Source: an optimization exercise on an open RTL-to-GDS flow (aim: small area and a short achievable clock period). Production flows keep margins and buffers that such runs may drop. The RTL was checked by simulation tests, not by an equivalence proof against the original design. Some runs may be left out. An edit can pass the tests and still lose a function that they never use.

run_1/closeup.png
Window x 84 to 109, y 277 to 302 um. Cells in gray, sequential cells in the stronger gray; small squares are vias.
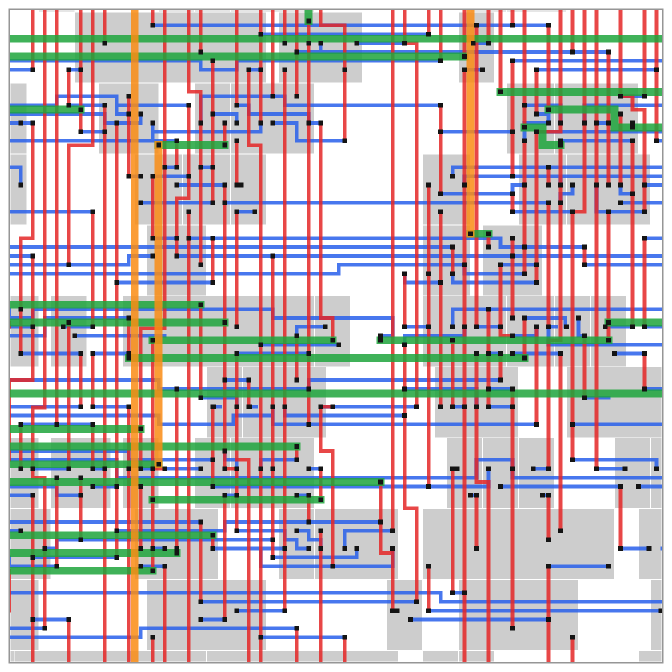
run_1/cts.png
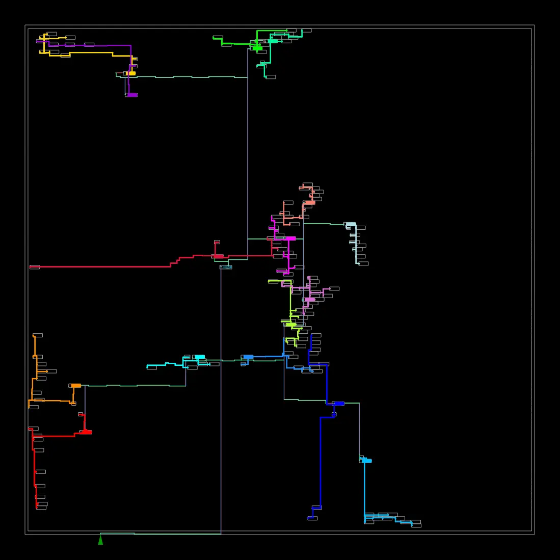
run_1/m2.png
Drawn at 1 px/um.
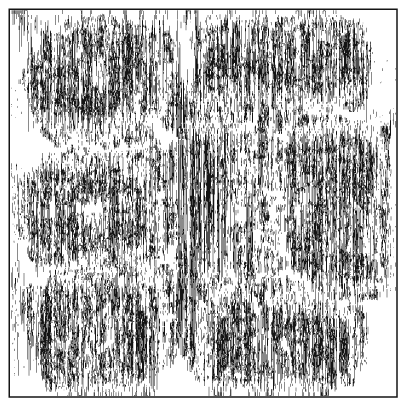
==> flow/design.v, too long to show whole: its modules and the start of the top module <==
// module band_scale: 490 lines
// module eq_mix: 1809 lines
module eq_mix( lft_out, rht_out,
	       POT_LP, POT_B1, POT_B2, POT_B3, POT_HP, VOLUME,
	       lft_LP, rht_LP, lft_B1, rht_B1, lft_B2, rht_B2,
	       lft_B3, rht_B3, lft_HP, rht_HP, clk );
  // ...
==> flow/run.sh <==
#!/bin/bash
# synth_recipe.tcl (not shown) runs the flow's synth.tcl, then flattens the netlist and writes it again
# the make line also repeats each setting of config.mk as NAME=value (left out here)
make -C /OpenROAD-flow-scripts/flow DESIGN_CONFIG=/design/flow/config.mk WORK_HOME=/design/flow/orfs CLKGATE_MAP_FILE= SYNTH_SCRIPT=/design/flow/synth_recipe.tcl finish
==> flow/config.mk <==
export PLATFORM = sky130hd
export DESIGN_NAME = eq_mix
export DESIGN_NICKNAME = eq_mix
export VERILOG_FILES = /design/flow/design.v
export SDC_FILE = /design/flow/constraint.sdc
export NUM_CORES = 4
export LEC_CHECK = 0
export ABC_AREA = 1
export CAP_MARGIN = 20
export CORE_MARGIN = 2
export CORE_UTILIZATION = 45
export PLACE_DENSITY = 0.6
export SLEW_MARGIN = 20
==> flow/constraint.sdc <==
create_clock -name core_clock -period 12.0 [get_ports {clk}]
set_input_delay 2.4000 -clock core_clock [delete_from_list [all_inputs] [get_ports {clk}]]
set_output_delay 2.4000 -clock core_clock [all_outputs]
set_load 0.01 [all_outputs]
==> summary.txt, run 1 <==
status complete, no violations; die span in x 386 um; Seq/total area 3.75%; layout cells sized above 1 2.64%; DP HPWL around 190 mm; worst reg-to-reg setup slack 2320 ps; area fraction of the dominant cell type after synthesis between 20% and 30%; starting density of the core 45.2%; Worst Tran Pin Value around 1200 ps; total die area 149000 um^2; Clock-cell share less than 1%; vias per inst roughly 5.8; Hold Path Class reg -> reg; Async SR Flop Fraction 0%; multi-input gate share of total cell area 74.6%; fmax 0.0907 GHz; Final Hold Fails 0; Adder-Cell Fraction of Synth Area 38.8%; Finished Layout Cells between 10000 and 15000; Placed Instances 11365; R2R cell count 35; MaxCap Viol Count 0; WP data required between 9000 and 10000 ps; CTS Hold Bufs 0; Inverters 2337; RSZ-0062 raised after global routing no; setup bufs post-CTS 0; Synth Area in XOR/XNOR 2.13%; ys flop type dfxtp_1; Worst Hold Depth 7; TAP cells 1917; global routing's busiest layer met2; Mapped Area 65800 um^2; Tot GR Track Use roughly 31%; Core Area approximately 150000 um^2; filler cell count 14851; post_cts resized 0; buffer share of cell area under 10%; remaining antenna violation count after routing 0; clk_skew around 26 ps; Rel. slew slack 19.8%; initial antenna violation count 0; clock latency (worst-skew pair) 540 ps
About closeup.png:
| color | layer |
|---|---|
| orange | M4 |
| blue | M1 |
| red | M2 |
| green | M3 |
sequential cells in the window: 0
cells with their middle in the window: 46
most frequent: inv_1 (11), o221ai_1 (10), nand2_1 (6)

About cts.png:
CTS Buf Count: 17
seq_cells: 132
Sink Count: 132
H-tree levels: 4

About m2.png:
longest straight run: 122 um
share of all routed wire: 44%
nets with wire on the layer: 8901
wire length on this layer: 102 mm
main direction: vertical

-- run 1: worst max-delay path: stages --
cell             delay [ps]
clkdlybuf4s50_1         600
inv_1                   110
nor2_1                  140
clkinv_1                890
o221ai_1                490
inv_1                   130
fa_1                    520
fa_1                    440
fa_1                    510
inv_1                    40
ha_1                    300
inv_1                    70
nor3_1                  480
nand2_1                 170
inv_1                   120
nand3_1                  90
nand2_1                 110
xor2_1                  370
clkdlybuf4s50_1         620
-- run 1: Yosys cell counts (all sizes together), types with 47 or more instances --
library cell  number
a21oi            563
buf               86
clkbuf           341
clkinv            47
dfxtp            132
fa               923
ha               563
inv             2290
nand2           2034
nand3            452
nor2             408
o21ai             72
o21bai            86
o221ai           649
o22ai            445
xnor2             82
xor2              78
-- run 1: through the flow --
step / setup slack [ps] / cell area, um^2
CTS: 1270 / 70400
floorplan: 3230 / 65800
detailed placement: 1270 / 69800
global placement: 1330 / 69800
finish: 978 / 70500
global route: 566 / 70500
-- run 1: metal layers --
metal	routed length, um	vias up
met3	21100	484
li1	-	30755
met1	103000	31299
met5	97	-
met2	102000	3332
met4	8020	2
-- run 1: cell usage in the layout (no fill, tap or decap), drive strengths merged, types with 11 or more instances in the layout --
cell type / Yosys / final
a21boi: 13 / 13
a21o: 31 / 31
a21oi: 563 / 563
a221oi: 26 / 26
and3: 12 / 12
buf: 86 / 108
clkbuf: 341 / 17
clkdlybuf4s50: 0 / 264
clkinv: 47 / 53
dfxtp: 132 / 132
fa: 923 / 923
ha: 563 / 563
inv: 2290 / 2297
nand2: 2034 / 2034
nand3: 452 / 452
nand3b: 18 / 18
nand4: 15 / 15
nor2: 408 / 408
nor3: 33 / 33
nor4: 11 / 11
o211ai: 14 / 14
o21a: 17 / 17
o21ai: 72 / 72
o21bai: 86 / 86
o221ai: 649 / 649
o22ai: 445 / 445
or2: 46 / 46
xnor2: 82 / 82
xor2: 78 / 78
--- run 2 (diff from run 1) ---
==> flow/flow/run.sh (new file) <==
#!/bin/bash
# Standard ORFS layout, with one step added after synthesis: flow/polarity.py
# complements full adders (FA(~a,~b,~c) = ~FA(a,b,c)) to remove inverters that
# synthesis leaves around them.  Registers and the rest of the flow are untouched.
set -euo pipefail
R=orfs/results/${FLOW_PLATFORM}/eq_mix/base
bash standard.sh synth > synth.log 2>&1
cp $R/1_2_yosys.v $R/1_2_yosys.standard.v
python3 flow/polarity.py $R/1_2_yosys.standard.v $R/1_2_yosys.pol.v > polarity.log 2>&1
mv $R/1_2_yosys.pol.v $R/1_2_yosys.v
rm -f $R/1_synth.odb $R/1_synth.sdc
bash standard.sh finish > layout.log 2>&1
==> flow/flow/polarity.py (new file) <==
#!/usr/bin/env python3
"""Remove inverters around full adders in a mapped sky130hd netlist.

A full adder is self-dual: FA(~a, ~b, ~c) = (~sum, ~cout).  Synthesis leaves many
inverters between full adders and between full adders and the logic around them.
This script chooses, for each full adder, whether to complement all of its pins,
so that as few inverters as possible are needed, and rewrites the netlist.  The
logic function of every net that is not internal to this rewrite is unchanged.

usage: polarity.py IN.v OUT.v
"""
import re
import sys
from collections import defaultdict

INV_RE = re.compile(r'^sky130_fd_sc_hd__(clk)?inv_\d+$')
FA_RE = re.compile(r'^sky130_fd_sc_hd__fa_\d+$')
OUT_PINS = {'X', 'Y', 'Q', 'Q_N', 'SUM', 'COUT', 'HI', 'LO'}

src = open(sys.argv[1]).read()

inst_re = re.compile(r'^  (sky130_fd_sc_hd__\w+) (\\\S+ |\S+) ?\((.*?)\n  \);\n', re.S | re.M)
pin_re = re.compile(r'\.(\w+)\((.*?)\)(?:,|\s*$)', re.M)

cells = []          # [type, name, {pin: net}]
spans = []
for m in inst_re.finditer(src):
    pins = {}
    for pm in pin_re.finditer(m.group(3)):
        pins[pm.group(1)] = pm.group(2).strip()
    cells.append([m.group(1), m.group(2), pins])
    spans.append((m.start(), m.end()))

header = src[:spans[0][0]]
assert 'sky130_fd_sc_hd__' not in header.split('*/', 1)[-1], 'unparsed cell before the first one'
footer = src[spans[-1][1]:]
between = [src[spans[i][1]:spans[i + 1][0]] for i in range(len(spans) - 1)]
assert all(b.strip() == '' for b in between), 'unexpected text between cells'

# ports
port_nets = set()
for m in re.finditer(r'^\s*(input|output|inout)\s+(\[\d+:\d+\]\s+)?(\S+?)\s*;', header, re.M):
    name = m.group(3)
    if m.group(2):
        hi, lo = map(int, re.findall(r'\d+', m.group(2)))
        for i in range(min(hi, lo), max(hi, lo) + 1):
            port_nets.add(f'{name}[{i}]')
    else:
        port_nets.add(name)

driver = {}
loads = defaultdict(list)   # net -> [(cell index, pin)]
for ci, (typ, name, pins) in enumerate(cells):
    for p, n in pins.items():
        if p in OUT_PINS:
            driver[n] = (ci, p)
        else:
            loads[n].append((ci, p))

is_inv = [bool(INV_RE.match(c[0])) for c in cells]
is_fa = [bool(FA_RE.match(c[0])) for c in cells]


def base_of(net):
    """(base net, polarity): net == base ^ polarity, following inverter chains."""
    pol = 0
    seen = 0
    while net in driver and is_inv[driver[net][0]] and seen < 10:
        net = cells[driver[net][0]][2]['A']
        pol ^= 1
        seen += 1
    return net, pol


# inverters whose output is a port keep their output net; treat them as ordinary cells
fixed_inv = set()
for ci in range(len(cells)):
    if is_inv[ci] and cells[ci][2]['Y'] in port_nets:
        fixed_inv.add(ci)
        is_inv[ci] = False

# loads of every base signal: (cell, pin, polarity of the original connection)
base_loads = defaultdict(list)
for ci, (typ, name, pins) in enumerate(cells):
    if is_inv[ci]:
        continue
    for p, n in pins.items():
        if p in OUT_PINS:
            continue
        b, pol = base_of(n)
        base_loads[b].append((ci, p, pol))

# a base net that is a port, or driven by a fa output that is a port, stays as it is
locked = [False] * len(cells)
for n in port_nets:
    if n in driver and is_fa[driver[n][0]]:
        locked[driver[n][0]] = True

flip = [0] * len(cells)


def native(b):
    """Polarity of the physical driver output of base b relative to its original value."""
    if b in driver and is_fa[driver[b][0]]:
        return flip[driver[b][0]]
    return 0


def cost(b):
    nat = native(b)
    for ci, p, pol in base_loads[b]:
        req = pol ^ (flip[ci] if is_fa[ci] else 0)
        if req != nat:
            return 1
    return 0


def touched(ci):
    out = set()
    for p, n in cells[ci][2].items():
        if p in OUT_PINS:
            out.add(n)
        else:
            out.add(base_of(n)[0])
    return out


fa_list = [ci for ci in range(len(cells)) if is_fa[ci] and not locked[ci]]
before = sum(cost(b) for b in list(base_loads))
for it in range(30):
    changed = 0
    for ci in fa_list:
        bs = touched(ci)
        c0 = sum(cost(b) for b in bs)
        flip[ci] ^= 1
        c1 = sum(cost(b) for b in bs)
        if c1 < c0:
            changed += 1
        else:
            flip[ci] ^= 1
    if not changed:
        break
after = sum(cost(b) for b in list(base_loads))

# rewrite
new_cells = []
inv_of = {}
k = 0
extra_wires = []


def inverted(net):
    global k
    if net not in inv_of:
        k += 1
        out = f'_pol{k}_'
        extra_wires.append(out)
        new_cells.append(['sky130_fd_sc_hd__inv_1', f'_polinv{k}_', {'A': net, 'Y': out}])
        inv_of[net] = out
    return inv_of[net]


for ci, (typ, name, pins) in enumerate(cells):
    if is_inv[ci]:
        continue
    newpins = {}
    for p, n in pins.items():
        if p in OUT_PINS:
            newpins[p] = n
            continue
        b, pol = base_of(n)
        req = pol ^ (flip[ci] if is_fa[ci] else 0)
        newpins[p] = b if req == native(b) else inverted(b)
    new_cells.append([typ, name, newpins])

# a removed inverter's output net may still be a port: make sure every port is driven
drv_new = {}
for typ, name, pins in new_cells:
    for p, n in pins.items():
        if p in OUT_PINS:
            drv_new[n] = name
for n in port_nets:
    if n in driver and n not in drv_new:
        raise SystemExit(f'port {n} lost its driver')


def fmt(n):
    return n + ' ' if n.startswith('\\') else n


out = [header]
for typ, name, pins in new_cells:
    items = list(pins.items())
    body = ',\n'.join(f'    .{p}({fmt(n)})' for p, n in items)
    out.append(f'  {typ} {name}{"" if name.endswith(" ") else " "}(\n{body}\n  );\n')
out.append(footer)
text = ''.join(out)
decl = ''.join(f'  wire {w};\n' for w in extra_wires)
# put the new wire declarations before the first cell
first = text.index('  sky130_fd_sc_hd__')
text = text[:first] + decl + text[first:]
open(sys.argv[2], 'w').write(text)
n_inv_before = sum(1 for c in cells if INV_RE.match(c[0]))
n_inv_after = sum(1 for c in new_cells if INV_RE.match(c[0]))
print(f'polarity: {sum(flip)} of {len(fa_list)} full adders complemented; '
      f'inverters {n_inv_before} -> {n_inv_after} (bases needing one {before} -> {after})')
==> flow/standard.sh (new file) <==
#!/bin/bash
# synth_recipe.tcl (not shown) runs the flow's synth.tcl, then flattens the netlist and writes it again
# the make line also repeats each setting of config.mk as NAME=value (left out here)
make -C /OpenROAD-flow-scripts/flow DESIGN_CONFIG=/design/flow/config.mk WORK_HOME=/design/flow/orfs CLKGATE_MAP_FILE= SYNTH_SCRIPT=/design/flow/synth_recipe.tcl "${@:-finish}"
removed: flow/run.sh
==> summary.txt, run 2 <==
Final Hold Fails 0; initial antenna violation count 1; status complete, no violations; commonest non-fill, non-tap cells in the layout nand2_1, inv_1, fa_1; worst reg-to-reg setup slack 2350 ps; DP HPWL 181 mm; fmax 0.0936 GHz; die span in x 376 um; area of placed instances 66300 um^2; most common cell after layout, fill and taps aside nand2_1; Tot GR Track Use 32.1%; CTS Hold Bufs 0; slowest stage delay, CP 730 ps; WP data required 9600 ps; crit-path cells fa_1 > fa_1 > ha_1 > or2_2 > nand3_1 > nand2_1 > fa_1 > xnor2_1 > o22ai_1 > a21oi_1 > fa_1 > fa_1 > fa_1 > inv_1 > ha_1 > a21o_1 > a21oi_1 > nor2_1 > a211oi_1 > nand2_1 > inv_1 > fa_1 > inv_1 > clkdlybuf4s50_1; starting density of the core 45.4%; Worst Tran Pin Value 1180 ps; vias per inst 6.09; R2R cell count 30; post_cts resized 0; clk_skew 30.6 ps; CP most frequent cell fa_1; H-tree levels 4; CTS Buf Count 17; Worst Hold Depth 8; Top Family by Delay on Critical Path adder cells; MaxCap Viol Count 0; RSZ-0062 raised after global routing no; Buf/Inv on CP 4
==> run 2: stage by stage <==
stage	setup slack, ps	cells	util, %
6_report	1320	10367	48.7
5_1_grt	813	10367	48.7
2_1_floorplan	3230	8600	-
3_3_place_gp	1440	10335	48.2
3_5_place_dp	1350	10335	48.2
4_1_cts	1280	10367	48.6
==> run 2: area by class of cell <==
class / count / area share (%)
repair buffers: 368 / 5.14
well taps: 1794 / 3.36
clock buffers: 18 / 0.656
inverters: 1433 / 8.04
clock inverters: 14 / 0.208
multi-input cells: 6608 / 78.7
flip-flops and latches: 132 / 3.95
==> run 2: metal layers <==
layer | vias up | GRT usage [%] | share of wire, %
met3 | 592 | 5.69 | 9.2
met4 | 2 | 11.7 | 4.0
met1 | 30232 | 43.6 | 42
li1 | 28907 | - | -
met2 | 3449 | 51.2 | 45
met5 | - | 0.103 | 0.0057
==> run 2: worst reg2reg max path: cells and delay by family, from the launching register on <==
family / cells / cell delay, ps
adder cells (fa/ha/maj): 9 / 4400
AND/OR/NAND/NOR: 13 / 1930
AO/OA/AOI/OAI: 5 / 970
flip-flops: 1 / 950
XOR/XNOR: 1 / 830
buffers and inverters: 2 / 420
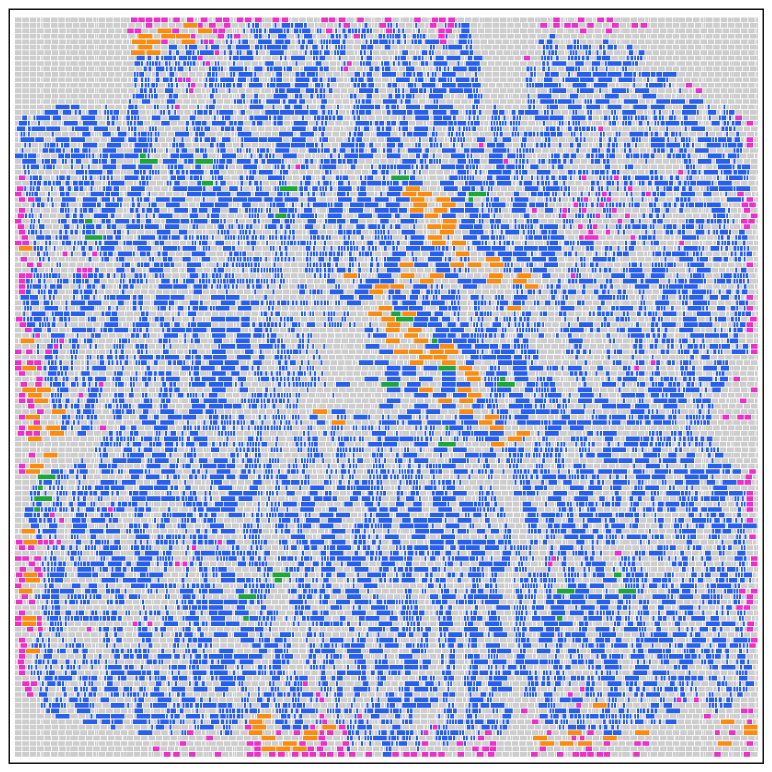
run_2/class_map.png
Drawn at 2 px/um. Fill, decap, tap and diode cells in gray.
| color | class | cells | share of their area |
|---|---|---|---|
| green | clock drivers and dummy loads | 32 | 0.89% |
| orange | registers | 132 | 4.1% |
| magenta | remaining buffers and delay cells | 368 | 5.3% |
| blue | remaining logic cells | 8041 | 90% |
Core Area: 137000 um^2
Seq/total area: 3.95%
post-route cell area: 66900 um^2
Final Util: 48.7%

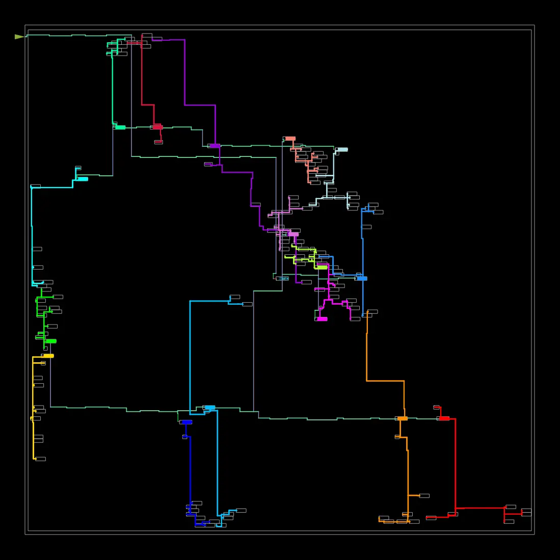
run_2/cts.png
CTS root buffer: clkbuf_16

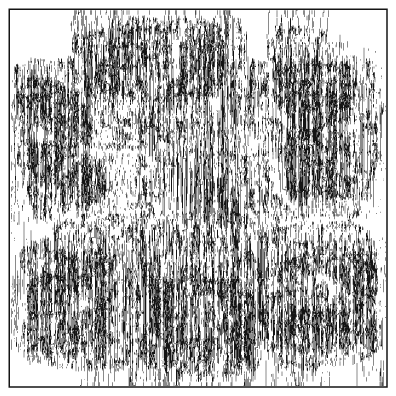
run_2/m2.png
Drawn at 1 px/um.
wire length on this layer: 103 mm
nets with wire on the layer: 8305
longest straight run: 92.1 um
main direction: vertical
met2 Track Usage GR: 51.2%
Routed Wire Length: 229 mm
vias post-DR: 63182

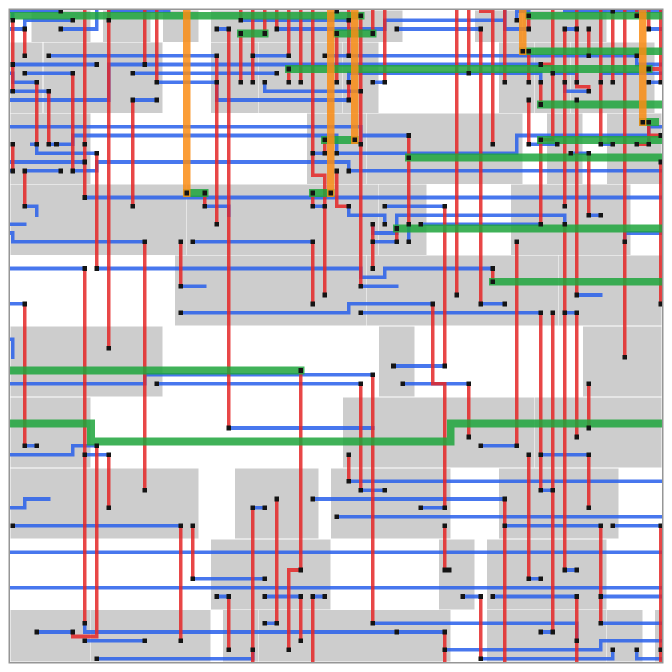
run_2/closeup.png
Window x 82 to 107, y 270 to 295 um. Cells in gray, sequential cells in the stronger gray; small squares are vias.
| color | layer |
|---|---|
| green | M3 |
| orange | M4 |
| red | M2 |
| blue | M1 |
most frequent: fa_1 (10), ha_1 (8), nand2_1 (5)
sequential cells in the window: 0
cells with their middle in the window: 35

--- run 3 (diff from run 2) ---
--- a/flow/config.mk
+++ b/flow/config.mk
@@ -12,2 +12,3 @@
 export PLACE_DENSITY = 0.6
+export SETUP_SLACK_MARGIN = 3.0
 export SLEW_MARGIN = 20
==> summary.txt, run 3 <==
status complete, no violations; Multi-input gate area 54500 um^2; Register Area 2770 um^2; total gr overflow 0; WP data required between 9000 and 10000 ps; filler cell count 13615; initial antenna violation count 1; Hold Path Class reg -> reg; R2R cell count 38; Worst Tran Pin Value 1160 ps; Worst Setup End Kind output port; CTS root buffer clkbuf_16; fmax 0.109 GHz; routed len/inst 22.3 um; Routed Wire Length 234 mm; vias post-DR 64053; Final Hold Fails 0; DP HPWL between 150 and 200 mm; Mapped Area 62400 um^2; remaining antenna violation count after routing 0; Sink Count 132; starting density of the core 45.4%; Rel. slew slack 22.6%; die span in x 376 um; clk_skew 30.1 ps; Net Count, Synth roughly 10000; Tot GR Track Use 32.6%; Clock Path Buffers 2; vias per inst ~6.1; commonest non-fill, non-tap cells in the layout nand2_1, inv_1, fa_1; Gate Count Post-Synth 8600; most common cell after layout, fill and taps aside nand2_1; Worst Hold Depth 8; worst reg-to-reg setup slack between 3000 and 4000 ps; Layout Nets about 10000; CTS Buf Count 17; RSZ-0062 raised after global routing yes; Syn-to-layout area delta 11.8%; layout cells sized above 1 about a tenth; total die area 142000 um^2; Core Area 137000 um^2; clock latency (worst-skew pair) 560 ps; MaxCap Viol Count 0; H-tree levels 4
run 3: cell types whose count changed in the layout (fill, tap and decap cells not counted), moves of 39 or more:
cell	before	now
nor2_1	405	364
dfxtp_1	132	71
a21oi_1	555	515
clkdlybuf4s50_1	264	218
dfxtp_2	0	39
inv_1	1433	1368
nand2_2	34	87
inv_2	0	48
buf_4	103	198
nand2_1	1998	1916
run 3: per-layer routing:
layer / up-vias / part of all wire, % / global-route usage, %
met3: 686 / 9.5 / 5.92
met2: 3592 / 45 / 52.0
li1: 29136 / - / -
met5: - / 0.0056 / 0.103
met4: 2 / 4.3 / 12.3
met1: 30637 / 41 / 43.9
run 3: layout make-up:
class,instances,area share (%)
Sequential cell,132,3.98
Tap cell,1794,3.22
Clock inverter,14,0.199
Timing Repair inverter,3,0.0323
Timing Repair Buffer,475,5.98
Clock buffer,18,0.630
Inverter,1433,7.80
Multi-Input combinational cell,6611,78.2
run 3: repair_timing:
item,4_1_cts,5_1_grt
pin swaps,99,114
buffers inserted,69,36
hold buffers,0,0
cloned,6,2
resized for setup,432,285
setup endpoints to repair,92,96
run 3: worst max-delay path: stages:
cell           delay, ps
dlygate4sd2_1        390
inv_1                140
nor2_4               200
clkinvlp_4           130
buf_4                170
o22ai_1              160
a21oi_1               90
fa_1                 470
fa_1                 490
fa_1                 520
inv_1                 60
ha_4                 290
nand2_1               60
nor2_2               120
nand3_1              110
nand2_2              140
inv_1                 60
fa_1                 370
xnor2_1              170
buf_2                170
run 3: through the flow:
step	instances	instance area, um^2	worst slack, ps
2_1_floorplan	8600	62400	3230
5_1_grt	10480	69700	2580
3_3_place_gp	10335	66300	1440
3_5_place_dp	10335	66300	1350
6_report	10480	69700	2860
4_1_cts	10442	68500	2800
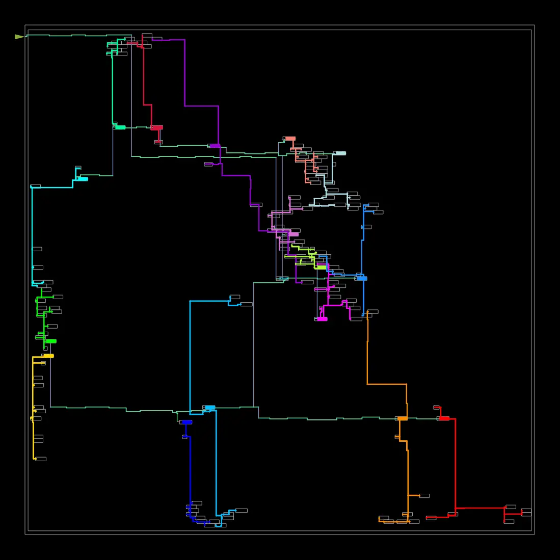
run_3/cts.png

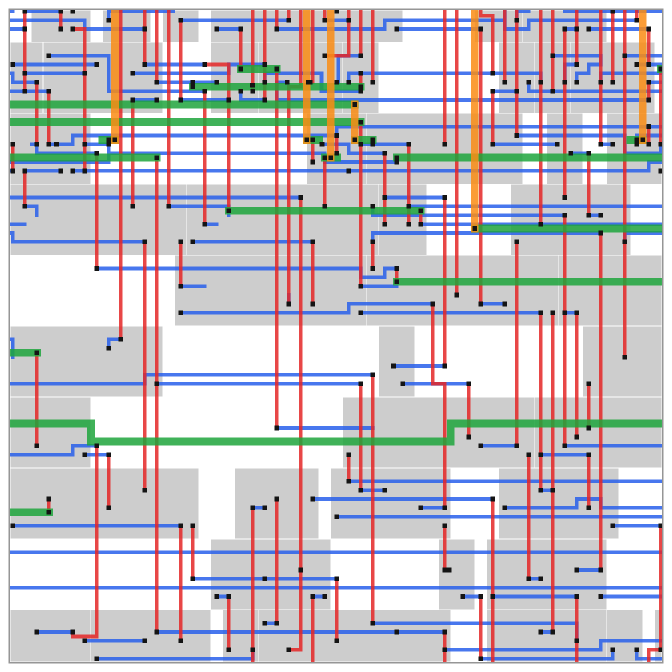
run_3/closeup.png
Window x 82 to 107, y 270 to 295 um. Cells in gray, sequential cells in the stronger gray; small squares are vias.
| color | layer |
|---|---|
| red | M2 |
| orange | M4 |
| blue | M1 |
| green | M3 |
cells with their middle in the window: 35
most frequent: fa_1 (10), ha_1 (8), nand2_1 (5)
sequential cells in the window: 0

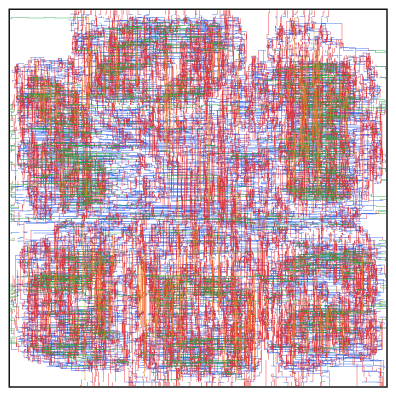
run_3/layers.png
Drawn at 1 px/um.
| color | layer | wire length |
|---|---|---|
| blue | M1 | 96.5 mm |
| red | M2 | 105 mm |
| green | M3 | 22.3 mm |
| orange | M4 | 10200 um |
| purple | M5 | 13.8 um |

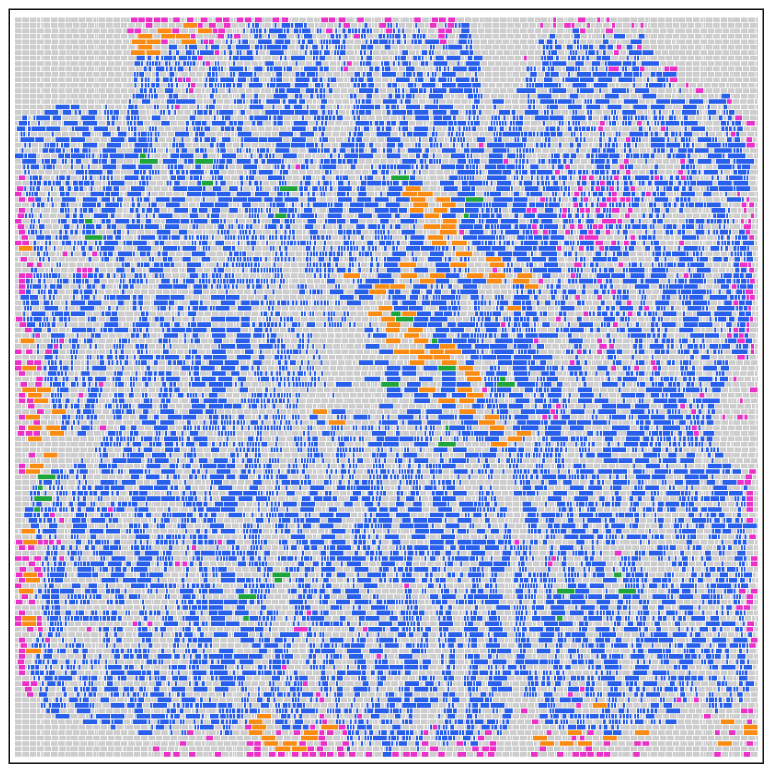
run_3/class_map.png
Drawn at 2 px/um. Fill, decap, tap and diode cells in gray.
| color | class | cells | share of their area |
|---|---|---|---|
| blue | remaining logic cells | 8047 | 89% |
| green | clock drivers and dummy loads | 32 | 0.86% |
| magenta | remaining buffers and delay cells | 475 | 6.2% |
| orange | registers | 132 | 4.1% |
standard-cell rows: 136
Seq/total area: 3.98%
post-route cell area: 69700 um^2
Final Util: 50.7%

--- run 4 (diff from run 3) ---
--- a/flow/flow/polarity.py
+++ b/flow/flow/polarity.py
@@ -174,2 +174,57 @@
     new_cells.append([typ, name, newpins])
+
+# absorb an inverter into the gate driving it when the inverter is that gate's only load
+TWIN = {
+    'nand2_1': 'and2_1', 'nor2_1': 'or2_1', 'a21oi_1': 'a21o_1', 'o21ai_0': 'o21a_1',
+    'o21ai_1': 'o21a_1', 'o221ai_1': 'o221a_1', 'xnor2_1': 'xor2_1', 'xor2_1': 'xnor2_1',
+    'a221oi_1': 'a221o_1', 'nand3_1': 'and3_1', 'o22ai_1': 'o22a_1', 'a31oi_1': 'a31o_1',
+    'o211ai_1': 'o211a_1', 'o21bai_1': 'o21ba_1', 'nand4_1': 'and4_1', 'a22oi_1': 'a22o_1',
+    'nor3_1': 'or3_1', 'a211oi_1': 'a211o_1', 'a21boi_0': 'a21bo_1', 'nand2b_1': 'and2b_1',
+    'nor2b_1': 'or2b_1',
+}
+P = 'sky130_fd_sc_hd__'
+nload = defaultdict(int)
+drv_i = {}
+for i, (typ, name, pins) in enumerate(new_cells):
+    for p, n in pins.items():
+        if p in OUT_PINS:
+            drv_i[n] = i
+        else:
+            nload[n] += 1
+dead = set()
+modified = set()
+absorbed = 0
+for i, (typ, name, pins) in enumerate(new_cells):
+    if not INV_RE.match(typ):
+        continue
+    a, y = pins['A'], pins['Y']
+    if a not in drv_i or nload[a] != 1 or a in port_nets:
+        continue
+    j = drv_i[a]
+    if j in dead or j in modified:
+        continue
+    modified.add(j)
+    dt, dn, dp = new_cells[j]
+    short = dt[len(P):]
+    if short in TWIN:
+        outp = 'Y' if 'Y' in dp else 'X'
+        # output pin of the twin: X for the non-inverting ones, Y for xnor2
+        twin = TWIN[short]
+        np = {p: n for p, n in dp.items() if p != outp}
+        np['Y' if twin == 'xnor2_1' else 'X'] = y
+        new_cells[j] = [P + twin, dn, np]
+        dead.add(i)
+        absorbed += 1
+    elif short == 'ha_1':
+        if dp.get('SUM') == a:
+            g1 = [P + 'xnor2_1', dn, {'A': dp['A'], 'B': dp['B'], 'Y': y}]
+            g2 = [P + 'and2_1', dn.rstrip() + '_c' + (' ' if dn.endswith(' ') else ''), {'A': dp['A'], 'B': dp['B'], 'X': dp['COUT']}]
+        else:
+            g1 = [P + 'xor2_1', dn, {'A': dp['A'], 'B': dp['B'], 'X': dp['SUM']}]
+            g2 = [P + 'nand2_1', dn.rstrip() + '_c' + (' ' if dn.endswith(' ') else ''), {'A': dp['A'], 'B': dp['B'], 'Y': y}]
+        new_cells[j] = g1
+        new_cells.append(g2)
+        dead.add(i)
+        absorbed += 1
+new_cells = [c for i, c in enumerate(new_cells) if i not in dead]
 
@@ -205,2 +260,3 @@
 print(f'polarity: {sum(flip)} of {len(fa_list)} full adders complemented; '
-      f'inverters {n_inv_before} -> {n_inv_after} (bases needing one {before} -> {after})')
+      f'inverters {n_inv_before} -> {n_inv_after} (bases needing one {before} -> {after}); '
+      f'{absorbed} absorbed into the gate driving them')
--- a/flow/config.mk
+++ b/flow/config.mk
@@ -10,4 +10,4 @@
 export CORE_MARGIN = 2
-export CORE_UTILIZATION = 45
-export PLACE_DENSITY = 0.6
+export CORE_UTILIZATION = 55
+export PLACE_DENSITY = 0.7
 export SETUP_SLACK_MARGIN = 3.0
==> summary.txt, run 4 <==
area of placed instances 65100 um^2; Finished Layout Cells 9748; worst reg-to-reg setup slack 3380 ps; fmax 0.108 GHz; Net Count, Synth 9836; Rel. slew slack about a fifth; clk_skew 32.2 ps; Syn-to-layout area delta 12.1%; vias per inst around 6.5; Tot GR Track Use 38.9%; total gr overflow 0; Final Hold Fails 0; MaxCap Viol Count 0; routed len/inst 23.1 um; layout cells sized above 1 10.4%; Sink Count 132; Placed Instances approximately 9600; CTS root buffer clkbuf_16; filler cell count ~10000; starting density of the core 55.5%; most common cell after layout, fill and taps aside nand2_1; status complete, no violations; Layout Nets 9951; H-tree levels 4; final worst slack 2700 ps; Hold Path Class reg -> reg; Mapped Area about 60000 um^2; CTS Buf Count 17; Worst Tran Pin Value 1180 ps; R2R cell count 26; remaining antenna violation count after routing 0; DP HPWL between 150 and 200 mm; initial antenna violation count 1; commonest non-fill, non-tap cells in the layout nand2_1, fa_1, inv_1; Clock Path Buffers 2; die span in x 338 um
run 4: repair_timing:
item,in CTS,in global routing
pin swaps,133,112
setup endpoints to repair,88,94
resized for setup,448,266
setup buffers,93,32
gates cloned,5,3
run 4: worst max-delay path, cell delays in order, from the launching register on:
cell,delay [ps]
dfxtp_4,360
fa_1,570
fa_2,510
xor2_4,190
nand2_1,90
nand2_1,90
a21oi_4,160
nand2_4,90
fa_2,550
clkinvlp_4,190
o221a_1,350
fa_2,560
fa_2,450
fa_2,550
inv_2,50
ha_4,260
and2_4,160
nand2_4,50
nor2_4,120
nand3_2,110
nand2_4,170
inv_2,50
fa_2,350
xnor2_2,200
buf_6,140
run 4: through the flow:
stage | util (%) | hold slack [ps]
finish | 62.2 | 1490
global route | 62.2 | 1600
CTS | 61.1 | 1510
detailed placement | 58.8 | 1460
global placement | 58.8 | 1440
floorplan | - | 1110
run 4: layer usage:
| metal | track usage [%] | vias to the layer above | part of all wire [%] |
|---|---|---|---|
| met5 | 0 | - | 0 |
| met4 | 16.5 | 0 | 4.9 |
| met3 | 8.72 | 722 | 12 |
| met2 | 58.4 | 4218 | 43 |
| met1 | 54.0 | 30063 | 41 |
| li1 | - | 28290 | - |
run 4: area by class of cell:
cell class	instances	area, um^2	share of cell area, %
tap	1488	1860	2.71
timing repair buffer	516	4570	6.64
clock inverter	14	143	0.207
multi-input combinational	6683	55600	80.8
timing repair inverter	5	35.0	0.0509
clock buffer	18	429	0.624
inverter	890	3400	4.95
sequential	132	2750	4.00
antenna	2	5.00	0.00727
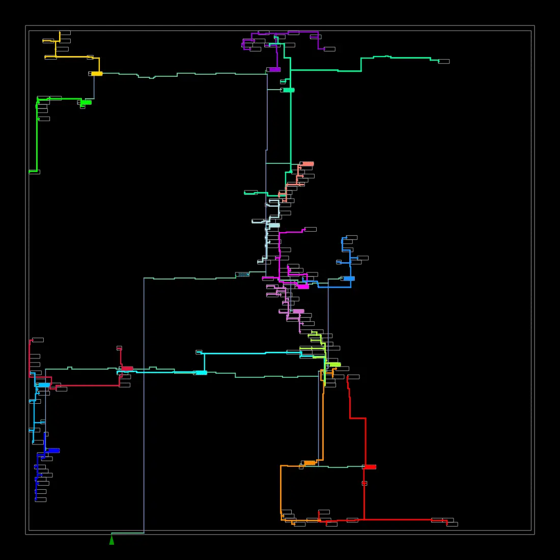
run_4/cts.png

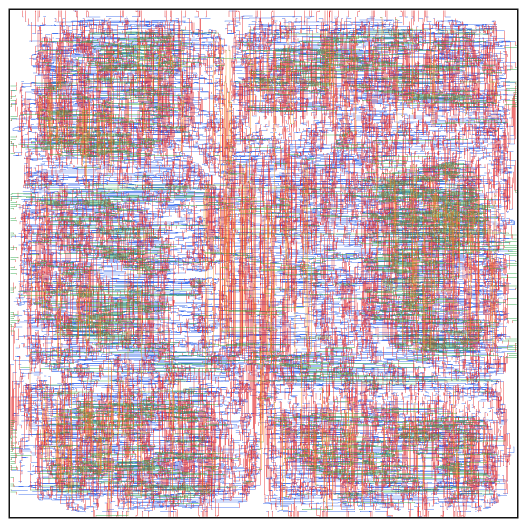
run_4/layers.png
Drawn at 1.5 px/um.
| color | layer | wire length |
|---|---|---|
| red | M2 | 95.9 mm |
| orange | M4 | 11100 um |
| green | M3 | 26.5 mm |
| blue | M1 | 91.9 mm |

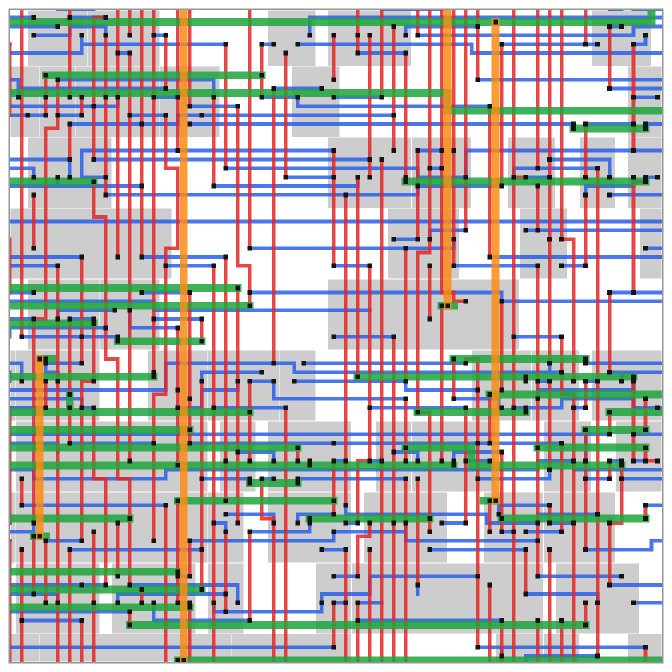
run_4/closeup.png
Window x 72 to 97, y 241 to 266 um. Cells in gray, sequential cells in the stronger gray; small squares are vias.
| color | layer |
|---|---|
| red | M2 |
| green | M3 |
| blue | M1 |
| orange | M4 |
most frequent: o221ai_1 (12), o22ai_1 (8), nand2_1 (7)
sequential cells in the window: 0
cells with their middle in the window: 47

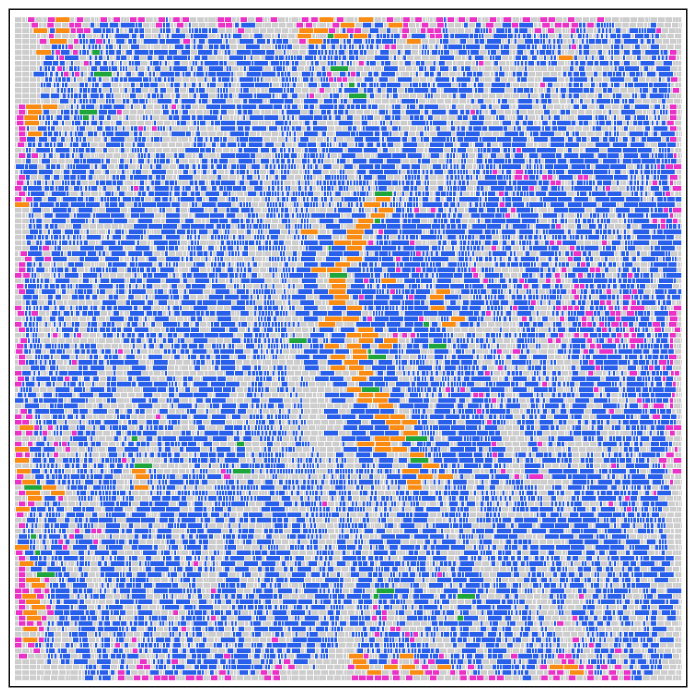
run_4/class_map.png
Drawn at 2 px/um. Fill, decap, tap and diode cells in gray.
| color | class | cells | share of their area |
|---|---|---|---|
| magenta | remaining buffers and delay cells | 516 | 6.8% |
| blue | remaining logic cells | 7578 | 88% |
| orange | registers | 132 | 4.1% |
| green | clock drivers and dummy loads | 32 | 0.85% |
Final Util: 62.2%
standard-cell rows: 122
post-route cell area: 68800 um^2

--- run 5 (diff from run 4) ---
--- a/flow/flow/run.sh
+++ b/flow/flow/run.sh
@@ -3,3 +3,4 @@
 # complements full adders (FA(~a,~b,~c) = ~FA(a,b,c)) to remove inverters that
-# synthesis leaves around them.  Registers and the rest of the flow are untouched.
+# synthesis leaves around them, and folds inverters into the gates next to them.
+# Registers and the rest of the flow are untouched.
 set -euo pipefail
@@ -11,2 +12,3 @@
 rm -f $R/1_synth.odb $R/1_synth.sdc
-bash standard.sh finish > layout.log 2>&1
+# port buffers: a plain buf_4 instead of the delay buffer buffer_ports picks by default
+bash standard.sh finish "BUFFER_PORTS_ARGS=-buffer_cell sky130_fd_sc_hd__buf_4" > layout.log 2>&1
--- a/flow/flow/polarity.py
+++ b/flow/flow/polarity.py
@@ -174,2 +174,30 @@
     new_cells.append([typ, name, newpins])
+
+# a half adder whose two inputs both come through inverters: a^b == ~a^~b and
+# a&b == ~(~a|~b), so use xor2 and nor2 on the inverters' inputs instead
+inv_in = {}
+for typ, name, pins in new_cells:
+    if INV_RE.match(typ):
+        inv_in[pins['Y']] = pins['A']
+ha_swapped = 0
+extra = []
+for i, (typ, name, pins) in enumerate(new_cells):
+    if typ != 'sky130_fd_sc_hd__ha_1':
+        continue
+    a, b = pins['A'], pins['B']
+    if a in inv_in and b in inv_in and a not in port_nets and b not in port_nets:
+        na, nb = inv_in[a], inv_in[b]
+        new_cells[i] = ['sky130_fd_sc_hd__xor2_1', name, {'A': na, 'B': nb, 'X': pins['SUM']}]
+        if 'COUT' in pins:
+            cname = name.rstrip() + '_n' + (' ' if name.endswith(' ') else '')
+            extra.append(['sky130_fd_sc_hd__nor2_1', cname, {'A': na, 'B': nb, 'Y': pins['COUT']}])
+        ha_swapped += 1
+new_cells += extra
+# drop inverters left without loads
+used = defaultdict(int)
+for typ, name, pins in new_cells:
+    for p, n in pins.items():
+        if p not in OUT_PINS:
+            used[n] += 1
+new_cells = [c for c in new_cells if not (INV_RE.match(c[0]) and used[c[2]['Y']] == 0 and c[2]['Y'] not in port_nets)]
 
@@ -261,2 +289,3 @@
       f'inverters {n_inv_before} -> {n_inv_after} (bases needing one {before} -> {after}); '
-      f'{absorbed} absorbed into the gate driving them')
+      f'{absorbed} absorbed into the gate driving them; {ha_swapped} half adders fed by inverters '
+      'rebuilt as xor2+nor2')
--- a/flow/config.mk
+++ b/flow/config.mk
@@ -10,5 +10,5 @@
 export CORE_MARGIN = 2
-export CORE_UTILIZATION = 55
-export PLACE_DENSITY = 0.7
-export SETUP_SLACK_MARGIN = 3.0
+export CORE_UTILIZATION = 45
+export PLACE_DENSITY = 0.6
+export SETUP_SLACK_MARGIN = 2.8
 export SLEW_MARGIN = 20
==> summary.txt, run 5 <==
Rel. slew slack 24.1%; commonest non-fill, non-tap cells in the layout nand2_1, fa_1, inv_1; CTS Buf Count 17; crit-path cells fa_1 > fa_2 > xor2_4 > nand2_1 > nor3_2 > nand2_2 > nand2_2 > fa_2 > inv_2 > o221a_1 > fa_2 > fa_1 > fa_2 > nor2_1 > a21o_1 > a21oi_2 > o21bai_4 > a21oi_2 > o21ai_4 > a21oi_2 > nand2_1 > xor2_2 > buf_4; layout cells sized above 1 roughly 11%; WP data required 9600 ps; Buf/Inv on CP 2; RSZ-0062 raised after global routing yes; initial antenna violation count 2; CTS root buffer clkbuf_16; Worst Setup End Kind output port; clock latency (worst-skew pair) approximately 540 ps; Sink Count 132; MaxCap Viol Count 0; Layout Nets 9845; die span in x 373 um; Gate Count Post-Synth 8104; slowest stage delay, CP around 620 ps; total gr overflow 0; standard-cell rows 135; most common cell after layout, fill and taps aside nand2_1; Clock Path Buffers 2; Crit. path cell count 23; Final Util about half; area of placed instances 64600 um^2; Finished Layout Cells 9956; Top Family by Delay on Critical Path adder cells; final worst slack 2790 ps; status complete, no violations; DP HPWL 177 mm; post-route cell area slightly below 70000 um^2; Tot GR Track Use a little under a third; remaining antenna violation count after routing 0; Slowest cell on crit path fa_2; Syn-to-layout area delta 10.3%
run 5: timing repair:
| item | in CTS | in global routing |
|---|---|---|
| setup buffers | 22 | 57 |
| resized for setup | 167 | 207 |
| gates cloned | 3 | 0 |
| pin swaps | 41 | 102 |
| hold buffers | 0 | 0 |
| setup endpoints to repair | 32 | 87 |
run 5: worst reg2reg max path: cells and delay by family (launching register included):
| kind | cells | cell delay [ps] |
|---|---|---|
| adders and majority gates | 9 | 4410 |
| and+or+nand+nor | 15 | 2080 |
| buffers and inverters | 5 | 870 |
| DFF | 1 | 300 |
| AOI/OAI and AO/OA | 4 | 930 |
run 5: area by class of cell:
cell class	instances	area [um^2]
multi-input cells	6704	55100
repair inverters	2	15.0
diodes	2	5.00
well taps	1781	2230
repair buffers	462	3610
clock inverters	13	173
flip-flops and latches	132	2760
inverters	842	3190
clock buffers	18	429
fillers	13268	67600
run 5: routing by layer:
metal	wire length (um)	track usage (%)	vias up
li1	-	-	28089
met1	97600	45.5	29856
met2	98900	48.9	3570
met3	21500	4.76	493
met4	8720	11.2	0
met5	0	0	-
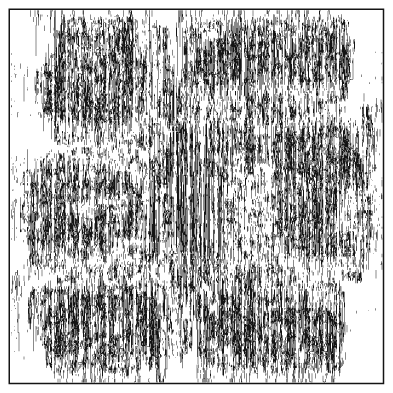
run_5/m2.png
Drawn at 1 px/um.
main direction: vertical
share of all routed wire: 44%
wire length on this layer: 98.9 mm
vias post-DR: 62008
Routed Wire Length: 227 mm

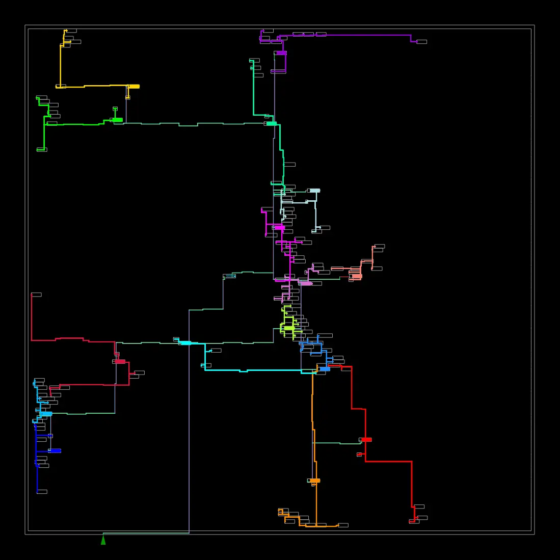
run_5/cts.png

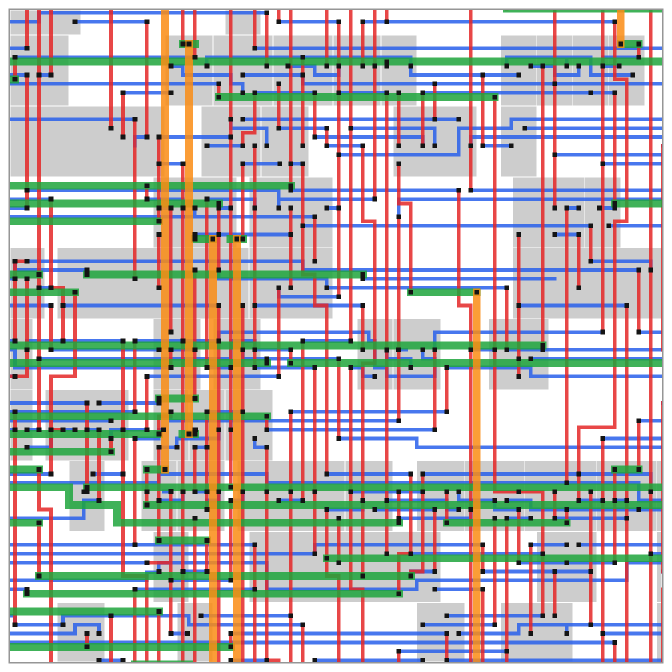
run_5/closeup.png
Window x 81 to 106, y 267 to 292 um. Cells in gray, sequential cells in the stronger gray; small squares are vias.
| color | layer |
|---|---|
| green | M3 |
| orange | M4 |
| blue | M1 |
| red | M2 |
cells with their middle in the window: 48
most frequent: o22ai_1 (8), nand3_1 (7), nand2_1 (7)
sequential cells in the window: 0

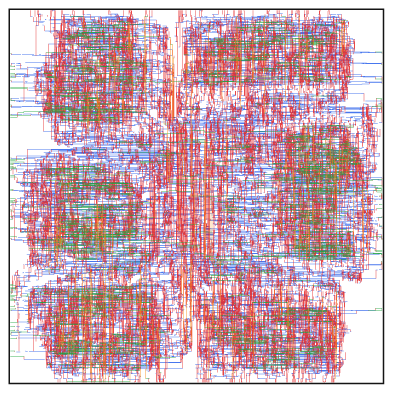
run_5/layers.png
Drawn at 1 px/um.
| color | layer | wire length |
|---|---|---|
| red | M2 | 98.9 mm |
| blue | M1 | 97.6 mm |
| orange | M4 | 8720 um |
| green | M3 | 21.5 mm |

--- run 6 (diff from run 5) ---
--- a/flow/flow/run.sh
+++ b/flow/flow/run.sh
@@ -12,3 +12,3 @@
 rm -f $R/1_synth.odb $R/1_synth.sdc
-# port buffers: a plain buf_4 instead of the delay buffer buffer_ports picks by default
-bash standard.sh finish "BUFFER_PORTS_ARGS=-buffer_cell sky130_fd_sc_hd__buf_4" > layout.log 2>&1
+# port buffers: a plain buf_2 instead of the delay buffer buffer_ports picks by default
+bash standard.sh finish "BUFFER_PORTS_ARGS=-buffer_cell sky130_fd_sc_hd__buf_2" > layout.log 2>&1
==> summary.txt, run 6 <==
area of placed instances approximately 64000 um^2; clock latency (worst-skew pair) 530 ps; Routed Wire Length 227 mm; GP Congestion between 0.9 and 1; starting density of the core 45.3%; standard-cell rows 135; period utilisation layout 76.8%; CTS Hold Bufs 0; CTS root buffer clkbuf_16; MaxCap Viol Count 0; pin count of the biggest net entering global routing 33; fmax 0.108 GHz; routed len/inst 22.8 um; total gr overflow 0; pre-CTS WS 1980 ps; filler cell count between 10000 and 15000; Worst Hold Depth 8; Syn-to-layout area delta 9.06%; R2R cell count 26; Tot GR Track Use 31.8%; Placed Instances between 9000 and 10000; Worst Setup End Kind output port; Layout Nets 9852; status complete, no violations; Worst Tran Pin Value ~1200 ps; commonest non-fill, non-tap cells in the layout nand2_1, fa_1, inv_1; clk_skew 19.5 ps; Gate Count Post-Synth 8104; total die area 139000 um^2; vias post-DR roughly 62000; Net Count, Synth between 9000 and 10000; die span in x 373 um; Vert. Die Dim 373 um; RSZ-0062 raised after global routing yes; Rel. slew slack 21.6%; vias per inst 6.22; DP HPWL about 180 mm; Clock Path Buffers 2; initial antenna violation count 5; Crit Path Class in -> out; most common cell after layout, fill and taps aside nand2_1; H-tree levels 4; Hold Path Class reg -> reg; Sink Count approximately 130; worst reg-to-reg setup slack 3160 ps; remaining antenna violation count after routing 0; Mapped Area 61200 um^2; WP data required 9600 ps; Finished Layout Cells approximately 10000; CTS tree yes; layout cells sized above 1 11.0%; Final Hold Fails 0; final worst slack between 2000 and 3000 ps; Clock Pin Slew Worst Setup and Hold Paths approximately 70 ps; CTS Buf Count 17
[run 6: cell count changes in the layout (fill, tap and decap cells not counted), sizes merged]
cell,previous run,this run
clkbuf,18,20
clkinvlp,9,13
diode,2,4
clkinv,6,4
buf,462,469
nand2,1935,1934
bufinv,3,1
[run 6: what timing repair did]
item                       in CTS  in global routing
setup endpoints to repair      62                 88
buffers inserted               24                 58
cloned                          3                  1
resized for setup             158                207
pin swaps                      55                123
[run 6: metrics by stage]
| stage | hold slack (ps) |
|---|---|
| 4_1_cts | 1450 |
| 3_3_place_gp | 1450 |
| 3_5_place_dp | 1440 |
| 5_1_grt | 1550 |
| 6_report | 1450 |
| 2_1_floorplan | 1090 |
[run 6: layout make-up]
cell class | count | area (um^2) | area share, %
well taps | 1781 | 2230 | 3.34
repair inverters | 3 | 22.5 | 0.0338
repair buffers | 469 | 2920 | 4.38
clock buffers | 20 | 467 | 0.699
multi-input cells | 6703 | 55000 | 82.5
clock inverters | 12 | 116 | 0.174
inverters | 842 | 3200 | 4.79
flip-flops and latches | 132 | 2740 | 4.10
diodes | 4 | 10.0 | 0.0150
[run 6: worst max-delay path, cell delays in order]
cell      delay (ps)
buf_2            110
inv_1             70
nor2_1           140
buf_6            170
inv_1            140
buf_4            260
o22ai_1          190
a21oi_1          110
fa_2             460
fa_1             540
fa_1             460
xor2_2           210
a21o_1           220
a21oi_2          170
nor2_1            70
a211oi_2         260
nand2_4          130
buf_6            160
nand3_1           70
nand2_2           70
xor2_2           220
buf_2            180
[run 6: layer usage]
layer | vias to the layer above | track usage (%) | share of wire [%]
li1 | 28096 | - | -
met1 | 29851 | 45.0 | 42
met2 | 3517 | 49.0 | 44
met3 | 527 | 5.49 | 10
met4 | 0 | 10.9 | 3.7
met5 | - | 0 | 0
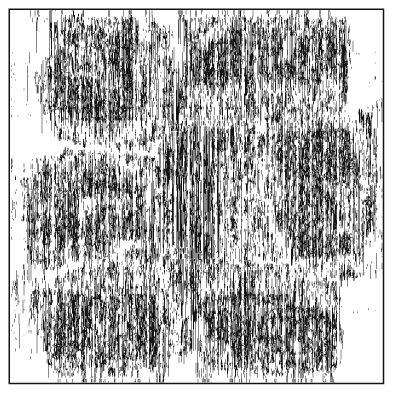
run_6/m2.png
Drawn at 1 px/um.
longest straight run: 97.6 um
main direction: vertical
wire length on this layer: 99.6 mm
nets with wire on the layer: 8068
share of all routed wire: 44%

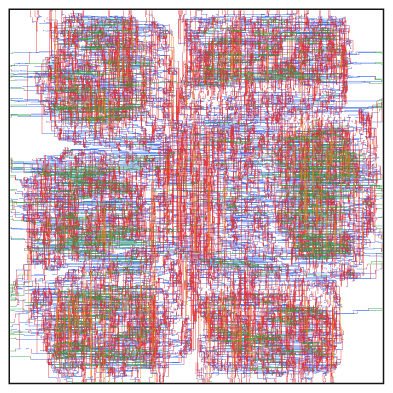
run_6/layers.png
Drawn at 1 px/um.
| color | layer | wire length |
|---|---|---|
| red | M2 | 99.6 mm |
| orange | M4 | 8300 um |
| green | M3 | 23.3 mm |
| blue | M1 | 96.2 mm |

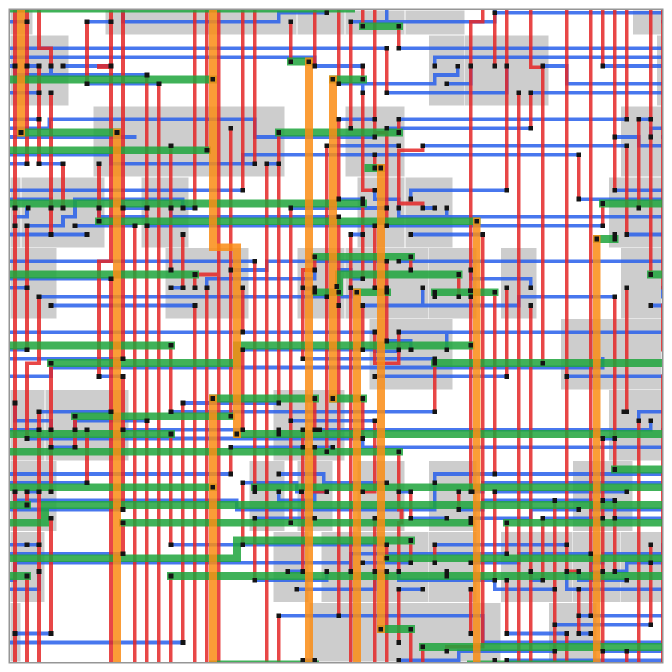
run_6/closeup.png
Window x 81 to 106, y 267 to 292 um. Cells in gray, sequential cells in the stronger gray; small squares are vias.
| color | layer |
|---|---|
| blue | M1 |
| orange | M4 |
| green | M3 |
| red | M2 |
cells with their middle in the window: 39
most frequent: nand3_1 (8), o221ai_1 (6)
sequential cells in the window: 0

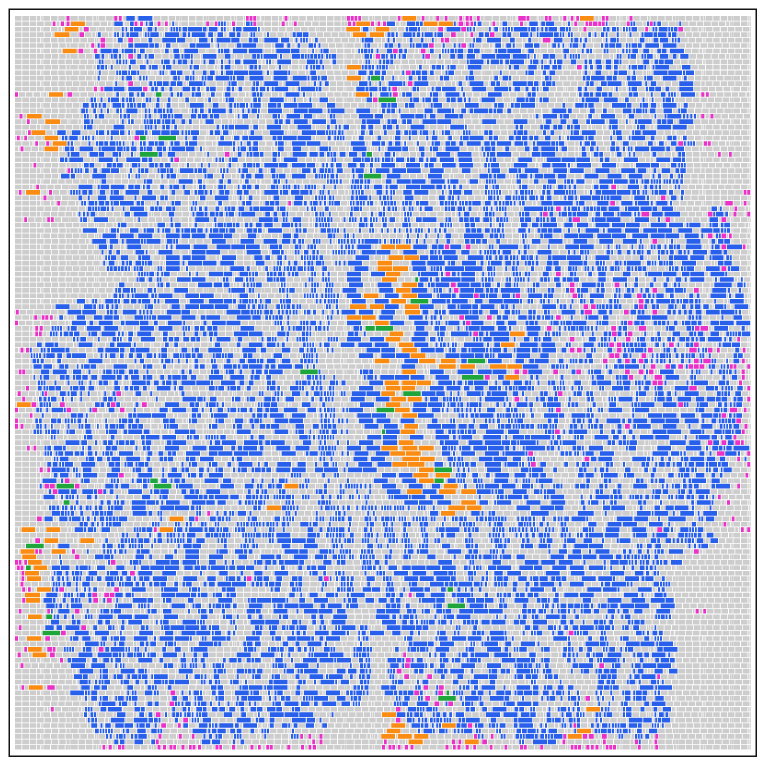
run_6/class_map.png
Drawn at 2 px/um. Fill, decap, tap and diode cells in gray.
| color | class | cells | share of their area |
|---|---|---|---|
| blue | remaining logic cells | 7548 | 90% |
| magenta | remaining buffers and delay cells | 469 | 4.5% |
| green | clock drivers and dummy loads | 32 | 0.90% |
| orange | registers | 132 | 4.2% |
Final Util: 49.4%
Core Area: 135000 um^2
Seq/total area: 4.10%
post-route cell area: 66700 um^2

--- run 7 (diff from run 6) ---
--- a/flow/config.mk
+++ b/flow/config.mk
@@ -12,3 +12,3 @@
 export PLACE_DENSITY = 0.6
-export SETUP_SLACK_MARGIN = 2.8
+export SETUP_SLACK_MARGIN = 2.5
 export SLEW_MARGIN = 20
==> summary.txt, run 7 <==
Gate Count Post-Synth 8104; die span in x roughly 370 um; status complete, no violations; WP data required 9600 ps; CTS root buffer clkbuf_16; Final Hold Fails 0; period utilisation layout 77.9%; worst reg-to-reg setup slack 2930 ps; met2 WL 99.2 mm; Mapped Area 61200 um^2; Clock Path Buffers 2; pre-CTS WS 1980 ps; clock latency (worst-skew pair) 520 ps; Rel. slew slack 22.5%; routed length on met1 96.0 mm; H-tree levels 4; most common cell after layout, fill and taps aside nand2_1; Syn-to-layout area delta 7.52%; remaining antenna violation count after routing 0; Vert. Die Dim 373 um; Clock Pin Slew Worst Setup and Hold Paths 60 ps; CTS tree yes; CTS Buf Count 17; Worst Tran Pin Value 1160 ps; Net Count, Synth 9788; total gr overflow 0; Crit Path Class in -> out; area of placed instances 64000 um^2; met3 WL post-DR 23.1 mm; Routed Wire Length 226 mm; R2R cell count 36
run 7: final cells by class:
class | instances | share of cell area [%]
repair inverters | 3 | 0.0304
clock inverters | 12 | 0.177
flip-flops and latches | 132 | 4.10
clock buffers | 20 | 0.709
multi-input cells | 6703 | 82.8
well taps | 1781 | 3.39
diodes | 4 | 0.0152
repair buffers | 428 | 3.90
inverters | 842 | 4.84
run 7: metrics by stage:
step | instances | util, % | hold WS (ps)
2_1_floorplan | 8104 | - | 1090
3_3_place_gp | 9844 | 47.3 | 1450
3_5_place_dp | 9844 | 47.3 | 1440
4_1_cts | 9883 | 48.0 | 1450
5_1_grt | 9925 | 48.7 | 1550
6_report | 9925 | 48.7 | 1460
run 7: layer usage:
metal | vias to the layer above | GRT usage, %
li1 | 28048 | -
met1 | 29694 | 45.0
met5 | - | 0
met3 | 522 | 5.43
met2 | 3617 | 48.8
met4 | 0 | 10.6
run 7: what timing repair did:
item                                    CTS  global route
endpoints found under the hold margin     0             0
resized for setup                        60           145
endpoints found under the setup margin   24            87
setup buffers                             5            37
gates cloned                              2             1
pin swaps                                 6            52
run 7: worst max-delay path: stages:
cell	delay [ps]
buf_2	150
nor2_1	140
buf_4	340
clkinvlp_2	710
o22ai_1	380
a21oi_1	100
fa_1	430
fa_1	470
fa_1	590
xor2_2	190
inv_1	120
nor3_4	250
nand2_1	110
inv_1	100
nand3_1	80
nand2_1	90
xor2_1	140
buf_2	140
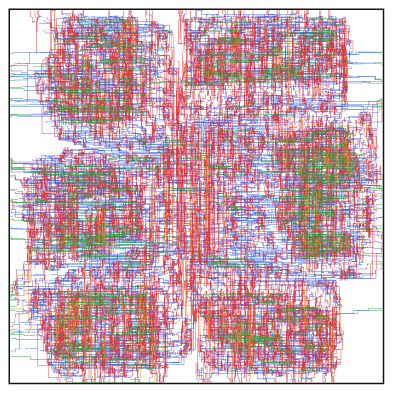
run_7/layers.png
Drawn at 1 px/um.
| color | layer | wire length |
|---|---|---|
| red | M2 | 99.2 mm |
| green | M3 | 23.1 mm |
| blue | M1 | 96.0 mm |
| orange | M4 | 7920 um |

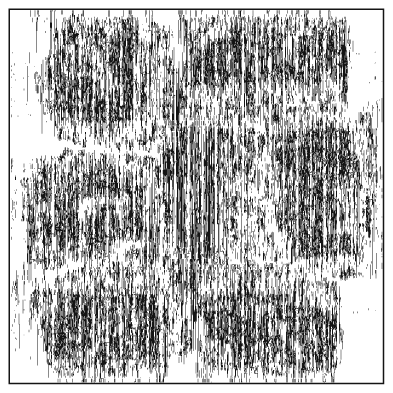
run_7/m2.png
Drawn at 1 px/um.
main direction: vertical
nets with wire on the layer: 8021
share of all routed wire: 44%
wire length on this layer: 99.2 mm
longest straight run: 121 um

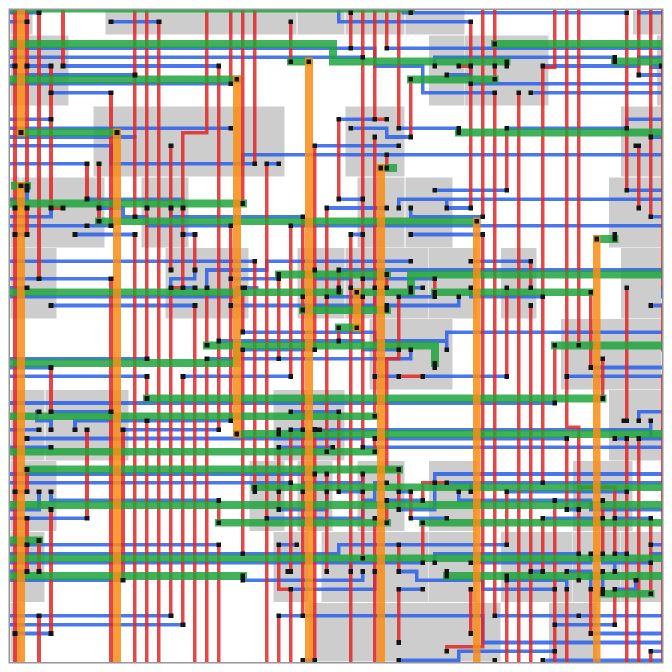
run_7/closeup.png
Window x 81 to 106, y 267 to 292 um. Cells in gray, sequential cells in the stronger gray; small squares are vias.
| color | layer |
|---|---|
| green | M3 |
| orange | M4 |
| blue | M1 |
| red | M2 |
cells with their middle in the window: 39
sequential cells in the window: 0
most frequent: nand3_1 (8), o221ai_1 (6)

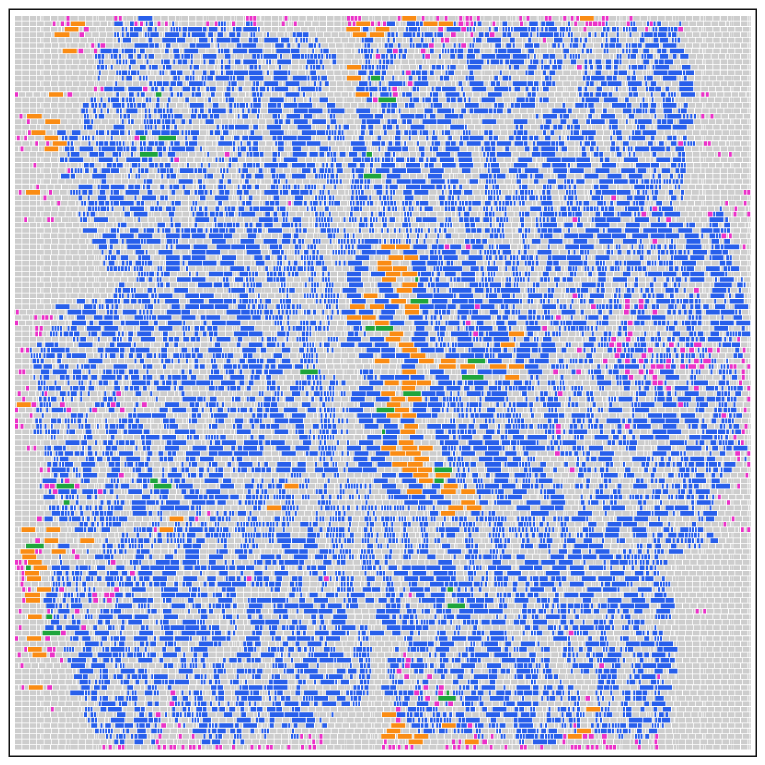
run_7/class_map.png
Drawn at 2 px/um. Fill, decap, tap and diode cells in gray.
| color | class | cells | share of their area |
|---|---|---|---|
| magenta | remaining buffers and delay cells | 428 | 4.0% |
| orange | registers | 132 | 4.2% |
| blue | remaining logic cells | 7548 | 91% |
| green | clock drivers and dummy loads | 32 | 0.92% |
Seq/total area: 4.10%
Final Util: 48.7%
post-route cell area: 65800 um^2
standard-cell rows: 135

--- run 8 (diff from run 7) ---
--- a/flow/config.mk
+++ b/flow/config.mk
@@ -12,3 +12,3 @@
 export PLACE_DENSITY = 0.6
-export SETUP_SLACK_MARGIN = 2.5
+export SETUP_SLACK_MARGIN = 3.0
 export SLEW_MARGIN = 20
==> summary.txt, run 8 <==
status complete, no violations; fmax 0.109 GHz; slowest stage delay, CP approximately 590 ps; Worst Tran Pin Value 1200 ps; CTS Buf Count 17; die span in x between 300 and 400 um; CTS root buffer clkbuf_16; crit-path cells fa_1 > fa_1 > xor2_2 > nand2_1 > nand2_1 > a21oi_2 > nand2_4 > fa_2 > xnor2_4 > o22ai_2 > a21oi_2 > fa_1 > fa_1 > fa_1 > xor2_2 > a21o_1 > a21oi_2 > nor2_2 > a211oi_2 > nand2_4 > inv_2 > fa_2 > inv_2 > buf_6; Clock Pin Slew Worst Setup and Hold Paths 60 ps; DP HPWL 176 mm; CP most frequent cell fa_1; Slowest cell on crit path fa_1; MaxCap Viol Count 0; period utilisation layout 76.7%; vias per inst 6.23; initial antenna violation count 5; Rel. slew slack 19.9%; pin count of the biggest net entering global routing 33; Worst Hold Depth 8; Crit. path cell count 24; Sink Count about 130; Clock Path Buffers 2; Mapped Area about 60000 um^2; worst reg-to-reg setup slack roughly 3400 ps; clk_skew ~17 ps; Crit Path Class reg -> out; layout cells sized above 1 11.8%; Hold Path Class reg -> reg; clock latency (worst-skew pair) 520 ps; total die area 139000 um^2; Final Hold Fails 0; CTS tree yes; Buf/Inv on CP 3; commonest non-fill, non-tap cells in the layout nand2_1, fa_1, inv_1; Layout Nets about 9900; starting density of the core a little under half; Net Count, Synth 9788; most common cell after layout, fill and taps aside nand2_1; standard-cell rows 135; Vert. Die Dim between 300 and 400 um; Gate Count Post-Synth 8104; Syn-to-layout area delta 9.87%; remaining antenna violation count after routing 0; WP data required 9600 ps; RSZ-0062 raised after global routing yes; H-tree levels 4; Core Area 135000 um^2; GP Congestion 0.986; Setup violations, final 0; Worst Setup End Kind output port
[run 8: cell type report]
type                    count  area, um^2
repair buffers            492        3160
clock inverters            12         116
well taps                1781        2230
multi-input cells        6703       55300
inverters                 842        3200
repair inverters            3        22.5
clock buffers              20         467
flip-flops and latches    132        2760
diodes                      4        10.0
fillers                 13311       67900
[run 8: routing by layer]
layer | routed length (um) | up-vias | GRT usage [%]
li1 | - | 28140 | -
met1 | 96600 | 29931 | 45.2
met2 | 99900 | 3621 | 49.3
met3 | 22900 | 532 | 5.41
met4 | 8680 | 0 | 11.1
met5 | 0 | - | 0
[run 8: worst register-to-register path, delay by kind of cell (launching register included)]
family / cells / cell delay [ps]
DFF: 1 / 310
and+or+nand+nor: 20 / 2840
buffers and inverters: 5 / 780
AOI/OAI and AO/OA: 2 / 210
adders and majority gates: 9 / 4340
[run 8: metrics by stage]
step / cell area (um^2) / utilization [%] / hold slack, ps / instances / setup WS (ps)
5_1_grt: 67200 / 49.7 / 1550 / 9989 / 2530
6_report: 67200 / 49.7 / 1440 / 9989 / 2790
3_5_place_dp: 64000 / 47.3 / 1440 / 9844 / 1980
4_1_cts: 66100 / 48.9 / 1450 / 9937 / 2830
3_3_place_gp: 64000 / 47.3 / 1450 / 9844 / 2010
2_1_floorplan: 61200 / - / 1090 / 8104 / 3230
[run 8: timing repair]
action	CTS	global route
cloned	3	1
pin swaps	104	104
hold buffers	0	0
setup endpoints to repair	90	91
setup buffers	58	47
gates resized for setup	246	191
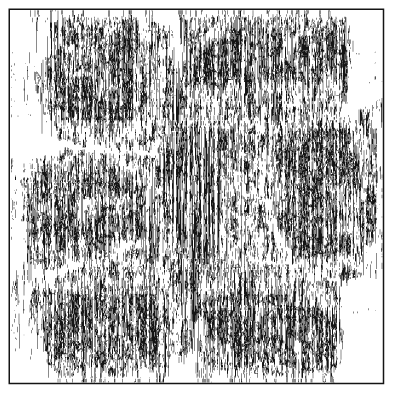
run_8/m2.png
Drawn at 1 px/um.
wire length on this layer: 99.9 mm
longest straight run: 91.1 um
nets with wire on the layer: 8112
share of all routed wire: 44%
main direction: vertical
vias post-DR: 62224
met2 Track Usage GR: 49.3%
Routed Wire Length: 228 mm

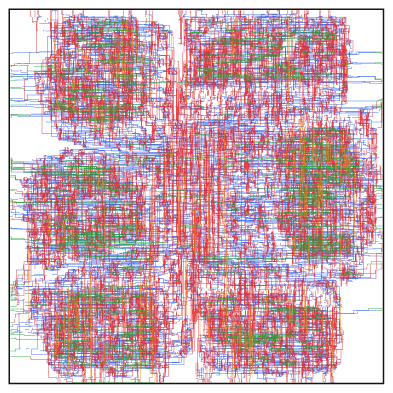
run_8/layers.png
Drawn at 1 px/um.
| color | layer | wire length |
|---|---|---|
| orange | M4 | 8680 um |
| red | M2 | 99.9 mm |
| blue | M1 | 96.6 mm |
| green | M3 | 22.9 mm |
routed len/inst: 22.8 um
Tot GR Track Use: 32.0%

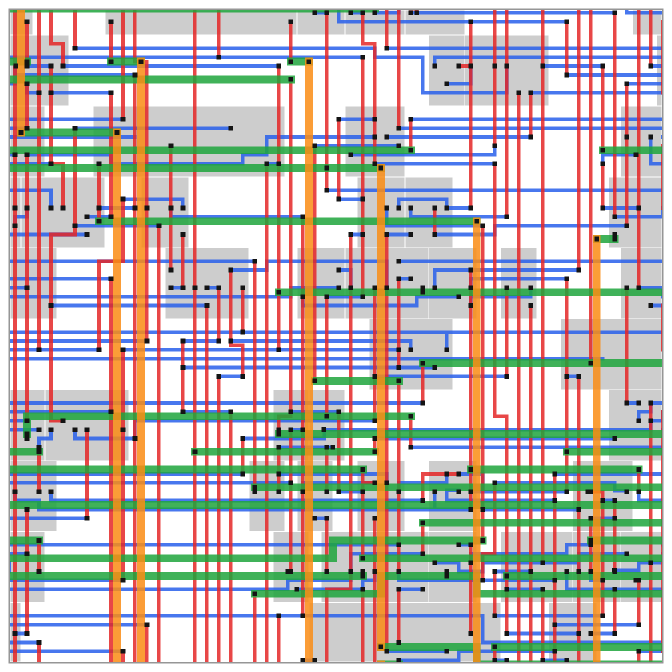
run_8/closeup.png
Window x 81 to 106, y 267 to 292 um. Cells in gray, sequential cells in the stronger gray; small squares are vias.
| color | layer |
|---|---|
| blue | M1 |
| orange | M4 |
| red | M2 |
| green | M3 |
sequential cells in the window: 0
most frequent: nand3_1 (8), o221ai_1 (6)
cells with their middle in the window: 39

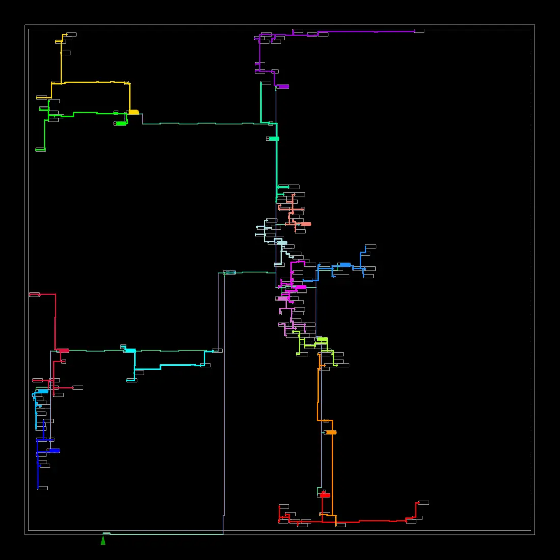
run_8/cts.png

--- run 9 (diff from run 8) ---
--- a/flow/design.v
+++ b/flow/design.v
@@ -385,103 +385,71 @@
 wire cp_p27_1 = cp_p27_0 & cp_p26_0;
-wire cp_g2_2 = cp_g2_0 | (cp_p2_0 & cp_g1_1);
-wire cp_p2_2 = cp_p2_0 & cp_p1_1;
 wire cp_g3_2 = cp_g3_1 | (cp_p3_1 & cp_g1_1);
 wire cp_p3_2 = cp_p3_1 & cp_p1_1;
-wire cp_g6_2 = cp_g6_0 | (cp_p6_0 & cp_g5_1);
-wire cp_p6_2 = cp_p6_0 & cp_p5_1;
 wire cp_g7_2 = cp_g7_1 | (cp_p7_1 & cp_g5_1);
 wire cp_p7_2 = cp_p7_1 & cp_p5_1;
-wire cp_g10_2 = cp_g10_0 | (cp_p10_0 & cp_g9_1);
-wire cp_p10_2 = cp_p10_0 & cp_p9_1;
 wire cp_g11_2 = cp_g11_1 | (cp_p11_1 & cp_g9_1);
 wire cp_p11_2 = cp_p11_1 & cp_p9_1;
-wire cp_g14_2 = cp_g14_0 | (cp_p14_0 & cp_g13_1);
-wire cp_p14_2 = cp_p14_0 & cp_p13_1;
 wire cp_g15_2 = cp_g15_1 | (cp_p15_1 & cp_g13_1);
 wire cp_p15_2 = cp_p15_1 & cp_p13_1;
-wire cp_g18_2 = cp_g18_0 | (cp_p18_0 & cp_g17_1);
-wire cp_p18_2 = cp_p18_0 & cp_p17_1;
 wire cp_g19_2 = cp_g19_1 | (cp_p19_1 & cp_g17_1);
 wire cp_p19_2 = cp_p19_1 & cp_p17_1;
-wire cp_g22_2 = cp_g22_0 | (cp_p22_0 & cp_g21_1);
-wire cp_p22_2 = cp_p22_0 & cp_p21_1;
 wire cp_g23_2 = cp_g23_1 | (cp_p23_1 & cp_g21_1);
 wire cp_p23_2 = cp_p23_1 & cp_p21_1;
-wire cp_g26_2 = cp_g26_0 | (cp_p26_0 & cp_g25_1);
-wire cp_p26_2 = cp_p26_0 & cp_p25_1;
 wire cp_g27_2 = cp_g27_1 | (cp_p27_1 & cp_g25_1);
 wire cp_p27_2 = cp_p27_1 & cp_p25_1;
-wire cp_g4_3 = cp_g4_0 | (cp_p4_0 & cp_g3_2);
-wire cp_p4_3 = cp_p4_0 & cp_p3_2;
-wire cp_g5_3 = cp_g5_1 | (cp_p5_1 & cp_g3_2);
-wire cp_p5_3 = cp_p5_1 & cp_p3_2;
-wire cp_g6_3 = cp_g6_2 | (cp_p6_2 & cp_g3_2);
-wire cp_p6_3 = cp_p6_2 & cp_p3_2;
 wire cp_g7_3 = cp_g7_2 | (cp_p7_2 & cp_g3_2);
 wire cp_p7_3 = cp_p7_2 & cp_p3_2;
-wire cp_g12_3 = cp_g12_0 | (cp_p12_0 & cp_g11_2);
-wire cp_p12_3 = cp_p12_0 & cp_p11_2;
-wire cp_g13_3 = cp_g13_1 | (cp_p13_1 & cp_g11_2);
-wire cp_p13_3 = cp_p13_1 & cp_p11_2;
-wire cp_g14_3 = cp_g14_2 | (cp_p14_2 & cp_g11_2);
-wire cp_p14_3 = cp_p14_2 & cp_p11_2;
 wire cp_g15_3 = cp_g15_2 | (cp_p15_2 & cp_g11_2);
 wire cp_p15_3 = cp_p15_2 & cp_p11_2;
-wire cp_g20_3 = cp_g20_0 | (cp_p20_0 & cp_g19_2);
-wire cp_p20_3 = cp_p20_0 & cp_p19_2;
-wire cp_g21_3 = cp_g21_1 | (cp_p21_1 & cp_g19_2);
-wire cp_p21_3 = cp_p21_1 & cp_p19_2;
-wire cp_g22_3 = cp_g22_2 | (cp_p22_2 & cp_g19_2);
-wire cp_p22_3 = cp_p22_2 & cp_p19_2;
 wire cp_g23_3 = cp_g23_2 | (cp_p23_2 & cp_g19_2);
 wire cp_p23_3 = cp_p23_2 & cp_p19_2;
-wire cp_g8_4 = cp_g8_0 | (cp_p8_0 & cp_g7_3);
-wire cp_p8_4 = cp_p8_0 & cp_p7_3;
-wire cp_g9_4 = cp_g9_1 | (cp_p9_1 & cp_g7_3);
-wire cp_p9_4 = cp_p9_1 & cp_p7_3;
-wire cp_g10_4 = cp_g10_2 | (cp_p10_2 & cp_g7_3);
-wire cp_p10_4 = cp_p10_2 & cp_p7_3;
-wire cp_g11_4 = cp_g11_2 | (cp_p11_2 & cp_g7_3);
-wire cp_p11_4 = cp_p11_2 & cp_p7_3;
-wire cp_g12_4 = cp_g12_3 | (cp_p12_3 & cp_g7_3);
-wire cp_p12_4 = cp_p12_3 & cp_p7_3;
-wire cp_g13_4 = cp_g13_3 | (cp_p13_3 & cp_g7_3);
-wire cp_p13_4 = cp_p13_3 & cp_p7_3;
-wire cp_g14_4 = cp_g14_3 | (cp_p14_3 & cp_g7_3);
-wire cp_p14_4 = cp_p14_3 & cp_p7_3;
 wire cp_g15_4 = cp_g15_3 | (cp_p15_3 & cp_g7_3);
 wire cp_p15_4 = cp_p15_3 & cp_p7_3;
-wire cp_g24_4 = cp_g24_0 | (cp_p24_0 & cp_g23_3);
-wire cp_p24_4 = cp_p24_0 & cp_p23_3;
-wire cp_g25_4 = cp_g25_1 | (cp_p25_1 & cp_g23_3);
-wire cp_p25_4 = cp_p25_1 & cp_p23_3;
-wire cp_g26_4 = cp_g26_2 | (cp_p26_2 & cp_g23_3);
-wire cp_p26_4 = cp_p26_2 & cp_p23_3;
-wire cp_g27_4 = cp_g27_2 | (cp_p27_2 & cp_g23_3);
-wire cp_p27_4 = cp_p27_2 & cp_p23_3;
-wire cp_g16_5 = cp_g16_0 | (cp_p16_0 & cp_g15_4);
-wire cp_p16_5 = cp_p16_0 & cp_p15_4;
-wire cp_g17_5 = cp_g17_1 | (cp_p17_1 & cp_g15_4);
-wire cp_p17_5 = cp_p17_1 & cp_p15_4;
-wire cp_g18_5 = cp_g18_2 | (cp_p18_2 & cp_g15_4);
-wire cp_p18_5 = cp_p18_2 & cp_p15_4;
-wire cp_g19_5 = cp_g19_2 | (cp_p19_2 & cp_g15_4);
-wire cp_p19_5 = cp_p19_2 & cp_p15_4;
-wire cp_g20_5 = cp_g20_3 | (cp_p20_3 & cp_g15_4);
-wire cp_p20_5 = cp_p20_3 & cp_p15_4;
-wire cp_g21_5 = cp_g21_3 | (cp_p21_3 & cp_g15_4);
-wire cp_p21_5 = cp_p21_3 & cp_p15_4;
-wire cp_g22_5 = cp_g22_3 | (cp_p22_3 & cp_g15_4);
-wire cp_p22_5 = cp_p22_3 & cp_p15_4;
-wire cp_g23_5 = cp_g23_3 | (cp_p23_3 & cp_g15_4);
-wire cp_p23_5 = cp_p23_3 & cp_p15_4;
-wire cp_g24_5 = cp_g24_4 | (cp_p24_4 & cp_g15_4);
-wire cp_p24_5 = cp_p24_4 & cp_p15_4;
-wire cp_g25_5 = cp_g25_4 | (cp_p25_4 & cp_g15_4);
-wire cp_p25_5 = cp_p25_4 & cp_p15_4;
-wire cp_g26_5 = cp_g26_4 | (cp_p26_4 & cp_g15_4);
-wire cp_p26_5 = cp_p26_4 & cp_p15_4;
-wire cp_g27_5 = cp_g27_4 | (cp_p27_4 & cp_g15_4);
-wire cp_p27_5 = cp_p27_4 & cp_p15_4;
-wire [27:0] p = {(cp_p27_0 ^ cp_g26_5), (cp_p26_0 ^ cp_g25_5), (cp_p25_0 ^ cp_g24_5), (cp_p24_0 ^ cp_g23_5), (cp_p23_0 ^ cp_g22_5), (cp_p22_0 ^ cp_g21_5), (cp_p21_0 ^ cp_g20_5), (cp_p20_0 ^ cp_g19_5), (cp_p19_0 ^ cp_g18_5), (cp_p18_0 ^ cp_g17_5), (cp_p17_0 ^ cp_g16_5), (cp_p16_0 ^ cp_g15_4), (cp_p15_0 ^ cp_g14_4), (cp_p14_0 ^ cp_g13_4), (cp_p13_0 ^ cp_g12_4), (cp_p12_0 ^ cp_g11_4), (cp_p11_0 ^ cp_g10_4), (cp_p10_0 ^ cp_g9_4), (cp_p9_0 ^ cp_g8_4), (cp_p8_0 ^ cp_g7_3), (cp_p7_0 ^ cp_g6_3), (cp_p6_0 ^ cp_g5_3), (cp_p5_0 ^ cp_g4_3), (cp_p4_0 ^ cp_g3_2), (cp_p3_0 ^ cp_g2_2), (cp_p2_0 ^ cp_g1_1), (cp_p1_0 ^ cp_g0_0), cp_p0_0};
+wire cp_g23_7 = cp_g23_3 | (cp_p23_3 & cp_g15_4);
+wire cp_p23_7 = cp_p23_3 & cp_p15_4;
+wire cp_g11_8 = cp_g11_2 | (cp_p11_2 & cp_g7_3);
+wire cp_p11_8 = cp_p11_2 & cp_p7_3;
+wire cp_g19_8 = cp_g19_2 | (cp_p19_2 & cp_g15_4);
+wire cp_p19_8 = cp_p19_2 & cp_p15_4;
+wire cp_g27_8 = cp_g27_2 | (cp_p27_2 & cp_g23_7);
+wire cp_p27_8 = cp_p27_2 & cp_p23_7;
+wire cp_g5_9 = cp_g5_1 | (cp_p5_1 & cp_g3_2);
+wire cp_p5_9 = cp_p5_1 & cp_p3_2;
+wire cp_g9_9 = cp_g9_1 | (cp_p9_1 & cp_g7_3);
+wire cp_p9_9 = cp_p9_1 & cp_p7_3;
+wire cp_g13_9 = cp_g13_1 | (cp_p13_1 & cp_g11_8);
+wire cp_p13_9 = cp_p13_1 & cp_p11_8;
+wire cp_g17_9 = cp_g17_1 | (cp_p17_1 & cp_g15_4);
+wire cp_p17_9 = cp_p17_1 & cp_p15_4;
+wire cp_g21_9 = cp_g21_1 | (cp_p21_1 & cp_g19_8);
+wire cp_p21_9 = cp_p21_1 & cp_p19_8;
+wire cp_g25_9 = cp_g25_1 | (cp_p25_1 & cp_g23_7);
+wire cp_p25_9 = cp_p25_1 & cp_p23_7;
+wire cp_g2_10 = cp_g2_0 | (cp_p2_0 & cp_g1_1);
+wire cp_p2_10 = cp_p2_0 & cp_p1_1;
+wire cp_g4_10 = cp_g4_0 | (cp_p4_0 & cp_g3_2);
+wire cp_p4_10 = cp_p4_0 & cp_p3_2;
+wire cp_g6_10 = cp_g6_0 | (cp_p6_0 & cp_g5_9);
+wire cp_p6_10 = cp_p6_0 & cp_p5_9;
+wire cp_g8_10 = cp_g8_0 | (cp_p8_0 & cp_g7_3);
+wire cp_p8_10 = cp_p8_0 & cp_p7_3;
+wire cp_g10_10 = cp_g10_0 | (cp_p10_0 & cp_g9_9);
+wire cp_p10_10 = cp_p10_0 & cp_p9_9;
+wire cp_g12_10 = cp_g12_0 | (cp_p12_0 & cp_g11_8);
+wire cp_p12_10 = cp_p12_0 & cp_p11_8;
+wire cp_g14_10 = cp_g14_0 | (cp_p14_0 & cp_g13_9);
+wire cp_p14_10 = cp_p14_0 & cp_p13_9;
+wire cp_g16_10 = cp_g16_0 | (cp_p16_0 & cp_g15_4);
+wire cp_p16_10 = cp_p16_0 & cp_p15_4;
+wire cp_g18_10 = cp_g18_0 | (cp_p18_0 & cp_g17_9);
+wire cp_p18_10 = cp_p18_0 & cp_p17_9;
+wire cp_g20_10 = cp_g20_0 | (cp_p20_0 & cp_g19_8);
+wire cp_p20_10 = cp_p20_0 & cp_p19_8;
+wire cp_g22_10 = cp_g22_0 | (cp_p22_0 & cp_g21_9);
+wire cp_p22_10 = cp_p22_0 & cp_p21_9;
+wire cp_g24_10 = cp_g24_0 | (cp_p24_0 & cp_g23_7);
+wire cp_p24_10 = cp_p24_0 & cp_p23_7;
+wire cp_g26_10 = cp_g26_0 | (cp_p26_0 & cp_g25_9);
+wire cp_p26_10 = cp_p26_0 & cp_p25_9;
+wire [27:0] p = {(cp_p27_0 ^ cp_g26_10), (cp_p26_0 ^ cp_g25_9), (cp_p25_0 ^ cp_g24_10), (cp_p24_0 ^ cp_g23_7), (cp_p23_0 ^ cp_g22_10), (cp_p22_0 ^ cp_g21_9), (cp_p21_0 ^ cp_g20_10), (cp_p20_0 ^ cp_g19_8), (cp_p19_0 ^ cp_g18_10), (cp_p18_0 ^ cp_g17_9), (cp_p17_0 ^ cp_g16_10), (cp_p16_0 ^ cp_g15_4), (cp_p15_0 ^ cp_g14_10), (cp_p14_0 ^ cp_g13_9), (cp_p13_0 ^ cp_g12_10), (cp_p12_0 ^ cp_g11_8), (cp_p11_0 ^ cp_g10_10), (cp_p10_0 ^ cp_g9_9), (cp_p9_0 ^ cp_g8_10), (cp_p8_0 ^ cp_g7_3), (cp_p7_0 ^ cp_g6_10), (cp_p6_0 ^ cp_g5_9), (cp_p5_0 ^ cp_g4_10), (cp_p4_0 ^ cp_g3_2), (cp_p3_0 ^ cp_g2_10), (cp_p2_0 ^ cp_g1_1), (cp_p1_0 ^ cp_g0_0), cp_p0_0};
 wire sat_pos = ~p[27] & (p[26] | p[25]);
==> flow/flow/run.sh (replaced) <==
#!/bin/bash
# Standard ORFS layout, with one step added after synthesis: flow/polarity.py
# complements full adders (FA(~a,~b,~c) = ~FA(a,b,c)) to remove inverters that
# synthesis leaves around them.  Registers and the rest of the flow are untouched.
set -euo pipefail
R=orfs/results/${FLOW_PLATFORM}/eq_mix/base
bash standard.sh synth > synth.log 2>&1
cp $R/1_2_yosys.v $R/1_2_yosys.standard.v
python3 flow/polarity.py $R/1_2_yosys.standard.v $R/1_2_yosys.pol.v > polarity.log 2>&1
mv $R/1_2_yosys.pol.v $R/1_2_yosys.v
rm -f $R/1_synth.odb $R/1_synth.sdc
bash standard.sh finish > layout.log 2>&1
==> summary.txt, run 9 <==
Crit Path Class in -> out; Routed Wire Length 230 mm; Final Hold Fails 0; Net Count, Synth roughly 9100; Rel. slew slack 20.1%; CTS Buf Count 17; Worst Setup End Kind output port; most common cell after layout, fill and taps aside nand2_1; Syn-to-layout area delta 17.7%; Vert. Die Dim 369 um; DP HPWL 174 mm; routed len/inst 24.4 um; period utilisation layout 76.6%; R2R cell count 32; slowest stage delay, CP 520 ps; remaining antenna violation count after routing 0; status complete, no violations; clock latency (worst-skew pair) 550 ps; vias per inst about 6.3; crit-path cells clkdlybuf4s50_1 > inv_1 > nor2_2 > buf_4 > a21oi_1 > fa_1 > fa_1 > fa_1 > xor2_2 > a21o_1 > a21oi_2 > nor2_2 > a211oi_4 > buf_6 > nand2_8 > buf_6 > nand3_4 > nand2_4 > xor2_4 > buf_6; Slowest cell on crit path fa_1; area of placed instances between 60000 and 70000 um^2; total die area ~140000 um^2; fmax ~0.11 GHz; standard-cell rows 133; Gate Count Post-Synth about 7400; RSZ-0062 raised after global routing yes; Worst Tran Pin Value about 1200 ps; Tot GR Track Use about a third; Buf/Inv on CP 6; vias post-DR between 50000 and 60000; Clock Pin Slew Worst Setup and Hold Paths about 90 ps; clk_skew 34.9 ps; worst reg-to-reg setup slack 3360 ps
==> run 9: repair_timing <==
item                                   in CTS  in global routing
setup endpoints to repair                 100                100
gates resized for setup                   640                615
gates cloned                                8                  6
pin swaps                                 126                188
setup buffers                             118                 95
endpoints found under the hold margin       0                  0
==> run 9: through the flow <==
step / instances / setup slack (ps)
after floorplan: 7437 / 3130
after global placement: 9173 / 1380
after detailed placement: 9173 / 1330
after CTS: 9331 / 2830
after global routing: 9434 / 2660
final: 9435 / 2810
==> run 9: final cells by class <==
class / count / area [um^2] / area share, %
Antenna cell: 2 / 5.00 / 0.00711
Clock buffer: 17 / 425 / 0.605
Clock inverter: 15 / 179 / 0.254
Inverter: 888 / 3430 / 4.87
Multi-Input combinational cell: 5988 / 55700 / 79.2
Sequential cell: 132 / 2750 / 3.91
Tap cell: 1755 / 2200 / 3.12
Timing Repair Buffer: 627 / 5590 / 7.94
Timing Repair inverter: 11 / 80.1 / 0.114
==> run 9: worst reg2reg max path: cells and delay by family (launching register included) <==
kind / cells / cell delay [ps]
adder cells (fa/ha/maj): 9 / 4300
buffers and inverters: 3 / 490
XOR/XNOR: 3 / 670
AND/OR/NAND/NOR: 11 / 1470
AO/OA/AOI/OAI: 6 / 930
flip-flops: 1 / 640
==> run 9: per-layer routing <==
metal | global-route usage, % | up-vias | routed length [um]
li1 | - | 26333 | -
met1 | 46.6 | 28925 | 95900
met2 | 50.2 | 3639 | 100000
met3 | 5.69 | 662 | 23500
met4 | 13.0 | 0 | 10400
met5 | 0 | - | 0
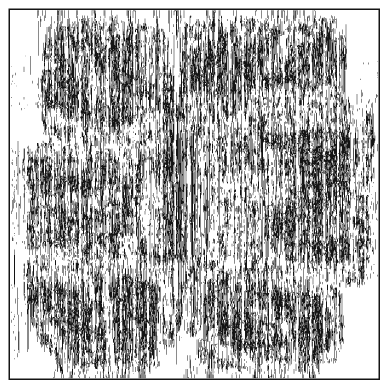
run_9/m2.png
Drawn at 1 px/um.
wire length on this layer: 100 mm
nets with wire on the layer: 7728
longest straight run: 102 um
share of all routed wire: 44%

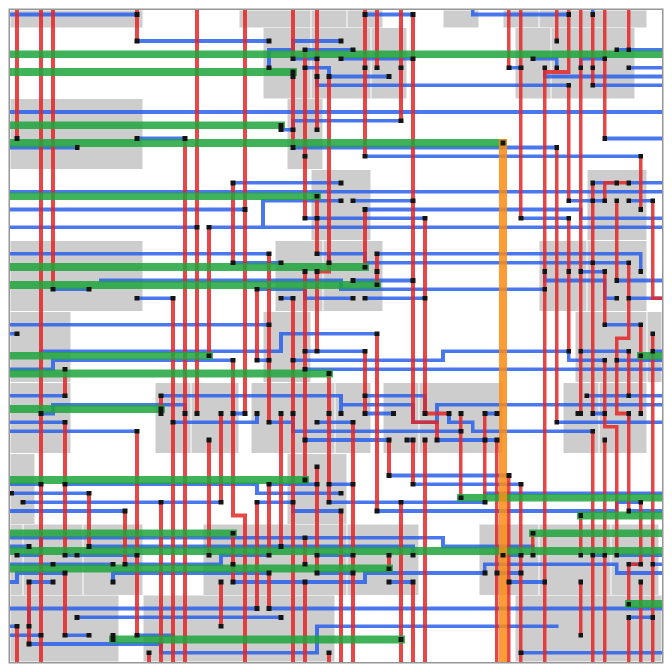
run_9/closeup.png
Window x 80 to 105, y 264 to 289 um. Cells in gray, sequential cells in the stronger gray; small squares are vias.
| color | layer |
|---|---|
| orange | M4 |
| green | M3 |
| red | M2 |
| blue | M1 |
sequential cells in the window: 0
most frequent: o22ai_1 (9), a21oi_1 (5), nand2_1 (4)
cells with their middle in the window: 37

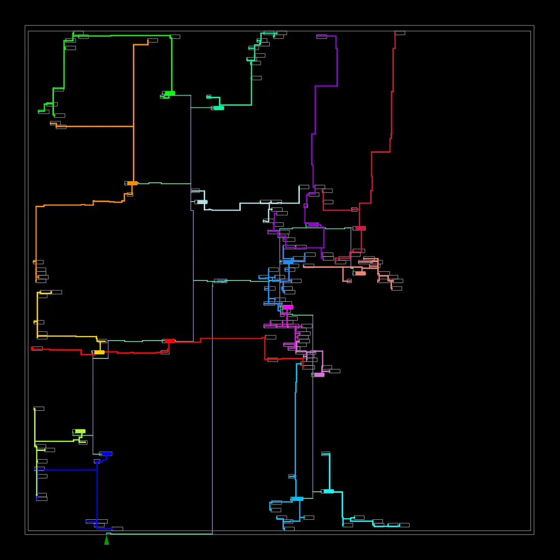
run_9/cts.png

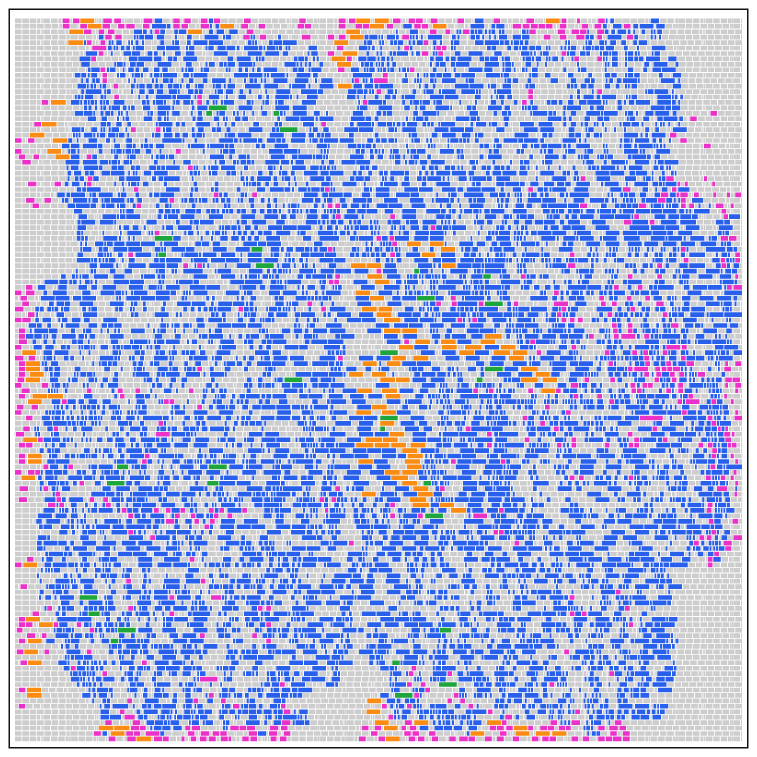
run_9/class_map.png
Drawn at 2 px/um. Fill, decap, tap and diode cells in gray.
| color | class | cells | share of their area |
|---|---|---|---|
| orange | registers | 132 | 4.0% |
| magenta | remaining buffers and delay cells | 627 | 8.2% |
| blue | remaining logic cells | 6887 | 87% |
| green | clock drivers and dummy loads | 32 | 0.89% |
post-route cell area: 70400 um^2
Seq/total area: 3.91%
Core Area: 132000 um^2
Final Util: 53.5%

==> run 10: too many edits to list; what changed since run 9 <==
flow/design.v: 2267 -> 2479 lines; modules unchanged: 0
  band_scale: edited, 458 -> 490 lines
  eq_mix: edited, 1809 -> 1989 lines
==> flow/flow/run.sh (replaced) <==
#!/bin/bash
# Standard ORFS layout, with one step added after synthesis: flow/polarity.py
# complements full adders (FA(~a,~b,~c) = ~FA(a,b,c)) to remove inverters that
# synthesis leaves around them, and folds inverters into the gates next to them.
# Registers and the rest of the flow are untouched.
set -euo pipefail
R=orfs/results/${FLOW_PLATFORM}/eq_mix/base
bash standard.sh synth > synth.log 2>&1
cp $R/1_2_yosys.v $R/1_2_yosys.standard.v
python3 flow/polarity.py $R/1_2_yosys.standard.v $R/1_2_yosys.pol.v > polarity.log 2>&1
mv $R/1_2_yosys.pol.v $R/1_2_yosys.v
rm -f $R/1_synth.odb $R/1_synth.sdc
# port buffers: a plain buf_2 instead of the delay buffer buffer_ports picks by default
bash standard.sh finish "BUFFER_PORTS_ARGS=-buffer_cell sky130_fd_sc_hd__buf_2" > layout.log 2>&1
--- a/flow/config.mk
+++ b/flow/config.mk
@@ -11,4 +11,4 @@
 export CORE_UTILIZATION = 45
 export PLACE_DENSITY = 0.6
-export SETUP_SLACK_MARGIN = 3.0
+export SETUP_SLACK_MARGIN = 2.8
 export SLEW_MARGIN = 20
==> summary.txt, run 10 <==
status complete, no violations; Layout Nets between 9000 and 10000; final worst slack 2810 ps; layout cells sized above 1 11.9%; MaxCap Viol Count 0; Worst Hold Depth 8; fmax approximately 0.11 GHz; pre-CTS WS 2530 ps; Worst Setup End Kind output port; Crit Path Class in -> out; Slowest cell on crit path fa_2; starting density of the core between 40% and 50%; initial antenna violation count 6; slowest stage delay, CP 610 ps; CTS tree yes; Top Family by Delay on Critical Path adder cells; clk_skew 33.9 ps; total die area 141000 um^2; RSZ-0062 raised after global routing yes; Buf/Inv on CP 4; Crit. path cell count 18; worst reg-to-reg setup slack 3240 ps; clock latency (worst-skew pair) between 500 and 600 ps; WP data required between 9000 and 10000 ps; Worst Tran Pin Value 1160 ps; die span in x 375 um; total gr overflow 0; routed len/inst 22.8 um; most common cell after layout, fill and taps aside nand2_1; CTS root buffer clkbuf_16; CTS Hold Bufs 0; CTS Buf Count 17; Syn-to-layout area delta 9.41%; R2R cell count 31; crit-path cells buf_2 > inv_1 > nor2_1 > clkinvlp_4 > o22ai_1 > a31oi_1 > fa_1 > fa_1 > fa_2 > xor2_4 > nand2_2 > o21ai_1 > nand3_1 > a21oi_1 > a211oi_1 > nand2_1 > xor2_1 > buf_2; filler cell count roughly 13000; Final Hold Fails 0; Hold Path Class reg -> reg; Net Count, Synth 9923; pin count of the biggest net entering global routing 34; Setup violations, final 0; Clock Pin Slew Worst Setup and Hold Paths 60 ps; Sink Count 132; DP HPWL roughly 180 mm
run 10: changes by cell type in the layout (fill, tap and decap cells not counted), sizes merged, moves of 74 or more:
cell,previous run,this run
buf,388,472
fa,1003,921
clkdlybuf4s50,175,0
nand2,1273,1967
nand3,262,415
o21ai,188,114
run 10: layout make-up:
| type | instances | area, um^2 | share of cell area [%] |
|---|---|---|---|
| Multi-Input combinational cell | 6813 | 56000 | 82.5 |
| Antenna cell | 5 | 12.5 | 0.0184 |
| Clock buffer | 19 | 443 | 0.652 |
| Tap cell | 1794 | 2240 | 3.31 |
| Clock inverter | 13 | 188 | 0.276 |
| Inverter | 872 | 3300 | 4.87 |
| Timing Repair Buffer | 472 | 2920 | 4.30 |
| Timing Repair inverter | 4 | 27.5 | 0.0405 |
| Sequential cell | 132 | 2740 | 4.04 |
run 10: timing repair:
item                       4_1_cts  5_1_grt
gates cloned                     0        4
buffers inserted                13       64
setup endpoints to repair       32       94
gates resized for setup        105      307
pin swaps                       26      142
run 10: stage by stage:
step | hold WS (ps) | instances | utilization, % | cell area (um^2)
6_report | 1430 | 10124 | 49.5 | 67900
5_1_grt | 1510 | 10124 | 49.5 | 67900
4_1_cts | 1410 | 10050 | 48.3 | 66200
3_5_place_dp | 1410 | 10005 | 47.4 | 64900
3_3_place_gp | 1410 | 10005 | 47.4 | 64900
2_1_floorplan | 1090 | 8245 | - | 62000
run 10: worst reg2reg max path: cells and delay by family (launching register included):
family / cells / cell delay (ps)
AOI/OAI and AO/OA: 4 / 710
adders and majority gates: 9 / 4330
DFF: 1 / 300
buffers and inverters: 3 / 1050
and+or+nand+nor: 14 / 1870
xor gates and xnor gates: 1 / 360
run 10: layer usage:
metal  vias to the layer above  GRT usage, %  share of wire [%]
li1                      28693             -                  -
met2                      3413          49.3                 44
met5                         -             0             0.0048
met4                         2          11.8                3.8
met3                       561          5.34                9.4
met1                     30393          44.8                 43
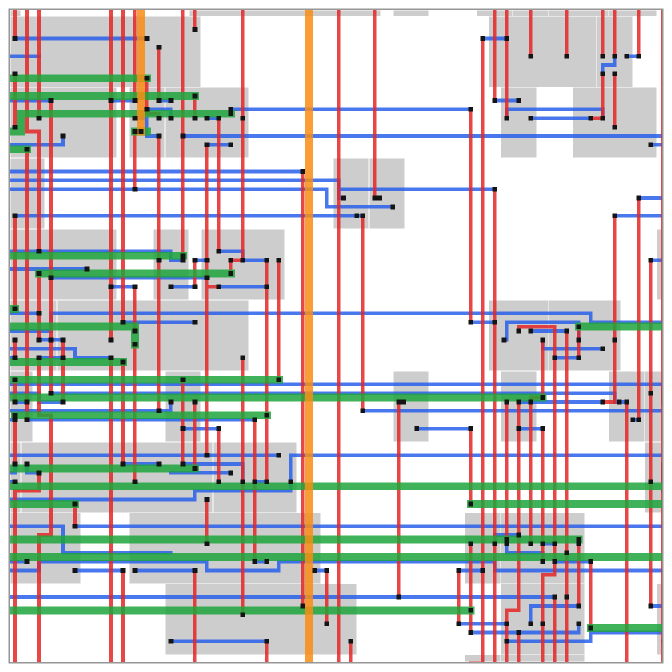
run_10/closeup.png
Window x 81 to 106, y 269 to 294 um. Cells in gray, sequential cells in the stronger gray; small squares are vias.
| color | layer |
|---|---|
| orange | M4 |
| red | M2 |
| blue | M1 |
| green | M3 |
cells with their middle in the window: 28
sequential cells in the window: 0
most frequent: nand2_1 (7), o221ai_1 (6), fa_1 (6)

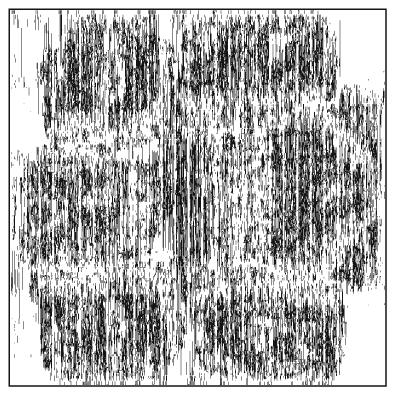
run_10/m2.png
Drawn at 1 px/um.
main direction: vertical
longest straight run: 134 um
share of all routed wire: 44%
Routed Wire Length: 230 mm
met2 Track Usage GR: 49.3%
vias post-DR: 63062

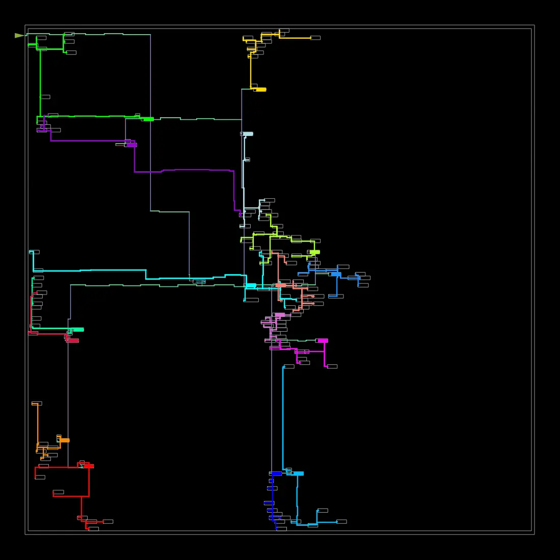
run_10/cts.png

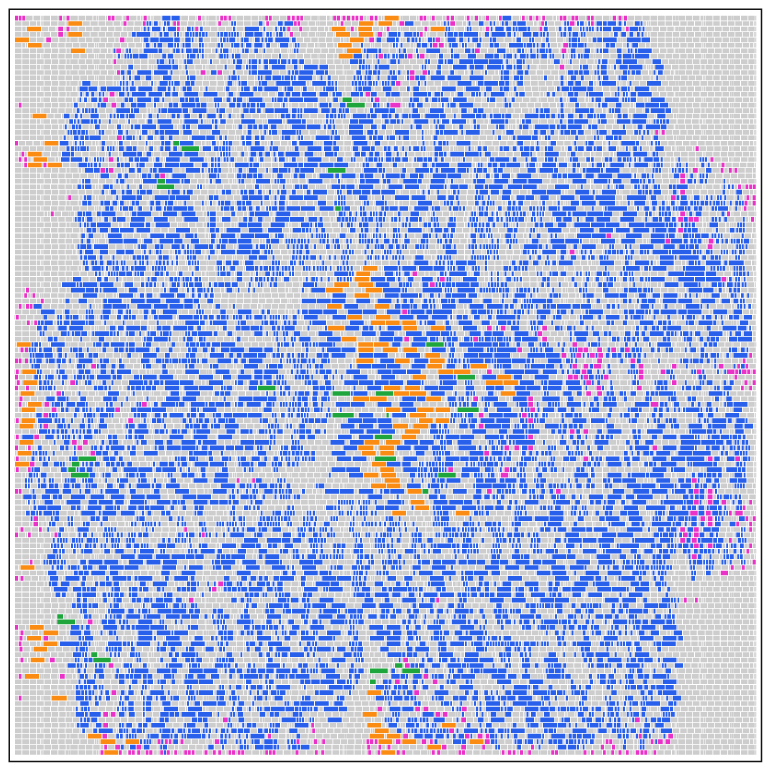
run_10/class_map.png
Drawn at 2 px/um. Fill, decap, tap and diode cells in gray.
| color | class | cells | share of their area |
|---|---|---|---|
| orange | registers | 132 | 4.2% |
| magenta | remaining buffers and delay cells | 472 | 4.5% |
| blue | remaining logic cells | 7689 | 90% |
| green | clock drivers and dummy loads | 32 | 0.96% |
post-route cell area: 67900 um^2
Seq/total area: 4.04%
Final Util: 49.5%
Core Area: 137000 um^2
standard-cell rows: 136

--- run 11 (diff from run 10) ---
--- a/flow/config.mk
+++ b/flow/config.mk
@@ -12,3 +12,3 @@
 export PLACE_DENSITY = 0.6
-export SETUP_SLACK_MARGIN = 2.8
+export SETUP_SLACK_MARGIN = 3.2
 export SLEW_MARGIN = 20
==> summary.txt, run 11 <==
status complete, no violations; Crit Path Class in -> out; final worst slack between 2000 and 3000 ps; CTS tree yes; pre-CTS WS 2480 ps; most common cell after layout, fill and taps aside nand2_1; RSZ-0062 raised after global routing yes; Gate Count Post-Synth 8245; R2R cell count 32; routed length on met1 approximately 98 mm; Buf/Inv on CP 7; Top Layer Used met5; Hold Path Class reg -> reg; commonest non-fill, non-tap cells in the layout nand2_1, fa_1, inv_1; Syn-to-layout area delta 11.2%; Crit. path cell count 20; CP most frequent cell fa_1; Clock Pin Slew Worst Setup and Hold Paths approximately 80 ps; post-route cell area roughly 69000 um^2; Mapped Area 62000 um^2; Final Hold Fails 0; period utilisation layout 75.3%; CTS Buf Count 17; worst reg-to-reg setup slack around 3600 ps; clk_skew 36.6 ps; clock latency (worst-skew pair) approximately 550 ps; slowest stage delay, CP between 600 and 700 ps; H-tree levels 4; initial antenna violation count 6; area of placed instances roughly 65000 um^2; standard-cell rows 136; routed len/inst 22.7 um; Net Count, Synth 9923; vias per inst 6.24; fmax between 0.1 and 0.15 GHz; WP data required ~9600 ps; MaxCap Viol Count 0; Top Family by Delay on Critical Path adder cells; total gr overflow 0; die span in x ~380 um; Sink Count 132; Core Area 137000 um^2; Worst Tran Pin Value between 1000 and 1500 ps; GP Congestion 0.956; Vert. Die Dim 375 um; Layout Nets 10047; Slowest cell on crit path fa_1; pin count of the biggest net entering global routing 34; CTS root buffer clkbuf_16; starting density of the core 45.2%; Yosys warning count 1; DP HPWL approximately 180 mm; Clock Path Buffers 2; Setup violations, final 0; Mean Syn Cell Area 7.53 um^2; Worst Hold Depth 7; CTS Hold Bufs 0; crit-path cells buf_2 > inv_1 > nor2_1 > buf_4 > clkinvlp_4 > buf_4 > o22ai_1 > a21oi_1 > fa_1 > fa_1 > fa_1 > xor2_2 > nand2_2 > nor2_4 > inv_1 > o21ai_0 > a211oi_1 > nand2_1 > xor2_1 > buf_2
==> run 11: area by class of cell <==
cell class	count	area [um^2]
Fill cell	13411	68200
Multi-Input combinational cell	6813	56600
Timing Repair Buffer	529	3440
Inverter	872	3320
Sequential cell	132	2760
Tap cell	1794	2240
Clock buffer	18	429
Clock inverter	14	161
Timing Repair inverter	4	30.0
Antenna cell	4	10.0
==> run 11: timing repair <==
item,4_1_cts,5_1_grt
endpoints found under the setup margin,89,95
gates cloned,4,0
pin swaps,136,183
resized for setup,317,303
buffers inserted,81,57
==> run 11: stage by stage <==
| stage | cells | hold slack, ps | util [%] |
|---|---|---|---|
| after global placement | 10001 | 1380 | 47.3 |
| after CTS | 10118 | 1410 | 49.2 |
| after global routing | 10180 | 1490 | 50.3 |
| after detailed placement | 10001 | 1370 | 47.3 |
| final | 10180 | 1400 | 50.3 |
| after floorplan | 8245 | 1090 | - |
==> run 11: metal layers <==
layer	GRT usage, %	vias up
met1	44.3	30685
li1	-	28787
met5	0	-
met2	50.6	3416
met3	5.28	588
met4	11.4	2
==> run 11: worst reg2reg max path, delay by kind of cell, from the launching register on <==
kind	cells	cell delay (ps)
xor+xnor	1	150
flops	1	310
fa+ha+maj	9	4130
buf+inv	3	670
compound gates	8	1490
simple gates	11	1570
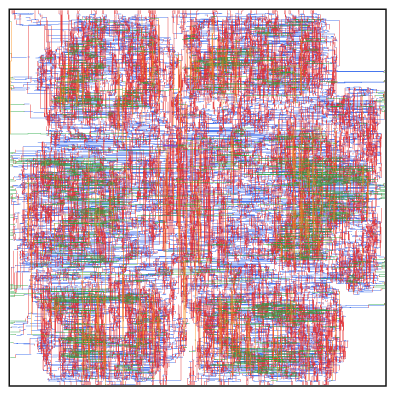
run_11/layers.png
Drawn at 1 px/um.
| color | layer | wire length |
|---|---|---|
| red | M2 | 103 mm |
| blue | M1 | 98.0 mm |
| purple | M5 | 12.9 um |
| green | M3 | 21.6 mm |
| orange | M4 | 9320 um |
vias post-DR: 63478
Routed Wire Length: 232 mm

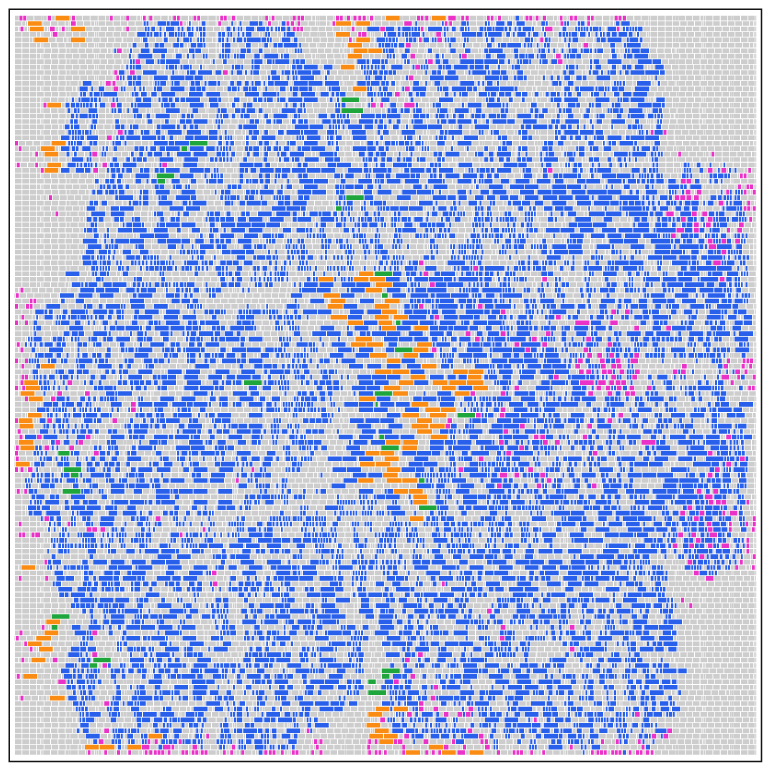
run_11/class_map.png
Drawn at 2 px/um. Fill, decap, tap and diode cells in gray.
| color | class | cells | share of their area |
|---|---|---|---|
| magenta | remaining buffers and delay cells | 529 | 5.2% |
| blue | remaining logic cells | 7689 | 90% |
| green | clock drivers and dummy loads | 32 | 0.89% |
| orange | registers | 132 | 4.1% |

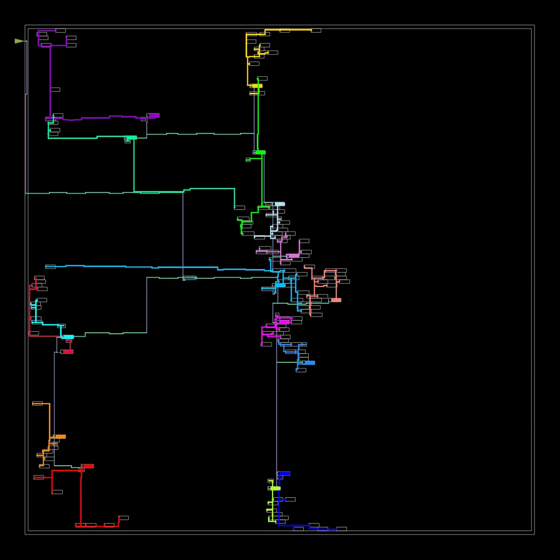
run_11/cts.png

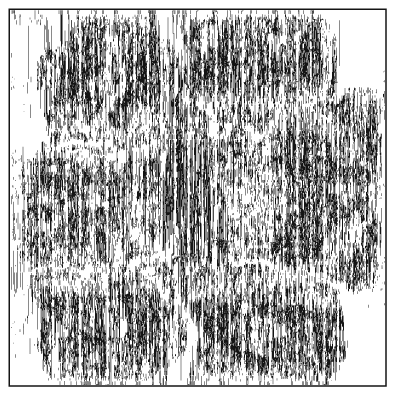
run_11/m2.png
Drawn at 1 px/um.
main direction: vertical
wire length on this layer: 103 mm
longest straight run: 111 um
met2 Track Usage GR: 50.6%

## Run 12: large edit since run 11, in outline
flow/design.v: 2479 -> 2587 lines; modules unchanged: 1
  eq_mix: edited, 1989 -> 2097 lines
==> summary.txt, run 12 <==
Finished Layout Cells 10324; Layout Nets around 10000; Clock Pin Slew Worst Setup and Hold Paths approximately 80 ps; Multi-input gate area roughly 57000 um^2; Vert. Die Dim between 300 and 400 um; CTS Hold Bufs 0; Register Area 2740 um^2; met3 WL post-DR around 24 mm; H-tree levels 4; status complete, no violations; Top Layer Used met5; remaining antenna violation count after routing 0; CTS Buf Count 17; WP data required 9600 ps; starting density of the core between 40% and 50%; Syn-to-layout area delta 12.2%; pin count of the biggest net entering global routing 32; Core Area approximately 140000 um^2; Gate Count Post-Synth 8350; fmax 0.112 GHz; clk_skew 28.1 ps; Worst Setup End Kind output port; worst reg-to-reg setup slack 3560 ps; Clock Path Buffers 2; vias per inst 6.26
[run 12: critical path, stage by stage]
cell and delay [ps]:
buf_2 170, inv_1 70, nor2_1 90, buf_4 270, clkinvlp_4 150, buf_6 190, o22ai_1 160, a21oi_1 80
fa_1 450, fa_1 510, fa_1 530, xor2_2 210, buf_4 160, a21oi_2 170, o21ai_2 90, a21oi_1 150
o21ai_0 150, a21oi_1 160, nand2_1 80, xor2_1 150, buf_2 160
[run 12: stage by stage]
| step | cell area, um^2 | utilization [%] |
|---|---|---|
| floorplan | 62400 | - |
| global placement | 65300 | 47.4 |
| detailed placement | 65300 | 47.4 |
| CTS | 68200 | 49.5 |
| global route | 70100 | 50.9 |
| finish | 70100 | 50.9 |
[run 12: routing by layer]
metal  vias up  track usage, %
met5         -               0
met1     30882            46.0
met2      3814            49.6
met3       676            6.06
met4         8            12.1
li1      29243               -
[run 12: what timing repair did]
action | in CTS | in global routing
buffers inserted | 109 | 67
resized for setup | 330 | 349
pin swaps | 99 | 203
setup endpoints to repair | 87 | 95
endpoints found under the hold margin | 0 | 0
gates cloned | 8 | 0
[run 12: final cells by class]
| cell class | count | share of cell area (%) |
|---|---|---|
| timing repair buffer | 570 | 5.57 |
| sequential | 132 | 3.91 |
| tap | 1794 | 3.20 |
| multi-input combinational | 6942 | 81.8 |
| antenna | 4 | 0.0143 |
| timing repair inverter | 8 | 0.0822 |
| clock buffer | 18 | 0.613 |
| inverter | 842 | 4.59 |
| clock inverter | 14 | 0.236 |
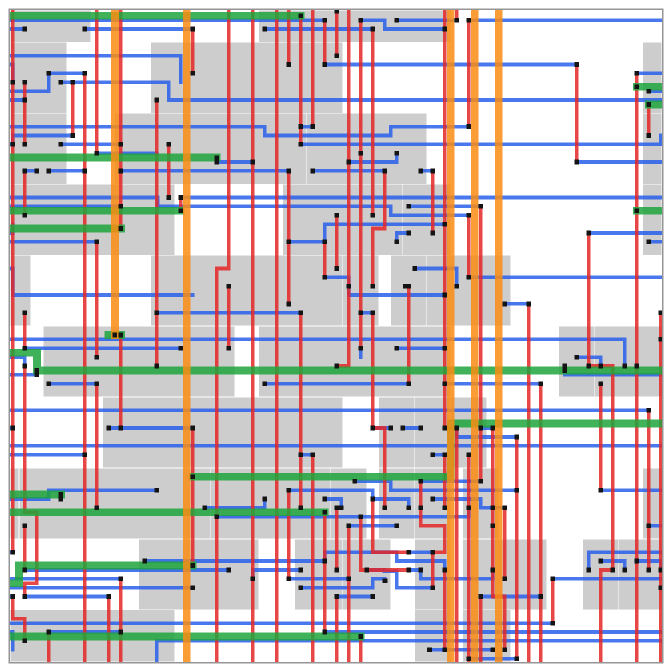
run_12/closeup.png
Window x 82 to 107, y 270 to 295 um. Cells in gray, sequential cells in the stronger gray; small squares are vias.
| color | layer |
|---|---|
| green | M3 |
| orange | M4 |
| red | M2 |
| blue | M1 |
sequential cells in the window: 0
most frequent: nand2_1 (8), fa_1 (8)
cells with their middle in the window: 36

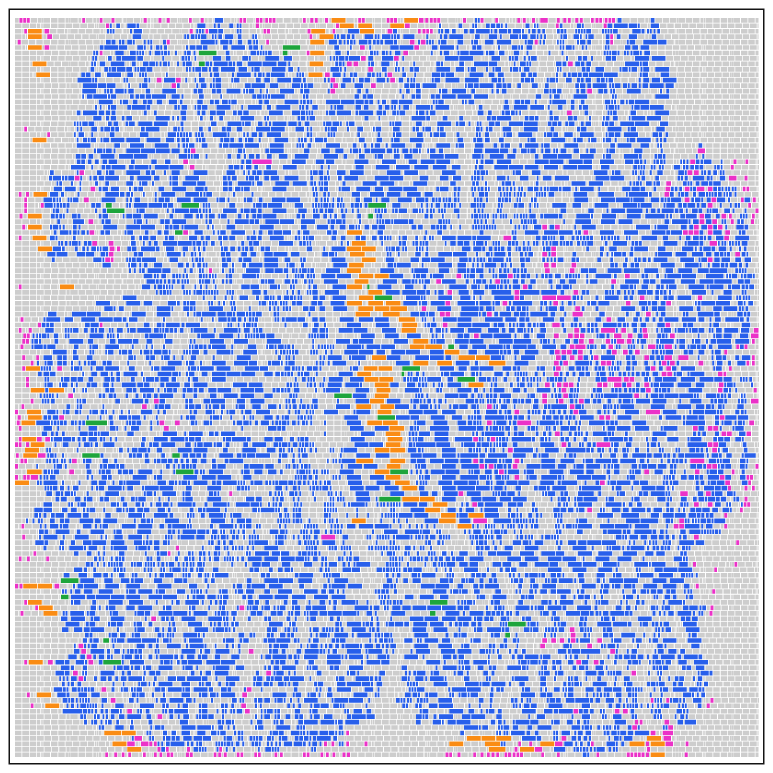
run_12/class_map.png
Drawn at 2 px/um. Fill, decap, tap and diode cells in gray.
| color | class | cells | share of their area |
|---|---|---|---|
| magenta | remaining buffers and delay cells | 570 | 5.8% |
| blue | remaining logic cells | 7792 | 89% |
| orange | registers | 132 | 4.0% |
| green | clock drivers and dummy loads | 32 | 0.88% |

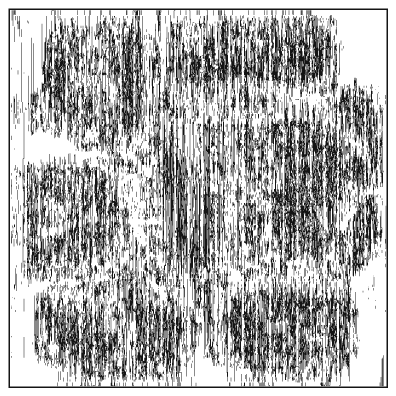
run_12/m2.png
Drawn at 1 px/um.
share of all routed wire: 43%
main direction: vertical
Routed Wire Length: 237 mm
met2 Track Usage GR: 49.6%
vias post-DR: 64623

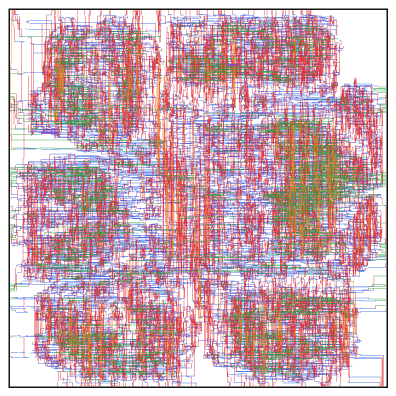
run_12/layers.png
Drawn at 1 px/um.
| color | layer | wire length |
|---|---|---|
| red | M2 | 103 mm |
| orange | M4 | 9630 um |
| purple | M5 | 46.9 um |
| blue | M1 | 100 mm |
| green | M3 | 24.3 mm |
routed len/inst: 22.9 um
Tot GR Track Use: 32.6%

## afterwards: timing with drivers on the ports
How much do the figures lean on ideal ports? The routed layouts below were timed once more, with nothing changed but the port constraints. Step 1, drivers: a clkbuf_16 drives clk and a buf_2 each remaining input, both assumed. Step 2 adds t to the input delays and takes it off the output delays; t is the mean of the earliest and latest rising clock arrival at the registers after step 1. Input paths then give back, and output paths get back, about the clock's delay inside the block. Slacks: no drivers / after step 1 / after step 2; pairs: no drivers / after step 1.
run	t, ns	slack for setup (ns)	clock arrival spread, ns	cell pins on the clock port's net
run 1	0.587	0.978 / 0.941 / 0.941	0.027 / 0.027	1
run 2	0.626	1.317 / 1.232 / 1.298	0.033 / 0.034	1
run 3	0.627	2.856 / 2.796 / 2.703	0.033 / 0.033	1
run 4	0.593	2.700 / 2.631 / 2.692	0.033 / 0.032	1
run 5	0.599	2.786 / 2.717 / 2.714	0.025 / 0.024	1
run 6	0.579	2.779 / 2.735 / 2.744	0.024 / 0.023	1
run 7	0.578	2.652 / 2.628 / 2.628	0.023 / 0.022	1
run 8	0.577	2.794 / 2.728 / 2.869	0.021 / 0.021	1
run 9	0.594	2.807 / 2.764 / 2.624	0.037 / 0.036	1
run 10	0.601	2.812 / 2.785 / 2.641	0.035 / 0.035	1
run 11	0.593	2.960 / 2.901 / 2.908	0.039 / 0.039	1
run 12	0.608	3.035 / 2.999 / 2.894	0.029 / 0.030	1
After both steps setup and hold are still met in every run listed. The setup slack of run 9, which loses most, moves by -0.043 ns with the drivers and by -0.183 ns with both steps.
